This is an optimization exercise on Yosys and OpenROAD, whose aim is small area, a short achievable clock period and few clock cycles, not a production implementation. The RTL was checked by simulation tests, not by an equivalence proof against the original design. The series may have gaps, and a smaller design here may also do less where the tests do not look.

<file path="design.v">
`timescale 1ns/100ps
module fsm(
    input  logic       clk, reset,
    input  logic [5:0] op,
    output logic       memread, memwrite, irwrite, regwrite,
    output logic       alusrca, iord, memtoreg, regdst,
    output logic [1:0] alusrcb, pcsource, aluop,
    output logic       pcwrite, pcwritecond
);
    typedef enum logic [3:0] {
        FETCH     = 4'b0000,
        DECODE    = 4'b0001,
        MEMADR    = 4'b0010,
        MEMREAD   = 4'b0011,
        MEMWRITEB = 4'b0100,
        MEMWRITE  = 4'b0101,
        EXECUTER  = 4'b0110,
        ALUWRITEB = 4'b0111,
        BRANCH    = 4'b1000,
        ADDIEXEC  = 4'b1001,
        ADDIWRITEB= 4'b1010,
        JUMP      = 4'b1011
    } state_t;
    state_t state, nextstate;
    always_ff @(posedge clk or posedge reset)
        if (reset) state <= FETCH;
        else       state <= nextstate;
    always_comb begin
        case (state)
            FETCH:      nextstate = DECODE;
            DECODE:     case (op)
                            6'b100011: nextstate = MEMADR;  
                            6'b101011: nextstate = MEMADR;  
                            6'b000000: nextstate = EXECUTER;  
                            6'b000100: nextstate = BRANCH;  
                            6'b001000: nextstate = ADDIEXEC;  
                            6'b000010: nextstate = JUMP;  
                            default:   nextstate = FETCH;
                        endcase
            MEMADR:     case (op)
                            6'b100011: nextstate = MEMREAD;
                            6'b101011: nextstate = MEMWRITE;
                            default:   nextstate = FETCH;
                        endcase
            MEMREAD:    nextstate = MEMWRITEB;
            MEMWRITEB:  nextstate = FETCH;
            MEMWRITE:   nextstate = FETCH;
            EXECUTER:   nextstate = ALUWRITEB;
            ALUWRITEB:  nextstate = FETCH;
            BRANCH:     nextstate = FETCH;
            ADDIEXEC:   nextstate = ADDIWRITEB;
            ADDIWRITEB: nextstate = FETCH;
            JUMP:       nextstate = FETCH;
            default:    nextstate = FETCH;
        endcase
    end
    always_comb begin
        {pcwrite, pcwritecond, iord, memread, memwrite, irwrite, memtoreg, pcsource, aluop, alusrcb, alusrca, regwrite, regdst} = 15'b0;
        case (state)
            FETCH: begin
                memread = 1;
                irwrite = 1;
                alusrcb = 2'b01;  
                pcwrite = 1;
            end
            DECODE: begin
                alusrcb = 2'b11;  
            end
            MEMADR: begin
                alusrca = 1;
                alusrcb = 2'b10;  
            end
            MEMREAD: begin
                memread = 1;
                iord = 1;
            end
            MEMWRITEB: begin
                regwrite = 1;
                memtoreg = 1;
            end
            MEMWRITE: begin
                memwrite = 1;
                iord = 1;
            end
            EXECUTER: begin
                alusrca = 1;
                aluop = 2'b10;
            end
            ALUWRITEB: begin
                regwrite = 1;
                regdst = 1;
            end
            BRANCH: begin
                alusrca = 1;
                aluop = 2'b01;
                pcwritecond = 1;
                pcsource = 2'b01;
            end
            ADDIEXEC: begin
                alusrca = 1;
                alusrcb = 2'b10;
            end
            ADDIWRITEB: begin
                regwrite = 1;
            end
            JUMP: begin
                pcwrite = 1;
                pcsource = 2'b10;
            end
        endcase
    end
endmodule
`timescale 1ns/100ps
module aludec
    #(parameter n = 32)(
    input  logic [5:0] funct,
    input  logic [1:0] aluop,
    output logic [3:0] alucontrol);
    always @*
    begin
        case(aluop)
        2'b00: alucontrol <= 4'b0010;   
        2'b01: alucontrol <= 4'b0110;   
        default:
            case(funct)
                6'b100000: alucontrol <= 4'b0010;  
                6'b100010: alucontrol <= 4'b0110;  
                6'b100100: alucontrol <= 4'b0000;  
                6'b100101: alucontrol <= 4'b0001;  
                6'b100111: alucontrol <= 4'b0011;  
                6'b101010: alucontrol <= 4'b0111;  
                6'b011000: alucontrol <= 4'b1000;  
                6'b011010: alucontrol <= 4'b1001;  
                6'b010010: alucontrol <= 4'b0100;  
                6'b010000: alucontrol <= 4'b0101;  
                default:   alucontrol <= 4'bxxxx;  
            endcase
        endcase
    end
endmodule
`timescale 1ns/100ps
module controller
    #(parameter n = 32)(
    input  logic       clk, reset,
    input  logic [5:0] op, funct,
    input  logic       zero,
    output logic       memread, memwrite, irwrite, regwrite,
    output logic       alusrca, iord, memtoreg, regdst,
    output logic [1:0] alusrcb, pcsource,
    output logic [3:0] alucontrol,
    output logic       pcen
);
    logic [1:0] aluop;
    logic       pcwrite, pcwritecond;
    fsm fsm(clk, reset, op, memread, memwrite, irwrite, regwrite, 
            alusrca, iord, memtoreg, regdst, alusrcb, pcsource, aluop, 
            pcwrite, pcwritecond);
    aludec ad(funct, aluop, alucontrol);
    assign pcen = pcwrite | (pcwritecond & zero);
endmodule
`timescale 1ns/100ps
module regfile
    #(parameter n = 32, parameter r = 5)(
    input  logic        clk, 
    input  logic        we3, 
    input  logic [(r-1):0]  ra1, ra2, wa3, 
    input  logic [(n-1):0] wd3, 
    output logic [(n-1):0] rd1, rd2
    );
    logic [(n-1):0] rf[(2**5-1):0];
    always @(posedge clk)
        if (we3 && wa3 != 0) rf[wa3] <= wd3;	
    assign rd1 = (ra1 != 0) ? rf[ra1] : 0;
    assign rd2 = (ra2 != 0) ? rf[ra2] : 0;
endmodule
`timescale 1ns/100ps
module alu
    #(parameter n = 32)(
    input  logic        clk,
    input  logic [(n-1):0] a, b,
    input  logic [3:0]  alucontrol,
    output logic [(n-1):0] result,
    output logic        zero
);
    logic [(n-1):0] condinvb, sumSlt;
    logic [(2*n-1):0] HiLo;
    assign zero = (result == {n{1'b0}});  
    assign condinvb = alucontrol[2] ? ~b : b;
    assign sumSlt = a + condinvb + alucontrol[2];  
    always @(*) begin
        case (alucontrol)
            4'b0000: result = a & b;              
            4'b0001: result = a | b;              
            4'b0010: result = a + b;              
            4'b0011: result = ~(a | b);           
            4'b0100: result = HiLo[(n-1):0];      
            4'b0101: result = HiLo[(2*n-1):n];    
            4'b0110: result = sumSlt;             
            4'b0111: begin                        
                                if (a[31] != b[31])
                                        if (a[31] > b[31])
                                                result = 1;
                                        else
                                                result = 0;
                                else
                                        if (a < b)
                                                result = 1;
                                        else
                                                result = 0;
            end
            default: result = {n{1'bx}};          
        endcase
    end
    always @(negedge clk) begin
        case (alucontrol)
            4'b1000: HiLo = a * b;  
            4'b1001:  
            begin
                HiLo[(n-1):0] = (b == 0) ? {n{1'b1}} : a / b;
                HiLo[(2*n-1):n] = (b == 0) ? a : a % b;
            end
        endcase
    end
endmodule
`timescale 1ns/100ps
module dff
    #(parameter n = 32)(
    input  logic CLOCK, RESET,
    input  logic [(n-1):0] D,
    output logic [(n-1):0] Q
);
    always @(posedge CLOCK, posedge RESET)
    begin
        if (RESET)
        begin
            Q <= 0;
        end
        else
        begin
            Q <= D;
        end
    end
endmodule
module flopenr #(parameter n = 32) (
    input  logic             clk,
    input  logic             reset,
    input  logic             en,
    input  logic [(n-1):0] d,
    output logic [(n-1):0] q
);
    always_ff @(posedge clk or posedge reset) begin
        if (reset) begin
            q <= {n{1'b0}};
        end else if (en) begin
            q <= d;
        end
    end
endmodule
`timescale 1ns/100ps
module mux2
    #(parameter n = 32)(
    input  logic [(n-1):0] D0, D1,
    input  logic S,
    output logic [(n-1):0] Y
);
    assign Y = S ? D1 : D0;
endmodule
module mux3 #(parameter n = 32) (
    input  logic [(n-1):0] d0, d1, d2,
    input  logic [1:0]       s,
    output logic [(n-1):0] y
);
    always_comb begin
        case (s)
            2'b00: y = d0;
            2'b01: y = d1;
            2'b10: y = d2;
            default: y = {n{1'bx}};
        endcase
    end
endmodule
module mux4 #(parameter n = 32) (
    input  logic [(n-1):0] d0, d1, d2, d3,
    input  logic [1:0]       s,
    output logic [(n-1):0] y
);
    always_comb begin
        case (s)
            2'b00: y = d0;
            2'b01: y = d1;
            2'b10: y = d2;
            2'b11: y = d3;
        endcase
    end
endmodule
`timescale 1ns/100ps
module signext
    #(parameter n = 32, i = 16)(
    input  logic [(i-1):0] A,
    output logic [(n-1):0] Y
);
    assign Y = { {n{A[(i-1)]}}, A};  
endmodule
`timescale 1ns/100ps
module sl2
    #(parameter n = 32)(
    input  logic [(n-1):0] A,
    output logic [(n-1):0] Y
);
    assign Y = {A[(n-3):0], 2'b00};
endmodule
`timescale 1ns/100ps
module datapath
    #(parameter n = 32)(
    input  logic        clk, reset,
    input  logic        pcen, irwrite, regwrite,
    input  logic        alusrca, iord, memtoreg, regdst,
    input  logic [1:0]  alusrcb, pcsource,
    input  logic [3:0]  alucontrol,
    output logic        zero,
    output logic [5:0]  op, funct,
    output logic [(n-1):0] adr, writedata,
    input  logic [(n-1):0] readdata
);
    logic [(n-1):0] pc, ir, mdr, a, b, aluout;
    logic [(n-1):0] pcnext;
    logic [(n-1):0] rd1, rd2;
    logic [(n-1):0] signimm, signimmsh;
    logic [(n-1):0] srca, srcb;
    logic [(n-1):0] aluresult;
    logic [4:0]     writereg;
    logic [(n-1):0] result;
    flopenr #(n) pcreg(clk, reset, pcen, pcnext, pc);
    mux2 #(n)    adrmux(pc, aluout, iord, adr);
    flopenr #(n) irreg(clk, reset, irwrite, readdata, ir);
    dff #(n)     mdrreg(clk, reset, readdata, mdr);
    assign op = ir[31:26];
    assign funct = ir[5:0];
    mux2 #(5)   wrmux(ir[20:16], ir[15:11], regdst, writereg);
    mux2 #(n)   resmux(aluout, mdr, memtoreg, result);
    regfile     rf(clk, regwrite, ir[25:21], ir[20:16], writereg, result, rd1, rd2);
    dff #(n)    areg(clk, reset, rd1, a);
    dff #(n)    breg(clk, reset, rd2, b);
    assign writedata = b;
    signext     se(ir[15:0], signimm);
    sl2         immsh(signimm, signimmsh);
    mux2 #(n)   srcamux(pc, a, alusrca, srca);
    mux4 #(n)   srcbmux(b, 32'd4, signimm, signimmsh, alusrcb, srcb);
    alu         alu(clk, srca, srcb, alucontrol, aluresult, zero);
    dff #(n)    alureg(clk, reset, aluresult, aluout);
    mux3 #(n)   pcmux(aluresult, aluout, {pc[31:28], ir[25:0], 2'b00}, pcsource, pcnext);
endmodule
`timescale 1ns/100ps
module cpu
    #(parameter n = 32)(
    input  logic           clk, reset,
    output logic           memwrite,
    output logic [(n-1):0] adr, writedata,
    input  logic [(n-1):0] readdata
);
    logic       memread, irwrite, regwrite, alusrca, iord, memtoreg, regdst, zero, pcen;
    logic [1:0] alusrcb, pcsource;
    logic [3:0] alucontrol;
    logic [5:0] op, funct;
    controller c(clk, reset, op, funct, zero,
                 memread, memwrite, irwrite, regwrite,
                 alusrca, iord, memtoreg, regdst,
                 alusrcb, pcsource, alucontrol, pcen);
    datapath dp(clk, reset, pcen, irwrite, regwrite,
                alusrca, iord, memtoreg, regdst,
                alusrcb, pcsource, alucontrol,
                zero, op, funct, adr, writedata, readdata);
endmodule
</file>
<file path="run.sh">
#!/bin/bash
# synth_recipe.tcl (not shown) runs the flow's synth.tcl, then flattens the netlist and writes it again
# the make line also repeats each setting of config.mk as NAME=value (left out here)
make -C /OpenROAD-flow-scripts/flow DESIGN_CONFIG=/design/flow/config.mk WORK_HOME=/design/flow/orfs CLKGATE_MAP_FILE= SYNTH_SCRIPT=/design/flow/synth_recipe.tcl finish
</file>
<file path="config.mk">
export PLATFORM = sky130hd
export DESIGN_NAME = cpu
export DESIGN_NICKNAME = cpu
export VERILOG_FILES = /design/flow/design.v
export SDC_FILE = /design/flow/constraint.sdc
export NUM_CORES = 4
export LEC_CHECK = 0
export CAP_MARGIN = 20
export CORE_MARGIN = 2
export CORE_UTILIZATION = 40
export SLEW_MARGIN = 20
</file>
<file path="constraint.sdc">
create_clock -name core_clock -period 160.0 [get_ports {clk}]
set_input_delay 32.0000 -clock core_clock [delete_from_list [all_inputs] [get_ports {clk}]]
set_output_delay 32.0000 -clock core_clock [all_outputs]
set_load 0.01 [all_outputs]
</file>
Figure 1. Register map, names as in the netlist (run 1).
Other sequential cells in the stronger grey, the rest of the logic in the fainter grey.
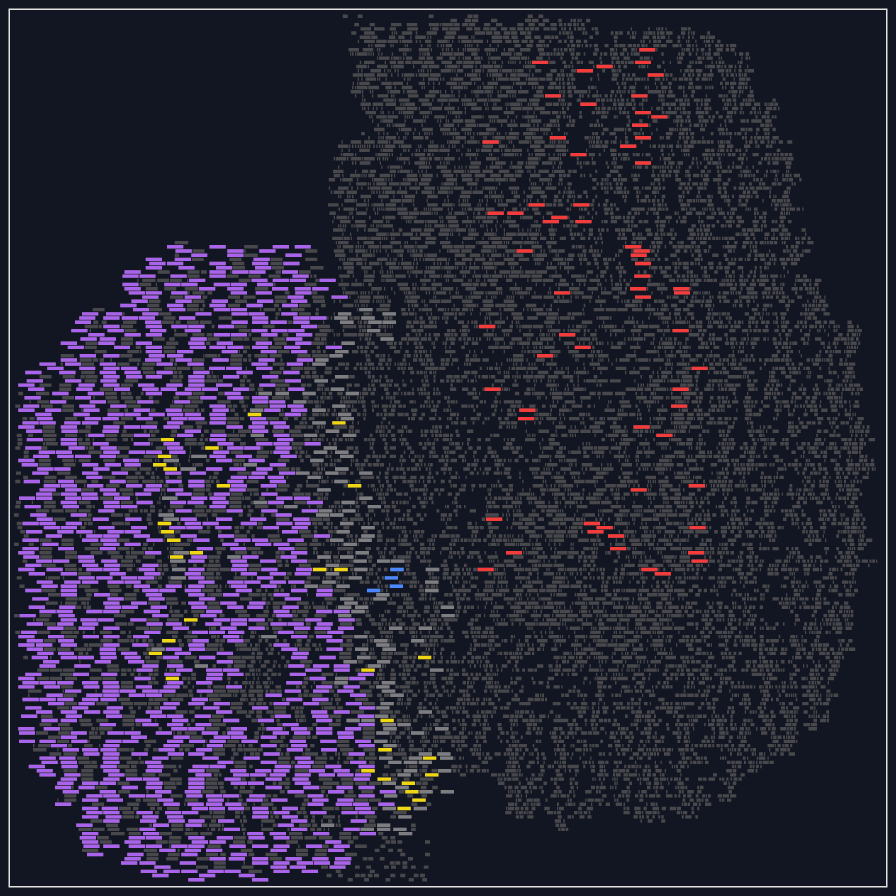
- yellow: dp.mdrreg.Q (placed flops 32)
- red: dp.alu.HiLo (placed flops 64)
- blue: c.fsm.state (placed flops 4)
- purple: dp.rf.rf (placed flops 1024)
- not coloured: 160

Figure 2. Clock distribution (run 1).
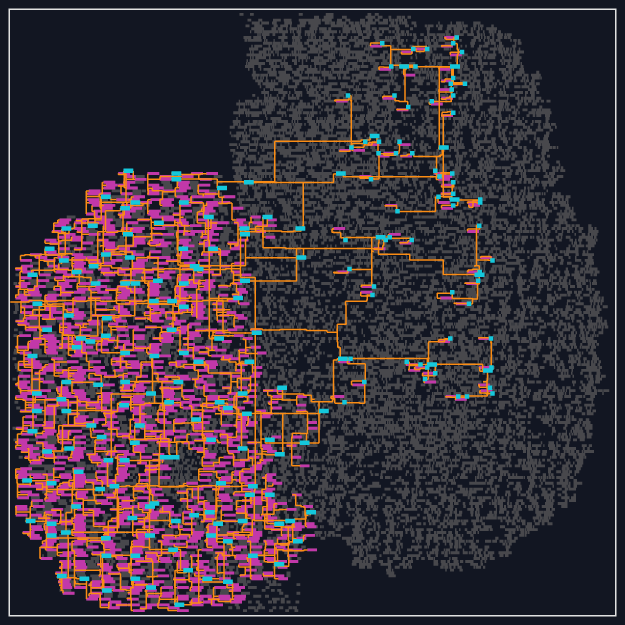
- orange: clock wires (length 18400 um)
- cyan: cells driving clock nets (count 210)
- magenta: flip-flops (count 1284)
- routed clock nets: 211
insertion delay of the later-clocked pin in the worst-skew pair: 0.88 ns
Max Clock Skew: 0.126 ns

Figure 3. Placed standard cells (run 1).
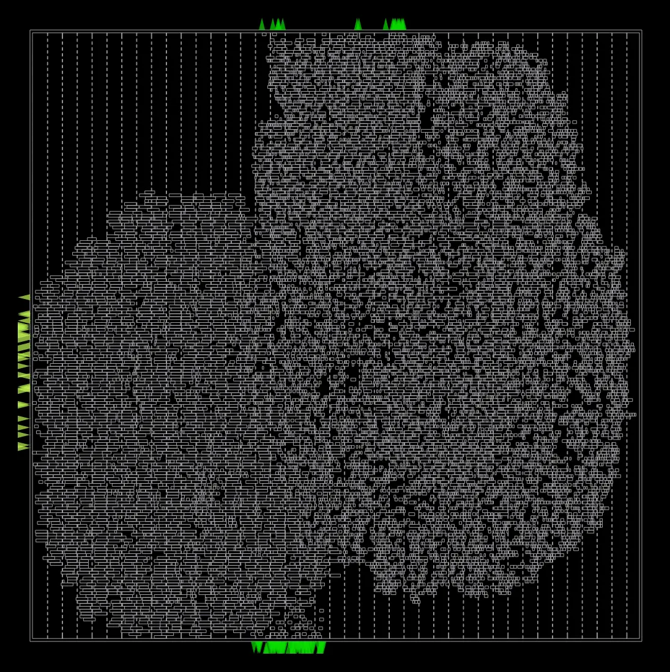
Filler cells: 30221
row count: 207
count of placed standard cells in the final layout, fillers left out: 16914

==> impl_metrics.csv, run 1 <==
group,metric,value,unit
drt,iter_0_drt_violations,12583,
placed_design,placed_cells,16566,
cts,cts_max_path_buffers,4,
logic_synthesis,synthesis.area,127000,sq um
layout,multi_input_comb_area,84000,sq um
min_path,worstHoldPathCells,2,
cts,clkTransAtPathRegs,0.06,ns
layout,multi_input_area_share,0.598,
logic_synthesis,synth.top_cell.area_share,0.256,
grt,maximum_number_of_pins_on_one_net_before_global_route_repair,134,
layout,layout_commonest_cell,"sky130_fd_sc_hd__nand2_1",
grt,grt.met1_usage,0.401,
cts,cts_setup_buffers,2,
drt,met3WireLength,59.4,mm
drt,ant_nets,0,
logic_synthesis,simple_gate_share_of_the_synthesized_area,0.121,
layout,drive_gt1_frac,0.135,
floorplan,die_x,568,um
layout,clk_share,0.0339,
logic_synthesis,synthesis.area_per_instance,10.2,sq um
logic_synthesis,synth_edf_count,1088,
logic_synthesis,postSynthRegisterBits,1284,
layout,final_util,0.443,
worst_setup_path,cp_max_fo,38,
outcome,status,"finished clean",
timing,setup_viol_count_final,0,
worst_setup_path,worst-setup-path-type,"flop to flop",
logic_synthesis,synth_common_cells,"sky130_fd_sc_hd__nand2_1 (1495), sky130_fd_sc_hd__inv_1 (1217), sky130_fd_sc_hd__edfxtp_1 (1088)",
placed_design,post-place-ws,-2.25,ns
min_path,hold_end,"dp.irreg.q[31]",
grt,met3_demand_to_capacity_share_in_global_routing,0.0860,
layout,largest_register_ff_count,1024,
drt,avgRoutedWirePerCell,31.8,um
timing,totalNegativeSetupSlack,0,ns
grt,track_usage,0.327,
cts,cts.sinks,1284,
logic_synthesis,synthXorXnorAreaFrac,0.0339,
layout,flops_and_latches,1284,
grt,grt_overflow,0,
layout,stdcell_area,141000,sq um
layout,insertedDiodeCount,19,
logic_synthesis,synth.yosys.warnings,8,
floorplan,io_pins,99,
logic_synthesis,synthTopCellsByArea,"sky130_fd_sc_hd__edfxtp_1 (26%), sky130_fd_sc_hd__fa_1 (14%), sky130_fd_sc_hd__ha_1 (9.1%)",
cts,htreeDepth,4,
cts,post_cts.resized_instances,21,
grt,global_route.peak_usage_layer,"met2",
layout,n_multi_input_combinational_cell,9368,
layout,area_growth,10.3,%
drt,dr.max_layer_used,"met5",
placed_design,finalWeightedCongestion,1.07,
worst_setup_path,cp-start-kind,"flop",
worst_setup_path,worstPathArrival,76.50,ns
layout,seq-cell-share,0.268,
min_path,startpoint_of_the_worst_hold_path,"dp.irreg.q[31]",
min_path,min-delay-path-class,"flop to flop",
timing,final_hold_fails,0,
worst_setup_path,critical-path-slowest-cell,"sky130_fd_sc_hd__or4_1",
Testbench counts for the RTL of run 1, summed over its fixed seeds: cycles 177,782.
Figure 4. Nets reached from selected ports (run 1).
Bar = 200 um.
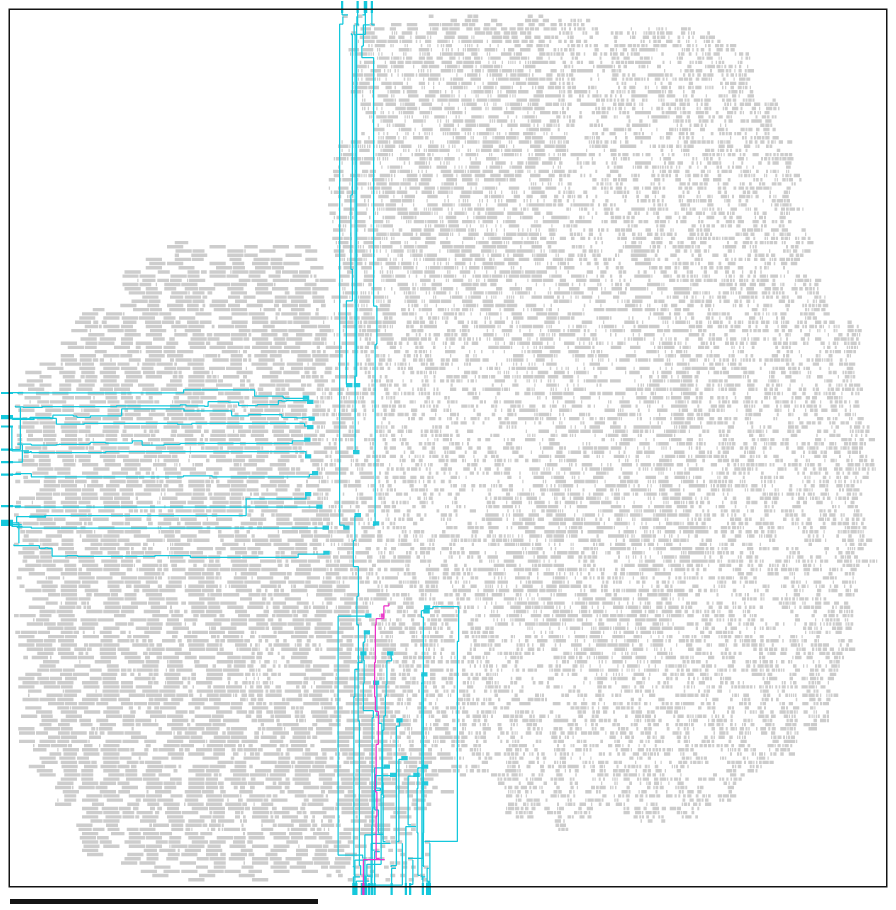

--- run 2 (changed files replaced; the others as in run 1) ---
==> design.v <==
`timescale 1ns/100ps
module cpu
    #(parameter n = 32)(
    input  logic           clk, reset,
    output logic           memwrite,
    output logic [(n-1):0] adr, writedata,
    input  logic [(n-1):0] readdata
);
    localparam K = 4;                   
    logic        mstate;                
    logic [31:0] adr_q;                 
    logic [31:0] ir;                    
    logic        irv;                   
    logic [9:0]  pcret;                 
    logic [4:0]  rt_q;                  
    logic [31:0] wd_q;                  
    logic        memwrite_q;
    logic [9:0]  pcf, pcplus, nf;
    assign pcf    = adr_q[11:2];
    assign pcplus = pcf + 10'd1;
    always_comb begin
        if (readdata[31:26] == 6'b000010) nf = readdata[9:0];
        else if (readdata[31:26] == 6'b000100 && readdata[25:21] == readdata[20:16]) nf = pcplus + readdata[9:0];
        else nf = pcplus;
    end
    logic [5:0]  op, funct;
    logic [4:0]  rs, rt, rd;
    logic [31:0] simm;
    assign op    = ir[31:26];
    assign rs    = ir[25:21];
    assign rt    = ir[20:16];
    assign rd    = ir[15:11];
    assign funct = ir[5:0];
    assign simm  = {{16{ir[15]}}, ir[15:0]};
    logic isR, isAddi, isLw, isSw, isBeq;
    assign isR    = irv & (op == 6'b000000);
    assign isAddi = irv & (op == 6'b001000);
    assign isLw   = irv & (op == 6'b100011);
    assign isSw   = irv & (op == 6'b101011);
    assign isBeq  = irv & (op == 6'b000100);
    logic fAdd, fSub, fAnd, fOr, fNor, fSlt, fMult, fDiv, fMflo, fMfhi;
    assign fAdd  = (funct == 6'b100000);
    assign fSub  = (funct == 6'b100010);
    assign fAnd  = (funct == 6'b100100);
    assign fOr   = (funct == 6'b100101);
    assign fNor  = (funct == 6'b100111);
    assign fSlt  = (funct == 6'b101010);
    assign fMult = (funct == 6'b011000);
    assign fDiv  = (funct == 6'b011010);
    assign fMflo = (funct == 6'b010010);
    assign fMfhi = (funct == 6'b010000);
    logic        we;
    logic [4:0]  wa;
    logic [31:0] wd, rd1, rd2;
    regfile rf(clk, we, rs, rt, wa, wd, rd1, rd2);
    logic        md_busy, md_start;
    logic [31:0] hi, lo;
    muldiv #(K) md(clk, reset, md_start, fDiv, rd1, rd2, md_busy, hi, lo);
    function automatic logic [31:0] radd32(input logic [31:0] x, y, input logic ci);
        logic c;
        c = ci;
        for (int i = 0; i < 32; i++) begin
            radd32[i] = x[i] ^ y[i] ^ c;
            c = (x[i] & y[i]) | (c & (x[i] ^ y[i]));
        end
    endfunction
    logic        sub;
    logic [31:0] bop, sum, alures;
    logic        slt;
    assign sub = isR & (fSub | fSlt);
    assign bop = isR ? rd2 : simm;
    assign sum = radd32(rd1, sub ? ~bop : bop, sub);
    assign slt = (rd1[31] ^ rd2[31]) ? rd1[31] : sum[31];
    always_comb begin
        alures = sum;                                
        if (isR & fAnd)  alures = rd1 & rd2;
        if (isR & fOr)   alures = rd1 | rd2;
        if (isR & fNor)  alures = ~(rd1 | rd2);
        if (isR & fSlt)  alures = {31'b0, slt};
        if (isR & fMflo) alures = lo;
        if (isR & fMfhi) alures = hi;
    end
    logic        stall, rwrite, mem, taken;
    assign stall  = isR & (fMult | fDiv | fMflo | fMfhi) & md_busy;
    assign rwrite = (isR & (fAdd | fSub | fAnd | fOr | fNor | fSlt | fMflo | fMfhi) & ~stall) | isAddi;
    assign mem    = isLw | isSw;
    assign taken  = isBeq & (rs != rt) & (rd1 == rd2);
    assign md_start = ~mstate & isR & (fMult | fDiv) & ~md_busy;
    assign we = mstate ? ~memwrite_q : rwrite;
    assign wa = mstate ? rt_q : (isR ? rd : rt);
    assign wd = mstate ? readdata : alures;
    always_ff @(posedge clk or posedge reset) begin
        if (reset) begin
            mstate     <= 1'b0;
            memwrite_q <= 1'b0;
            adr_q      <= 32'b0;
            irv        <= 1'b0;
        end else if (mstate) begin
            mstate     <= 1'b0;
            memwrite_q <= 1'b0;
            adr_q      <= {20'b0, pcret, 2'b00};
        end else if (taken) begin
            adr_q      <= {20'b0, pcf + simm[9:0], 2'b00};
            irv        <= 1'b0;
        end else if (~stall) begin
            mstate     <= mem;
            memwrite_q <= isSw;
            adr_q      <= mem ? sum : {20'b0, nf, 2'b00};
            irv        <= 1'b1;
        end
    end
    always_ff @(posedge clk) begin
        if (~mstate & ~stall) ir <= readdata;
        pcret <= nf;
        rt_q  <= rt;
        wd_q  <= rd2;
    end
    assign adr       = adr_q;
    assign memwrite  = memwrite_q;
    assign writedata = wd_q;
endmodule
module regfile(
    input  logic        clk,
    input  logic        we3,
    input  logic [4:0]  ra1, ra2, wa3,
    input  logic [31:0] wd3,
    output logic [31:0] rd1, rd2
);
    logic [31:0] rf[31:1];
    always_ff @(posedge clk)
        if (we3 && wa3 != 0) rf[wa3] <= wd3;
    always_comb begin
        rd1 = 32'b0;
        rd2 = 32'b0;
        for (int i = 1; i < 32; i++) begin
            rd1 = rd1 | ({32{ra1 == i[4:0]}} & rf[i]);
            rd2 = rd2 | ({32{ra2 == i[4:0]}} & rf[i]);
        end
    end
endmodule
module muldiv #(parameter K = 4)(
    input  logic        clk, reset,
    input  logic        start, isdiv,
    input  logic [31:0] a, b,
    output logic        busy,
    output logic [31:0] hi, lo
);
    localparam C = 32 / K;
    logic [5:0]  cnt;
    logic        div_q;
    logic [31:0] opnd, lreg;
    logic [31:0] h [0:K];
    logic [31:0] l [0:K];
    assign busy = (cnt != 6'd0);
    assign h[0] = hi;
    assign l[0] = lreg;
    for (genvar i = 0; i < K; i++) begin : step
        logic [31:0] x, y, s;
        logic        c, ge;
        assign x = div_q ? {h[i][30:0], l[i][0]} : h[i];
        assign y = (div_q | l[i][0]) ? opnd : 32'b0;
        assign {c, s} = {1'b0, x} + {1'b0, y} + {32'b0, div_q};
        assign ge = h[i][31] | c;
        assign h[i+1] = div_q ? (ge ? s : x) : {c, s[31:1]};
        assign l[i+1] = {div_q ? ge : s[0], l[i][31:1]};
    end
    logic [31:0] arev;
    always_comb
        for (int j = 0; j < 32; j++) arev[j] = a[31-j];
    always_ff @(posedge clk or posedge reset)
        if (reset)      cnt <= 6'd0;
        else if (start) cnt <= C[5:0];
        else if (busy)  cnt <= cnt - 6'd1;
    always_ff @(posedge clk) begin
        if (start) begin
            div_q <= isdiv;
            opnd  <= isdiv ? ~b : a;
            hi    <= 32'b0;
            lreg  <= isdiv ? arev : b;
        end else if (busy) begin
            hi   <= h[K];
            lreg <= l[K];
        end
    end
    always_comb
        for (int j = 0; j < 32; j++) lo[j] = div_q ? lreg[31-j] : lreg[j];
endmodule
Figure 5. Nets reached from selected ports (run 2).
Bar = 100 um.
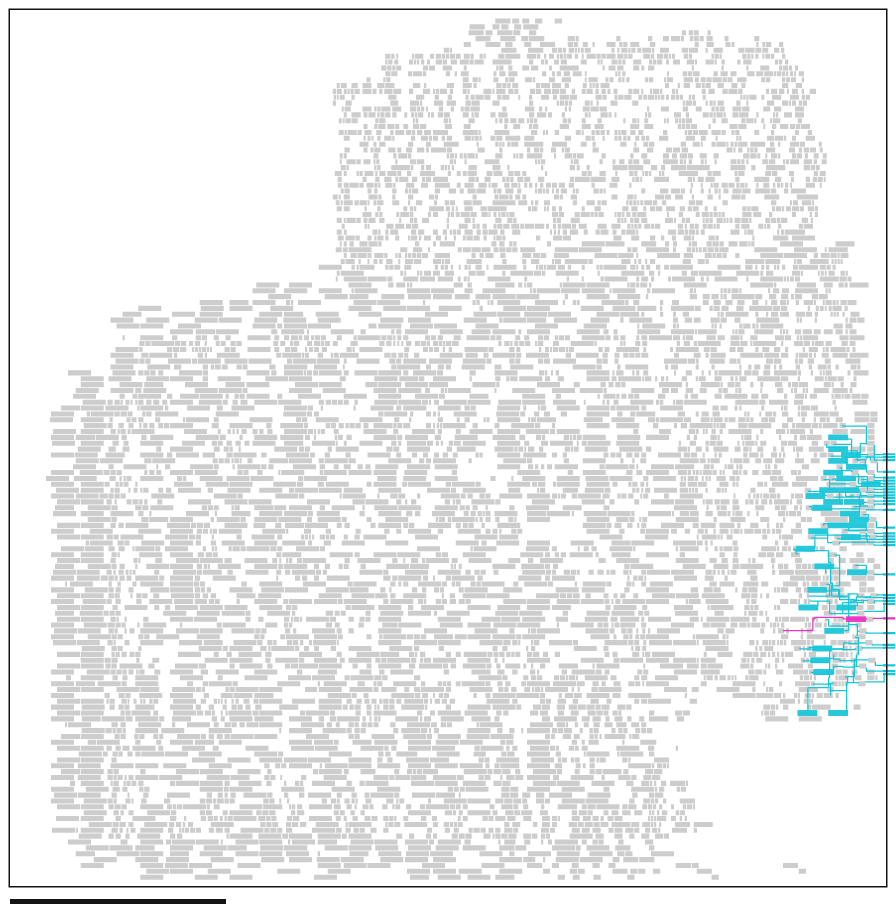
- magenta: memwrite (direction output; edge right; end cells 1; wire 51.6 um)
- cyan: adr (direction output; edge right; end cells 32; wire 1140 um)
io pins: 99
Port Buf Inserts: 98

Figure 6. The metal 1 layer (run 2).
Supply wires on this layer in grey. Cells faint in the background.
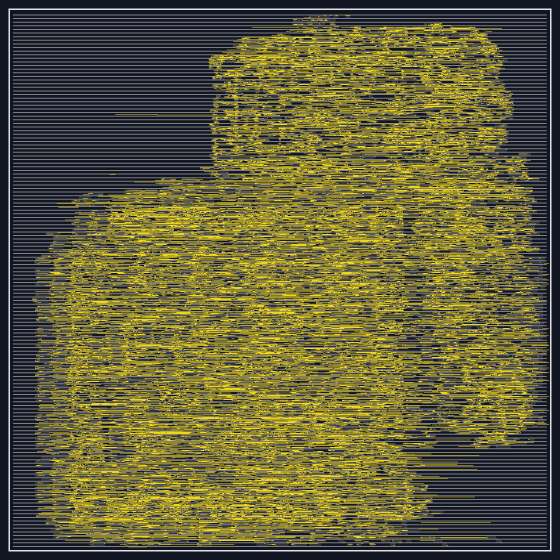
- longest straight run: 151 um
- share of all routed wire: 34%
- main direction: horizontal
- wire length on this layer: 111 mm

Figure 7. Placed standard cells (run 2).
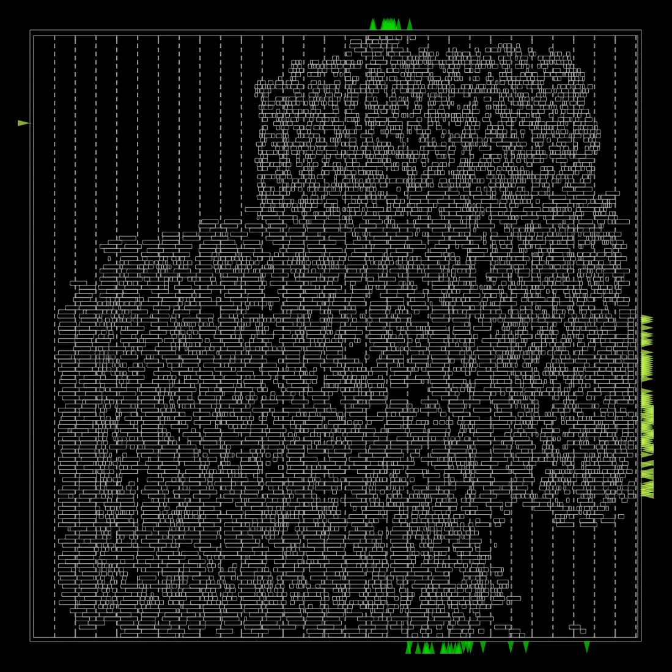
Final Core Density: 0.466
row count: 147
sequential share of cell area: 0.472
area of the placeable core: 161000 sq um

==> impl_metrics.csv, run 2 <==
group,metric,value,unit
placed_design,post-place-ws,124.54,ns
worst_setup_path,critical-path-slowest-cell,"sky130_fd_sc_hd__and4b_1",
layout,multi_input_comb_area,28600,sq um
layout,layout_commonest_cell,"sky130_fd_sc_hd__edfxtp_1",
layout,largest_register_ff_count,992,
worst_setup_path,cp_max_fo,10,
logic_synthesis,postSynthRegisterBits,1209,
placed_design,placed_cells,7768,
floorplan,die_x,406,um
layout,final_cells,8041,
grt,maximum_number_of_pins_on_one_net_before_global_route_repair,151,
worst_setup_path,worst-setup-path-type,"primary input to flop",
logic_synthesis,synth_common_cells,"sky130_fd_sc_hd__edfxtp_1 (1089), sky130_fd_sc_hd__a22oi_1 (776), sky130_fd_sc_hd__nand2_1 (412)",
cts,insertion_delay_of_the_later_clocked_pin_in_the_worst_skew_pair,0.84,ns
grt,track_usage,0.387,
grt,grt_overflow,0,
cts,post_cts.resized_instances,0,
layout,flops_and_latches,1209,
worst_setup_path,cp-start-kind,"primary input",
cts,clkTransAtPathRegs,0.06,ns
logic_synthesis,synthTopCellsByArea,"sky130_fd_sc_hd__edfxtp_1 (51%), sky130_fd_sc_hd__a22oi_1 (9.0%), sky130_fd_sc_hd__ha_1 (4.1%)",
drt,dr.max_layer_used,"met5",
worst_setup_path,worstPathArrival,35.41,ns
grt,met3_demand_to_capacity_share_in_global_routing,0.207,
grt,global_route.peak_usage_layer,"met2",
logic_synthesis,synthXorXnorAreaFrac,0.0275,
layout,clk_share,0.0623,
floorplan,chipHeight,406,um
logic_synthesis,synthesis.area_per_instance,11.5,sq um
min_path,startpoint_of_the_worst_hold_path,"adr_q[17]",
min_path,hold_end,"adr_q[17]",
logic_synthesis,synth.top_cell.area_share,0.505,
layout,area_growth,15.5,%
cts,htreeDepth,4,
min_path,worstHoldPathCells,1,
cts,cts_setup_buffers,0,
grt,grt.met1_usage,0.469,
logic_synthesis,synth.yosys.warnings,5,
logic_synthesis,simple_gate_share_of_the_synthesized_area,0.106,
cts,cts.sinks,1209,
drt,met3WireLength,60.1,mm
layout,fill_cells,14425,
layout,n_multi_input_combinational_cell,3938,
timing,final_hold_fails,0,
layout,area_share_nonclk_buffers,0.0385,
outcome,status,"finished clean",
min_path,min-delay-path-class,"flop to flop",
Testbench counts for the RTL of run 2, summed over its fixed seeds: cycles 65,025.
Figure 8. Register map, names as in the netlist (run 2).
Other sequential cells in the stronger grey, the rest of the logic in the fainter grey.
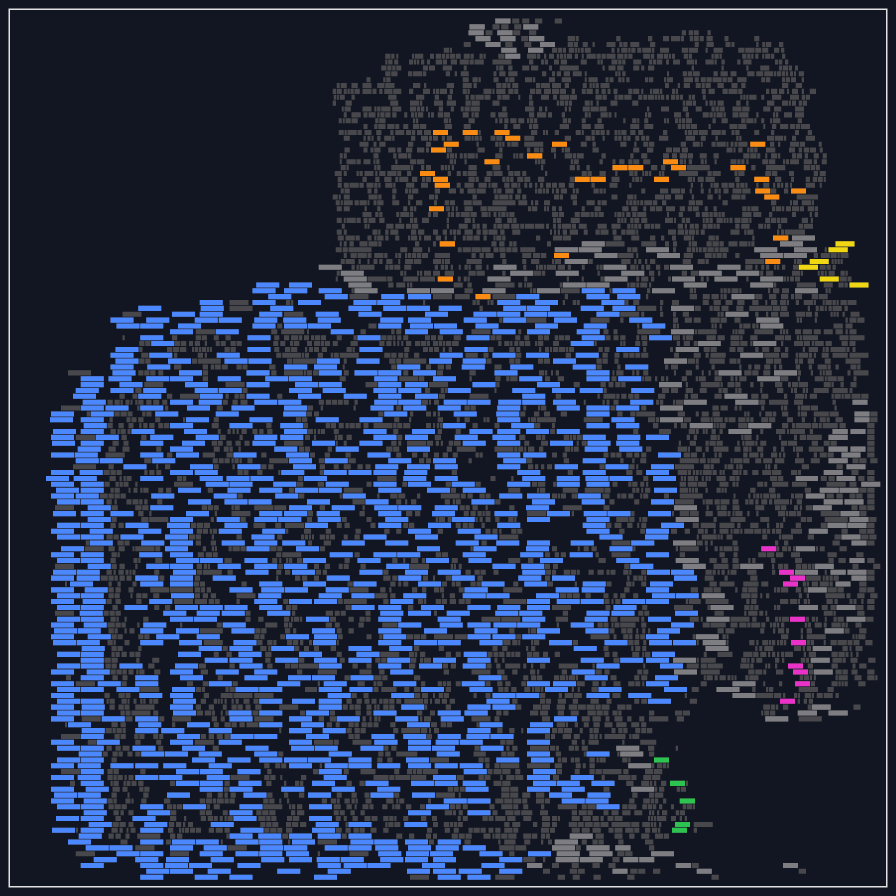

--- run 3 (diff from run 2) ---
--- a/design.v
+++ b/design.v
@@ -82,9 +82,9 @@
     end
     logic        stall, rwrite, mem, taken;
-    assign stall  = isR & (fMult | fDiv | fMflo | fMfhi) & md_busy;
+    assign stall  = isR & (fMflo | fMfhi) & md_busy;
     assign rwrite = (isR & (fAdd | fSub | fAnd | fOr | fNor | fSlt | fMflo | fMfhi) & ~stall) | isAddi;
     assign mem    = isLw | isSw;
     assign taken  = isBeq & (rs != rt) & (rd1 == rd2);
-    assign md_start = ~mstate & isR & (fMult | fDiv) & ~md_busy;
+    assign md_start = ~mstate & isR & (fMult | fDiv);
     assign we = mstate ? ~memwrite_q : rwrite;
     assign wa = mstate ? rt_q : (isR ? rd : rt);
@@ -146,39 +146,76 @@
     output logic [31:0] hi, lo
 );
-    localparam C = 32 / K;
-    logic [5:0]  cnt;
+    localparam KM = 4, KD = 2;
+    function automatic logic [16:0] radd16(input logic [15:0] x, y, input logic ci);
+        logic c;
+        c = ci;
+        for (int i = 0; i < 16; i++) begin
+            radd16[i] = x[i] ^ y[i] ^ c;
+            c = (x[i] & y[i]) | (c & (x[i] ^ y[i]));
+        end
+        radd16[16] = c;
+    endfunction
+    logic [4:0]  cnt;
     logic        div_q;
     logic [31:0] opnd, lreg;
-    logic [31:0] h [0:K];
-    logic [31:0] l [0:K];
-    assign busy = (cnt != 6'd0);
-    assign h[0] = hi;
-    assign l[0] = lreg;
-    for (genvar i = 0; i < K; i++) begin : step
-        logic [31:0] x, y, s;
-        logic        c, ge;
-        assign x = div_q ? {h[i][30:0], l[i][0]} : h[i];
-        assign y = (div_q | l[i][0]) ? opnd : 32'b0;
-        assign {c, s} = {1'b0, x} + {1'b0, y} + {32'b0, div_q};
-        assign ge = h[i][31] | c;
-        assign h[i+1] = div_q ? (ge ? s : x) : {c, s[31:1]};
-        assign l[i+1] = {div_q ? ge : s[0], l[i][31:1]};
-    end
-    logic [31:0] arev;
-    always_comb
+    assign busy = (cnt != 5'd0);
+    logic [31:0] hm [0:KM];
+    logic [31:0] lm [0:KM];
+    assign hm[0] = hi;
+    assign lm[0] = lreg;
+    for (genvar i = 0; i < KM; i++) begin : mstep
+        logic [16:0] s0, s1;
+        assign s0 = radd16(hm[i][15:0], lm[i][0] ? opnd[15:0] : 16'b0, 1'b0);
+        assign s1 = radd16(hm[i][31:16], lm[i][0] ? opnd[31:16] : 16'b0, s0[16]);
+        assign hm[i+1] = {s1, s0[15:1]};
+        assign lm[i+1] = {s0[0], lm[i][31:1]};
+    end
+    logic [31:0] hd [0:KD];
+    logic [31:0] ld [0:KD];
+    assign hd[0] = hi;
+    assign ld[0] = lreg;
+    for (genvar i = 0; i < KD; i++) begin : dstep
+        logic [31:0] x, d;
+        logic [16:0] lo16, up0, up1;
+        logic        ge;
+        assign x    = {hd[i][30:0], ld[i][0]};
+        assign lo16 = radd16(x[15:0], opnd[15:0], 1'b1);
+        assign up0  = radd16(x[31:16], opnd[31:16], 1'b0);
+        assign up1  = radd16(x[31:16], opnd[31:16], 1'b1);
+        assign d    = {lo16[16] ? up1[15:0] : up0[15:0], lo16[15:0]};
+        assign ge   = hd[i][31] | (lo16[16] ? up1[16] : up0[16]);
+        assign hd[i+1] = ge ? d : x;
+        assign ld[i+1] = {ge, ld[i][31:1]};
+    end
+    logic        big16, big24;
+    logic [31:0] arev, h0, l0;
+    assign big24 = |b[31:24];
+    assign big16 = |b[31:16];
+    always_comb begin
         for (int j = 0; j < 32; j++) arev[j] = a[31-j];
+        if (big24) begin
+            h0 = {8'b0, a[31:8]};
+            l0 = {24'b0, arev[31:24]};
+        end else if (big16) begin
+            h0 = {16'b0, a[31:16]};
+            l0 = {16'b0, arev[31:16]};
+        end else begin
+            h0 = 32'b0;
+            l0 = arev;
+        end
+    end
     always_ff @(posedge clk or posedge reset)
-        if (reset)      cnt <= 6'd0;
-        else if (start) cnt <= C[5:0];
-        else if (busy)  cnt <= cnt - 6'd1;
+        if (reset)      cnt <= 5'd0;
+        else if (start) cnt <= !isdiv ? 5'd8 : big24 ? 5'd4 : big16 ? 5'd8 : 5'd16;
+        else if (busy)  cnt <= cnt - 5'd1;
     always_ff @(posedge clk) begin
         if (start) begin
             div_q <= isdiv;
             opnd  <= isdiv ? ~b : a;
-            hi    <= 32'b0;
-            lreg  <= isdiv ? arev : b;
+            hi    <= isdiv ? h0 : 32'b0;
+            lreg  <= isdiv ? l0 : b;
         end else if (busy) begin
-            hi   <= h[K];
-            lreg <= l[K];
+            hi   <= div_q ? hd[KD] : hm[KM];
+            lreg <= div_q ? ld[KD] : lm[KM];
         end
     end
Figure 9. Register map, names as in the netlist (run 3).
Other sequential cells in the stronger grey, the rest of the logic in the fainter grey.
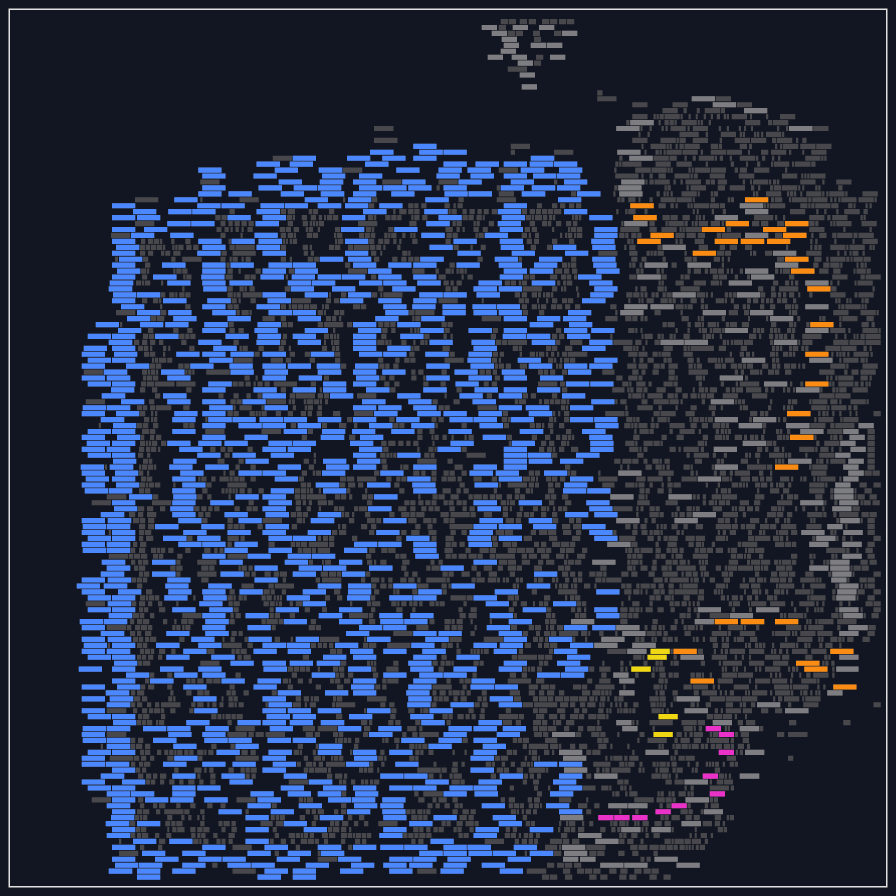
- blue: rf.rf (placed flops 992)
- yellow: md.cnt (placed flops 5; where bottom right)
- orange: md.hi (placed flops 32)
- magenta: pcret (placed flops 10; where bottom right)
- not coloured: 169

Figure 10. Placed standard cells (run 3).
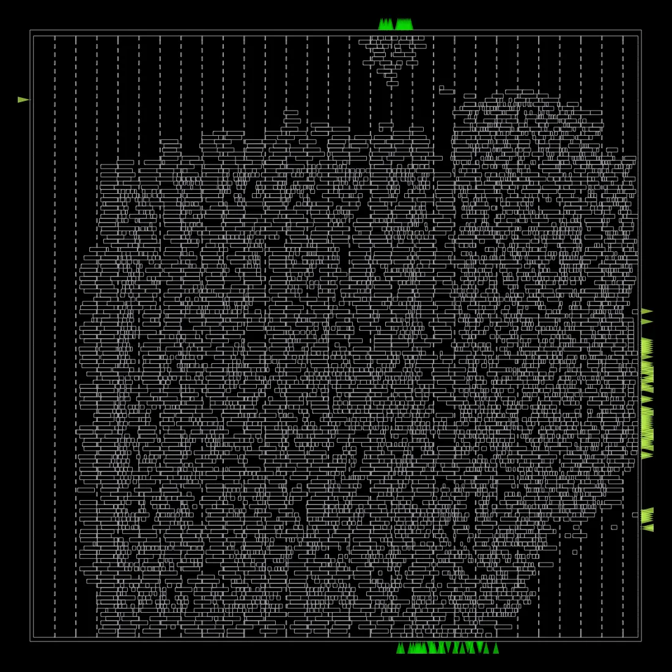
Final Core Density: 0.462
Filler cells: 13984

Figure 11. Clock distribution (run 3).
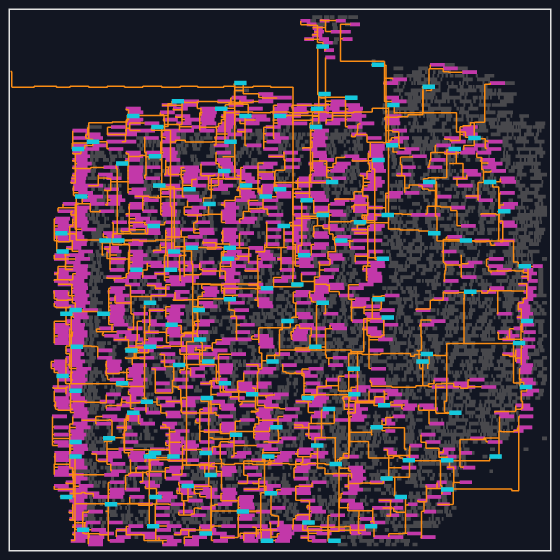
- magenta: flip-flops (count 1208)
- cyan: cells driving clock nets (count 132)
- orange: clock wires (length 15600 um)
- flops lie: spread over the die
- routed clock nets: 133
Max Clock Skew: 0.0609 ns
insertion delay of the later-clocked pin in the worst-skew pair: 0.85 ns

==> impl_metrics.csv, run 3 <==
group,metric,value,unit
outcome,status,"finished clean",
grt,grt.met1_usage,0.447,
layout,multi_input_comb_area,26100,sq um
worst_setup_path,ff2ff_setup_slack,132.73,ns
logic_synthesis,synth.distinct_cells,88,
floorplan,io_pins,99,
placed_design,finalWeightedCongestion,0.998,
drt,dr.max_layer_used,"met5",
cts,clkTransAtPathRegs,0.06,ns
worst_setup_path,cp_max_fo,17,
floorplan,design.core.area,156000,sq um
grt,track_usage,0.375,
logic_synthesis,synth.top_cell.area_share,0.534,
grt,grt_overflow,0,
timing,highest_achievable_clock_rate,28.9,MHz
placed_design,placed_cells,7247,
floorplan,floorplan.tapcells,2058,
layout,clk_share,0.0602,
layout,area_growth,14.5,%
grt,met3_demand_to_capacity_share_in_global_routing,0.195,
cts,cts.sinks,1208,
logic_synthesis,synth.yosys.warnings,7,
logic_synthesis,synthesis.area_per_instance,12.0,sq um
layout,clock_buffers,167,
cts,cts.root.buffer_cell,"sky130_fd_sc_hd__clkbuf_16",
floorplan,die_x,401,um
min_path,worstHoldPathCells,2,
layout,seq-cell-share,0.493,
grt,initial_antenna_violation_count,25,
layout,insertedDiodeCount,27,
logic_synthesis,muxShareOfSynthArea,0.0155,
layout,n_multi_input_combinational_cell,3434,
logic_synthesis,simple_gate_share_of_the_synthesized_area,0.119,
worst_setup_path,critical-path-slowest-cell,"sky130_fd_sc_hd__nor4_1",
logic_synthesis,synthXorXnorAreaFrac,0.0140,
worst_setup_path,worst-setup-path-type,"primary input to flop",
layout,drive_gt1_frac,0.109,
layout,seq_area,35600,sq um
placed_design,post-place-ws,124.54,ns
timing,timing.max_slew.rel_slack,0.0696,
worst_setup_path,cp-start-kind,"primary input",
logic_synthesis,post-synth-top-area-cell,"sky130_fd_sc_hd__edfxtp_1",
timing,final_hold_fails,0,
layout,dominant_cells,"sequential cells",
logic_synthesis,postSynthRegisterBits,1208,
cts,htreeDepth,4,
layout,flops_and_latches,1208,
worst_setup_path,rr_worst_depth,81,
logic_synthesis,synthTopCellsByArea,"sky130_fd_sc_hd__edfxtp_1 (53%), sky130_fd_sc_hd__a22oi_1 (8.3%), sky130_fd_sc_hd__fa_1 (6.9%)",
layout,multi_input_area_share,0.361,
min_path,hold_end,"adr_q[4]",
layout,area_share_nonclk_buffers,0.0365,
floorplan,floorplan.rows,145,
placed_design,io_buffers,98,
min_path,min-delay-path-class,"flop to flop",
layout,layout_commonest_cell,"sky130_fd_sc_hd__edfxtp_1",
logic_synthesis,synth_common_cells,"sky130_fd_sc_hd__edfxtp_1 (1121), sky130_fd_sc_hd__a22oi_1 (693), sky130_fd_sc_hd__nand2_1 (441)",
timing,worst_hold_margin,0.438,ns
min_path,startpoint_of_the_worst_hold_path,"pcret[2]",
cts,cts_max_path_buffers,3,
floorplan,chipHeight,401,um
grt,maximum_number_of_pins_on_one_net_before_global_route_repair,145,
layout,largest_register_ff_count,992,
worst_setup_path,worstPathArrival,35.33,ns
placed_design,place_area,67600,sq um
floorplan,floorplan.initialDensity,0.403,
cts,post_cts.resized_instances,0,
drt,avgRoutedWirePerCell,41.3,um
layout,final_cells,7513,
cts,cts_setup_buffers,0,
drt,met3WireLength,56.9,mm
layout,final.signal_inverter_count,235,
logic_synthesis,synth_adder_area_share,0.0878,
grt,global_route.peak_usage_layer,"met2",
layout,mostFrequentLayoutCells,"sky130_fd_sc_hd__edfxtp_1 (1121), sky130_fd_sc_hd__a22oi_1 (693), sky130_fd_sc_hd__nand2_1 (438), sky130_fd_sc_hd__nor2_1 (241), sky130_fd_sc_hd__and3_1 (238)",
Testbench counts for the RTL of run 3, summed over its fixed seeds: cycles 61,107.
Figure 12. A small window of the routed layout (run 3).
Bar = 10 um. Window x 88 to 113, y 288 to 313 um. Cells in grey, sequential cells in the stronger grey; small squares are vias.
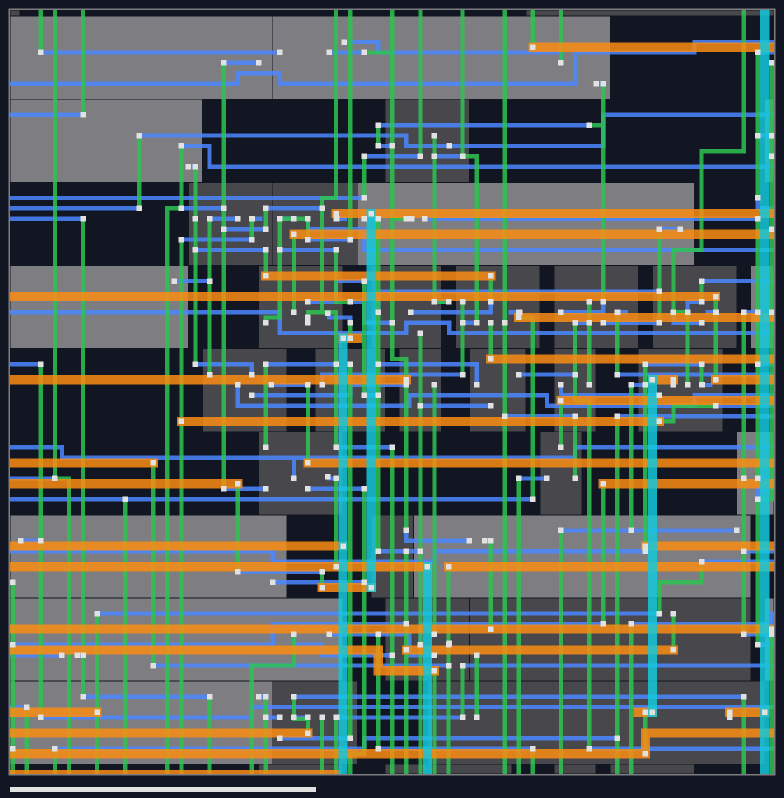

--- run 4 (diff from run 3) ---
--- a/design.v
+++ b/design.v
@@ -10,4 +10,7 @@
     logic        mstate;                
     logic [31:0] adr_q;                 
+    logic [9:0]  adr_pc;                
+    logic [19:0] adr_hi;
+    logic [1:0]  adr_lo;
     logic [31:0] ir;                    
     logic        irv;                   
@@ -19,9 +22,11 @@
     assign pcf    = adr_q[11:2];
     assign pcplus = pcf + 10'd1;
-    always_comb begin
-        if (readdata[31:26] == 6'b000010) nf = readdata[9:0];
-        else if (readdata[31:26] == 6'b000100 && readdata[25:21] == readdata[20:16]) nf = pcplus + readdata[9:0];
-        else nf = pcplus;
-    end
+    logic        fj, fbeq;
+    logic [9:0]  fbt, fnb;
+    assign fj   = (readdata[31:26] == 6'b000010);
+    assign fbeq = (readdata[31:26] == 6'b000100) && (readdata[25:21] == readdata[20:16]);
+    assign fbt  = pcplus + readdata[9:0];
+    assign fnb  = fj ? readdata[9:0] : pcplus;
+    assign nf   = fbeq ? fbt : fnb;
     logic [5:0]  op, funct;
     logic [4:0]  rs, rt, rd;
@@ -90,24 +95,36 @@
     assign wa = mstate ? rt_q : (isR ? rd : rt);
     assign wd = mstate ? readdata : alures;
+    logic [9:0]  adr_e;
+    logic        use_nf;
+    always_comb begin
+        if (mstate)     adr_e = pcret;
+        else if (taken) adr_e = pcf + simm[9:0];
+        else if (stall) adr_e = pcf;
+        else            adr_e = sum[11:2];
+    end
+    assign use_nf = ~mstate & ~taken & ~stall & ~mem;
     always_ff @(posedge clk or posedge reset) begin
         if (reset) begin
             mstate     <= 1'b0;
             memwrite_q <= 1'b0;
-            adr_q      <= 32'b0;
+            adr_pc     <= 10'b0;
             irv        <= 1'b0;
-        end else if (mstate) begin
-            mstate     <= 1'b0;
-            memwrite_q <= 1'b0;
-            adr_q      <= {20'b0, pcret, 2'b00};
-        end else if (taken) begin
-            adr_q      <= {20'b0, pcf + simm[9:0], 2'b00};
-            irv        <= 1'b0;
-        end else if (~stall) begin
-            mstate     <= mem;
-            memwrite_q <= isSw;
-            adr_q      <= mem ? sum : {20'b0, nf, 2'b00};
-            irv        <= 1'b1;
-        end
-    end
+        end else begin
+            adr_pc <= use_nf ? nf : adr_e;
+            if (mstate) begin
+                mstate     <= 1'b0;
+                memwrite_q <= 1'b0;
+            end else if (taken) begin
+                irv        <= 1'b0;
+            end else if (~stall) begin
+                mstate     <= mem;
+                memwrite_q <= isSw;
+                irv        <= 1'b1;
+            end
+        end
+    end
+    always_ff @(posedge clk)
+        {adr_hi, adr_lo} <= {sum[31:12], sum[1:0]};
+    assign adr_q = {adr_hi, adr_pc, adr_lo};
     always_ff @(posedge clk) begin
         if (~mstate & ~stall) ir <= readdata;
--- a/config.mk
+++ b/config.mk
@@ -8,4 +8,6 @@
 export CAP_MARGIN = 20
 export CORE_MARGIN = 2
-export CORE_UTILIZATION = 40
+export CORE_UTILIZATION = 45
+export CTS_CLUSTER_DIAMETER = 80
+export CTS_CLUSTER_SIZE = 25
 export SLEW_MARGIN = 20
Figure 13. A small window of the routed layout (run 4).
Bar = 10 um. Window x 82 to 107, y 271 to 296 um. Cells in grey, sequential cells in the stronger grey; small squares are vias.
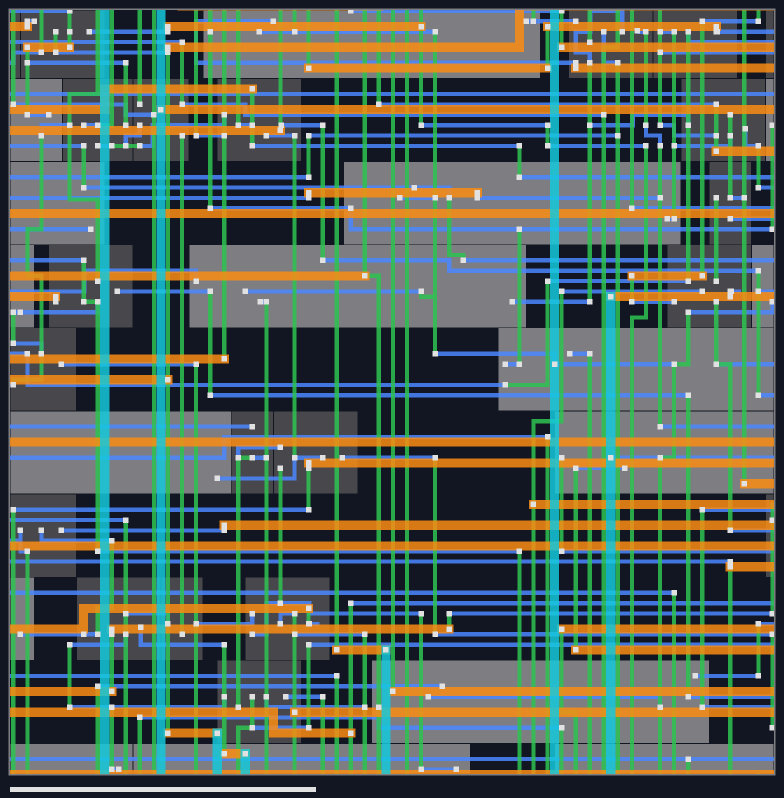
- orange: met3
- cyan: met4
- green: met2
- blue: met1
- most frequent: a22oi_1 (13), edfxtp_1 (7), nand2_1 (3)
- cells with their middle in the window: 25
- sequential cells in the window: 7
- netlist names of flops here include: rf.rf (7)

Figure 14. Placed standard cells (run 4).
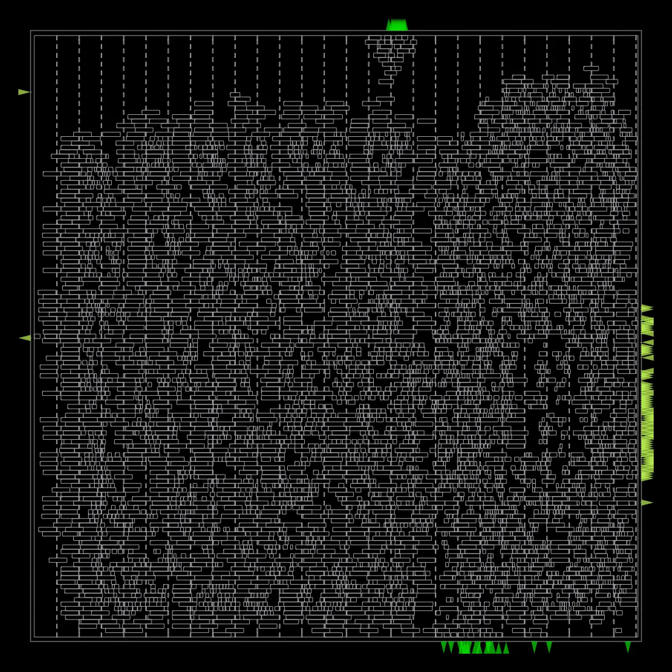
count of placed standard cells in the final layout, fillers left out: 7269
row count: 137
Filler cells: 12095

==> impl_metrics.csv, run 4 <==
group,metric,value,unit
drt,dr.max_layer_used,"met5",
floorplan,chipHeight,378,um
layout,multi_input_comb_area,26300,sq um
layout,area_growth,12.0,%
grt,maximum_number_of_pins_on_one_net_before_global_route_repair,128,
layout,flops_and_latches,1208,
floorplan,die_x,378,um
worst_setup_path,cp_num_buf_inv,1,
cts,cts.root.buffer_cell,"sky130_fd_sc_hd__clkbuf_16",
floorplan,io_pins,99,
cts,cts_max_path_buffers,3,
logic_synthesis,postSynthRegisterBits,1208,
worst_setup_path,max_stage_delay,0.88,ns
layout,drive_gt1_frac,0.108,
placed_design,dp_hpwl,190,mm
min_path,startpoint_of_the_worst_hold_path,"irv",
grt,track_usage,0.432,
placed_design,place_area,67800,sq um
timing,grt_setup_unrepaired,"false",
logic_synthesis,muxShareOfSynthArea,0.0220,
logic_synthesis,synthesis.area_per_instance,12.0,sq um
grt,grt_pass1_vias,50081,
grt,gr-usage-met2,0.590,
timing,highest_achievable_clock_rate,28.9,MHz
logic_synthesis,post-synth-top-area-cell,"sky130_fd_sc_hd__edfxtp_1",
layout,seq_area,35500,sq um
layout,insertedDiodeCount,23,
logic_synthesis,synth.distinct_cells,90,
layout,area_share_nonclk_buffers,0.0414,
layout,clock_buffers,82,
cts,cts.hold.buffers_added,0,
placed_design,post-place-ws,124.69,ns
timing,timing.max_slew.rel_slack,0.195,
layout,multi_input_area_share,0.372,
grt,global_route.peak_usage_layer,"met2",
logic_synthesis,simple_gate_share_of_the_synthesized_area,0.115,
cts,cts.sinks,1208,
logic_synthesis,synth.top_cell.area_share,0.533,
worst_setup_path,rr_worst_depth,83,
drt,route.met2.wl,125,mm
cts,clkTransAtPathRegs,0.09,ns
layout,clk_share,0.0371,
layout,layout_commonest_cell,"sky130_fd_sc_hd__edfxtp_1",
logic_synthesis,synth_common_cells,"sky130_fd_sc_hd__edfxtp_1 (1121), sky130_fd_sc_hd__a22oi_1 (762), sky130_fd_sc_hd__nand2_1 (457)",
worst_setup_path,cp-start-kind,"primary input",
worst_setup_path,critical-path-slowest-cell,"sky130_fd_sc_hd__nor4_1",
floorplan,floorplan.initialDensity,0.453,
layout,seq-cell-share,0.502,
cts,post_cts.resized_instances,0,
cts,insertion_delay_of_the_later_clocked_pin_in_the_worst_skew_pair,0.77,ns
layout,final.signal_inverter_count,253,
worst_setup_path,worstPathArrival,35.18,ns
layout,mostFrequentLayoutCells,"sky130_fd_sc_hd__edfxtp_1 (1121), sky130_fd_sc_hd__a22oi_1 (762), sky130_fd_sc_hd__nand2_1 (455), sky130_fd_sc_hd__nor2_1 (250), sky130_fd_sc_hd__inv_1 (250)",
logic_synthesis,synth.yosys.warnings,7,
layout,n_multi_input_combinational_cell,3440,
grt,grt.met1_usage,0.521,
outcome,status,"finished clean",
placed_design,placed_cells,7108,
layout,largest_register_ff_count,992,
worst_setup_path,cp_max_fo,15,
drt,drt-total-wl,315,mm
logic_synthesis,synth_adder_area_share,0.0878,
layout,final_util,0.507,
grt,grt_overflow,0,
logic_synthesis,yosysMostFrequentCell,"sky130_fd_sc_hd__edfxtp_1",
placed_design,io_buffers,98,
layout,dominant_cells,"sequential cells",
floorplan,floorplan.tapcells,1876,
min_path,min-delay-path-class,"flop to flop",
timing,tightestPinTransition,1.21,ns
worst_setup_path,ff2ff_setup_slack,131.27,ns
worst_setup_path,cp_cell_sequence,"clkdlybuf4s50_1 -> nor4_1 -> nand3b_1 -> o21ai_0 -> a21oi_1 -> nand2_1 -> o21ai_0 -> mux2_2",
cts,cts_setup_buffers,0,
drt,firstDrtPassIters,13,
floorplan,die_area,143000,sq um
min_path,worstHoldPathCells,1,
min_path,hold_end,"irv",
timing,worst_clock_skew,0.0687,ns
drt,avgRoutedWirePerCell,43.3,um
worst_setup_path,worst-setup-path-type,"primary input to flop",
worst_setup_path,rr_endpoint,"md.hi[10]",
timing,final_hold_fails,0,
logic_synthesis,synthTopCellsByArea,"sky130_fd_sc_hd__edfxtp_1 (53%), sky130_fd_sc_hd__a22oi_1 (9.1%), sky130_fd_sc_hd__fa_1 (6.9%)",
grt,met3_demand_to_capacity_share_in_global_routing,0.214,
timing,worst_hold_margin,0.547,ns
logic_synthesis,synthXorXnorAreaFrac,0.0142,
grt,initial_antenna_violation_count,24,
logic_synthesis,synth-main-ff-cell,"sky130_fd_sc_hd__edfxtp_1",
cts,htreeDepth,3,
drt,met3WireLength,56.6,mm
worst_setup_path,worst_path_dominant_cell_family,"simple AND/OR/NAND/NOR gates",
floorplan,design.core.area,139000,sq um
layout,nNetsFinal,5668,
drt,route.vias.total,54315,
placed_design,finalWeightedCongestion,1.04,
Testbench counts for the RTL of run 4, summed over its fixed seeds: cycles 61,107.
Figure 15. Clock distribution (run 4).
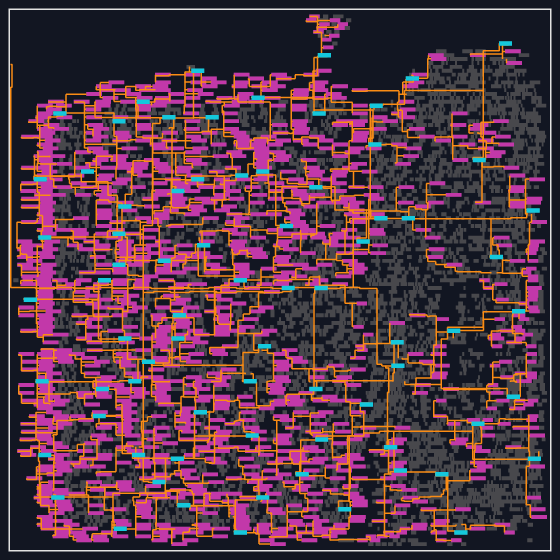
- cyan: cells driving clock nets (count 75)
- orange: clock wires (length 14700 um)
- magenta: flip-flops (count 1208)
- routed clock nets: 76
- flops lie: spread over the die

Figure 16. Register map, names as in the netlist (run 4).
Other sequential cells in the stronger grey, the rest of the logic in the fainter grey.
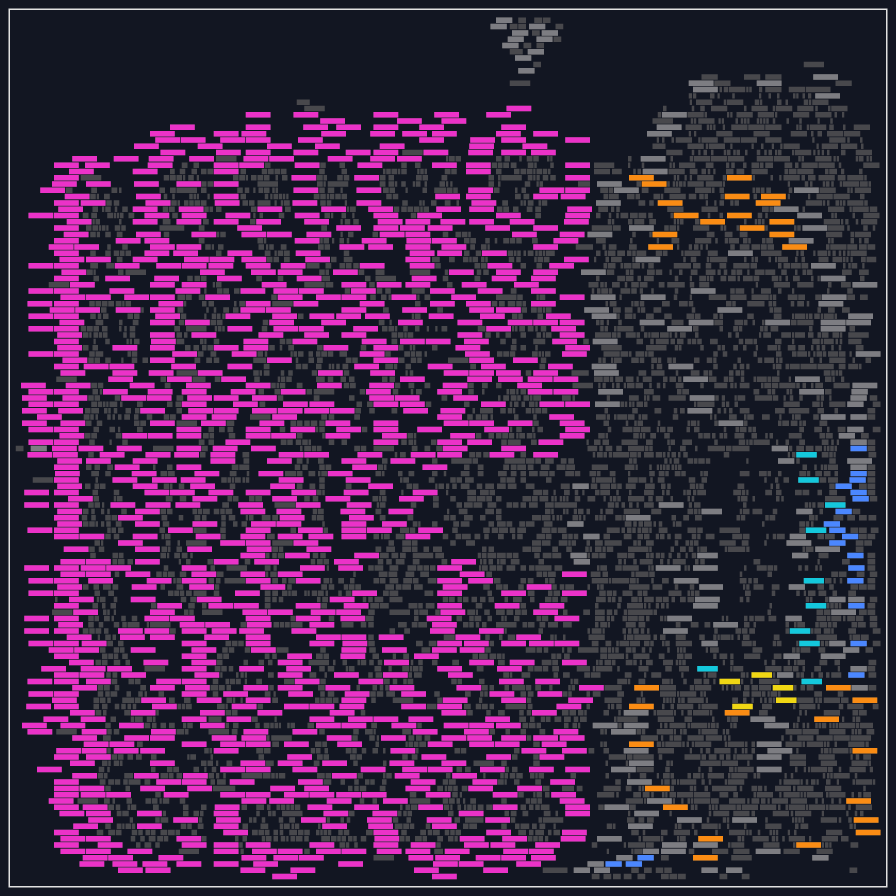

--- run 5 (diff from run 4) ---
--- a/design.v
+++ b/design.v
@@ -196,5 +196,5 @@
         logic [16:0] lo16, up0, up1;
         logic        ge;
-        assign x    = {hd[i][30:0], ld[i][0]};
+        assign x    = {hd[i][30:0], ld[i][31]};
         assign lo16 = radd16(x[15:0], opnd[15:0], 1'b1);
         assign up0  = radd16(x[31:16], opnd[31:16], 1'b0);
@@ -203,21 +203,20 @@
         assign ge   = hd[i][31] | (lo16[16] ? up1[16] : up0[16]);
         assign hd[i+1] = ge ? d : x;
-        assign ld[i+1] = {ge, ld[i][31:1]};
+        assign ld[i+1] = {ld[i][30:0], ge};
     end
     logic        big16, big24;
-    logic [31:0] arev, h0, l0;
+    logic [31:0] h0, l0;
     assign big24 = |b[31:24];
     assign big16 = |b[31:16];
     always_comb begin
-        for (int j = 0; j < 32; j++) arev[j] = a[31-j];
         if (big24) begin
             h0 = {8'b0, a[31:8]};
-            l0 = {24'b0, arev[31:24]};
+            l0 = {a[7:0], 24'b0};
         end else if (big16) begin
             h0 = {16'b0, a[31:16]};
-            l0 = {16'b0, arev[31:16]};
+            l0 = {a[15:0], 16'b0};
         end else begin
             h0 = 32'b0;
-            l0 = arev;
+            l0 = a;
         end
     end
@@ -237,5 +236,4 @@
         end
     end
-    always_comb
-        for (int j = 0; j < 32; j++) lo[j] = div_q ? lreg[31-j] : lreg[j];
+    assign lo = lreg;
 endmodule
Figure 17. Register map, names as in the netlist (run 5).
Other sequential cells in the stronger grey, the rest of the logic in the fainter grey.
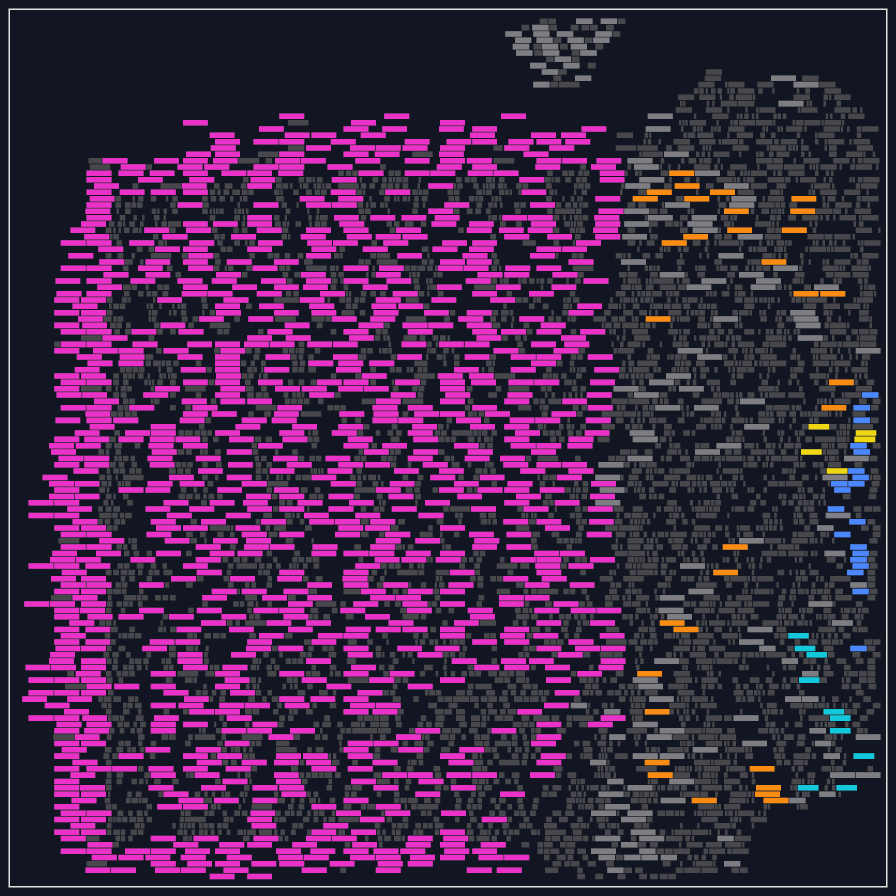
- yellow: md.cnt (placed flops 5; where right middle)
- orange: md.hi (placed flops 32; where a vertical strip on the right)
- cyan: adr_pc (placed flops 10; where bottom right)
- magenta: rf.rf (placed flops 992)
- blue: adr_hi (placed flops 20; where right middle)
Final Core Density: 0.507
sequential share of cell area: 0.509

Figure 18. A small window of the routed layout (run 5).
Bar = 10 um. Window x 82 to 107, y 270 to 295 um. Cells in grey, sequential cells in the stronger grey; small squares are vias.
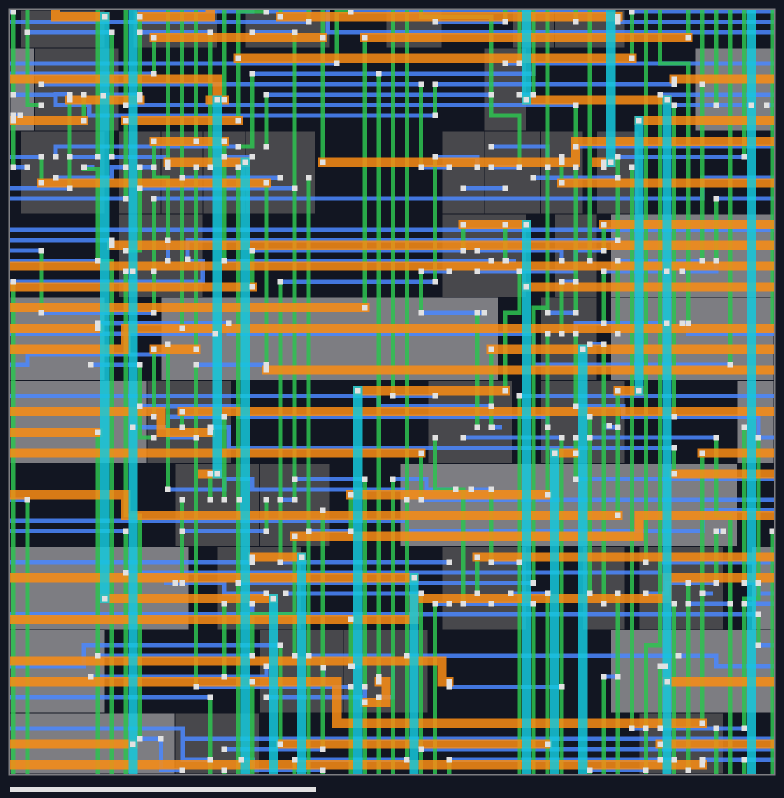
- cyan: met4
- orange: met3
- green: met2
- blue: met1
- sequential cells in the window: 3
- netlist names of flops here include: rf.rf (3)
- cells with their middle in the window: 31
- most frequent: a22oi_1 (14), nand2_1 (9), edfxtp_1 (3)

Figure 19. The metal 1 layer (run 5).
Supply wires on this layer in grey. Cells faint in the background.
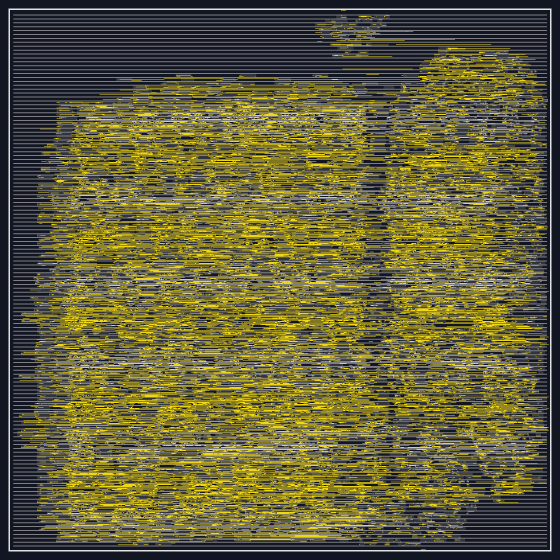
- share of all routed wire: 32%
- longest straight run: 91.5 um
- wire length on this layer: 101 mm
- main direction: horizontal
routed via count: 53931
total wirelength of the detailed-routed design: 315 mm
routing usage on met1: 0.513

==> impl_metrics.csv, run 5 <==
group,metric,value,unit
timing,finalMaxSlewViolations,0,
layout,flops_and_latches,1208,
layout,largest-register,"rf.rf",
placed_design,io_buffers,98,
layout,layout_commonest_cell,"sky130_fd_sc_hd__edfxtp_1",
worst_setup_path,worst-setup-path-type,"primary input to flop",
cts,post_cts.resized_instances,0,
cts,cts_setup_buffers,0,
layout,seq_area,35500,sq um
layout,nNetsFinal,5543,
cts,cts.root.buffer_cell,"sky130_fd_sc_hd__clkbuf_16",
min_path,worstHoldPathCells,2,
drt,avgRoutedWirePerCell,44.4,um
logic_synthesis,yosysMostFrequentCell,"sky130_fd_sc_hd__edfxtp_1",
logic_synthesis,synth_compound_gate_area_share,0.163,
layout,insertedDiodeCount,30,
layout,largest_register_ff_count,992,
floorplan,floorplan.initialDensity,0.453,
grt,first_pass_grt_wire_length,420,mm
layout,multi_input_comb_area,25400,sq um
layout,clock_buffers,82,
worst_setup_path,rr_worst_depth,80,
logic_synthesis,synthesis.area_per_instance,12.1,sq um
floorplan,floorplan.rows,136,
timing,final_hold_fails,0,
min_path,hold_end,"adr_pc[8]",
layout,area_growth,11.9,%
layout,final.signal_inverter_count,242,
layout,drive_gt1_frac,0.103,
worst_setup_path,cp_max_fo,5,
drt,firstDrtPassIters,13,
worst_setup_path,worstPathArrival,34.91,ns
worst_setup_path,worst_path_dominant_cell_family,"compound AO/OA/AOI/OAI gates",
placed_design,placed_cells,6908,
drt,dr.max_layer_used,"met5",
cts,clkTransAtPathRegs,0.10,ns
logic_synthesis,muxShareOfSynthArea,0.0175,
grt,gr-usage-met2,0.602,
worst_setup_path,cp_num_buf_inv,1,
cts,cts.hold.buffers_added,0,
worst_setup_path,rr_endpoint,"md.hi[15]",
logic_synthesis,post-synth-top-area-cell,"sky130_fd_sc_hd__edfxtp_1",
cts,cts.sinks,1208,
min_path,min-delay-path-class,"flop to flop",
floorplan,io_pins,99,
logic_synthesis,synth-main-ff-cell,"sky130_fd_sc_hd__edfxtp_1",
grt,met3_demand_to_capacity_share_in_global_routing,0.223,
worst_setup_path,cp_cell_sequence,"clkdlybuf4s50_1 -> ha_1 -> a21o_1 -> a211oi_1 -> o21ai_0 -> a41oi_1 -> a21boi_0 -> o21ai_0 -> nor3_1 -> and2_1 -> o32a_1",
logic_synthesis,synth_common_cells,"sky130_fd_sc_hd__edfxtp_1 (1121), sky130_fd_sc_hd__a22oi_1 (754), sky130_fd_sc_hd__nand2_1 (438)",
drt,route.met2.wl,126,mm
layout,area_share_nonclk_buffers,0.0400,
drt,met3WireLength,57.3,mm
timing,grt_setup_unrepaired,"false",
timing,tightestPinTransition,1.32,ns
grt,maximum_number_of_pins_on_one_net_before_global_route_repair,71,
worst_setup_path,ff2ff_setup_slack,132.23,ns
grt,grt_pass1_vias,49799,
layout,fill_cells,11966,
worst_setup_path,max_stage_delay,0.63,ns
timing,highest_achievable_clock_rate,29.1,MHz
layout,n_multi_input_combinational_cell,3339,
logic_synthesis,synth.top_cell.area_share,0.540,
layout,mostFrequentLayoutCells,"sky130_fd_sc_hd__edfxtp_1 (1121), sky130_fd_sc_hd__a22oi_1 (754), sky130_fd_sc_hd__nand2_1 (436), sky130_fd_sc_hd__inv_1 (238), sky130_fd_sc_hd__buf_4 (221)",
logic_synthesis,synthXorXnorAreaFrac,0.0146,
logic_synthesis,postSynthRegisterBits,1208,
floorplan,die_area,141000,sq um
floorplan,design.core.area,137000,sq um
timing,timing.max_slew.rel_slack,0.120,
grt,track_usage,0.434,
cts,cts_max_path_buffers,3,
placed_design,place_area,66700,sq um
layout,multi_input_area_share,0.365,
worst_setup_path,critical_path.reg2reg.startpoint,"md.lreg[31]",
timing,worst_clock_skew,0.0634,ns
placed_design,post-place-ws,124.98,ns
layout,clk_share,0.0398,
floorplan,die_x,376,um
layout,final_cells,7079,
grt,global_route.peak_usage_layer,"met2",
outcome,status,"finished clean",
logic_synthesis,synth_adder_area_share,0.0885,
placed_design,dp_hpwl,189,mm
cts,insertion_delay_of_the_later_clocked_pin_in_the_worst_skew_pair,0.76,ns
worst_setup_path,critical-path-slowest-cell,"sky130_fd_sc_hd__clkdlybuf4s50_1",
logic_synthesis,synth.yosys.warnings,7,
min_path,startpoint_of_the_worst_hold_path,"pcret[8]",
placed_design,finalWeightedCongestion,1.02,
timing,worst_hold_margin,0.577,ns
grt,initial_antenna_violation_count,29,
worst_setup_path,cp-start-kind,"primary input",
floorplan,floorplan.tapcells,1794,
grt,grt_overflow,0,
layout,dominant_cells,"sequential cells",
worst_setup_path,timing.critical_path.required,160.59,ns
Testbench counts for the RTL of run 5, summed over its fixed seeds: cycles 61,107.

what the ideal ports hide:
How much do the figures lean on ideal ports? The routed layouts below were timed once more, with nothing changed but the port constraints. Step 1: set_driving_cell puts a clkbuf_16 on clk and a buf_2 on each other input, an assumption about the parent block. Step 2 moves the port delays by t, midway between the first and last clock arrival at a register: inputs arrive t later, outputs are due t later. That takes back most of the time a late clock gives input paths. a / b / c = ideal / step 1 / step 2; a / b = the first two.
| run | t, ns | setup WS [ns] | worst register clock-pin slew, ns | cell pins on the clock port's net |
|---|---|---|---|---|
| run 2 | 0.883 | 125.262 / 125.293 / 124.410 | 0.07 / 0.07 | 1 |
| run 3 | 0.895 | 125.381 / 125.431 / 124.536 | 0.07 / 0.07 | 1 |
| run 4 | 0.810 | 125.449 / 125.500 / 124.689 | 0.11 / 0.11 | 1 |
| run 5 | 0.798 | 125.688 / 125.721 / 124.923 | 0.11 / 0.11 | 1 |
After both steps setup and hold are still met in every run listed. The setup slack of run 2, which loses most, moves by +0.031 ns with the drivers and by -0.852 ns with both steps.
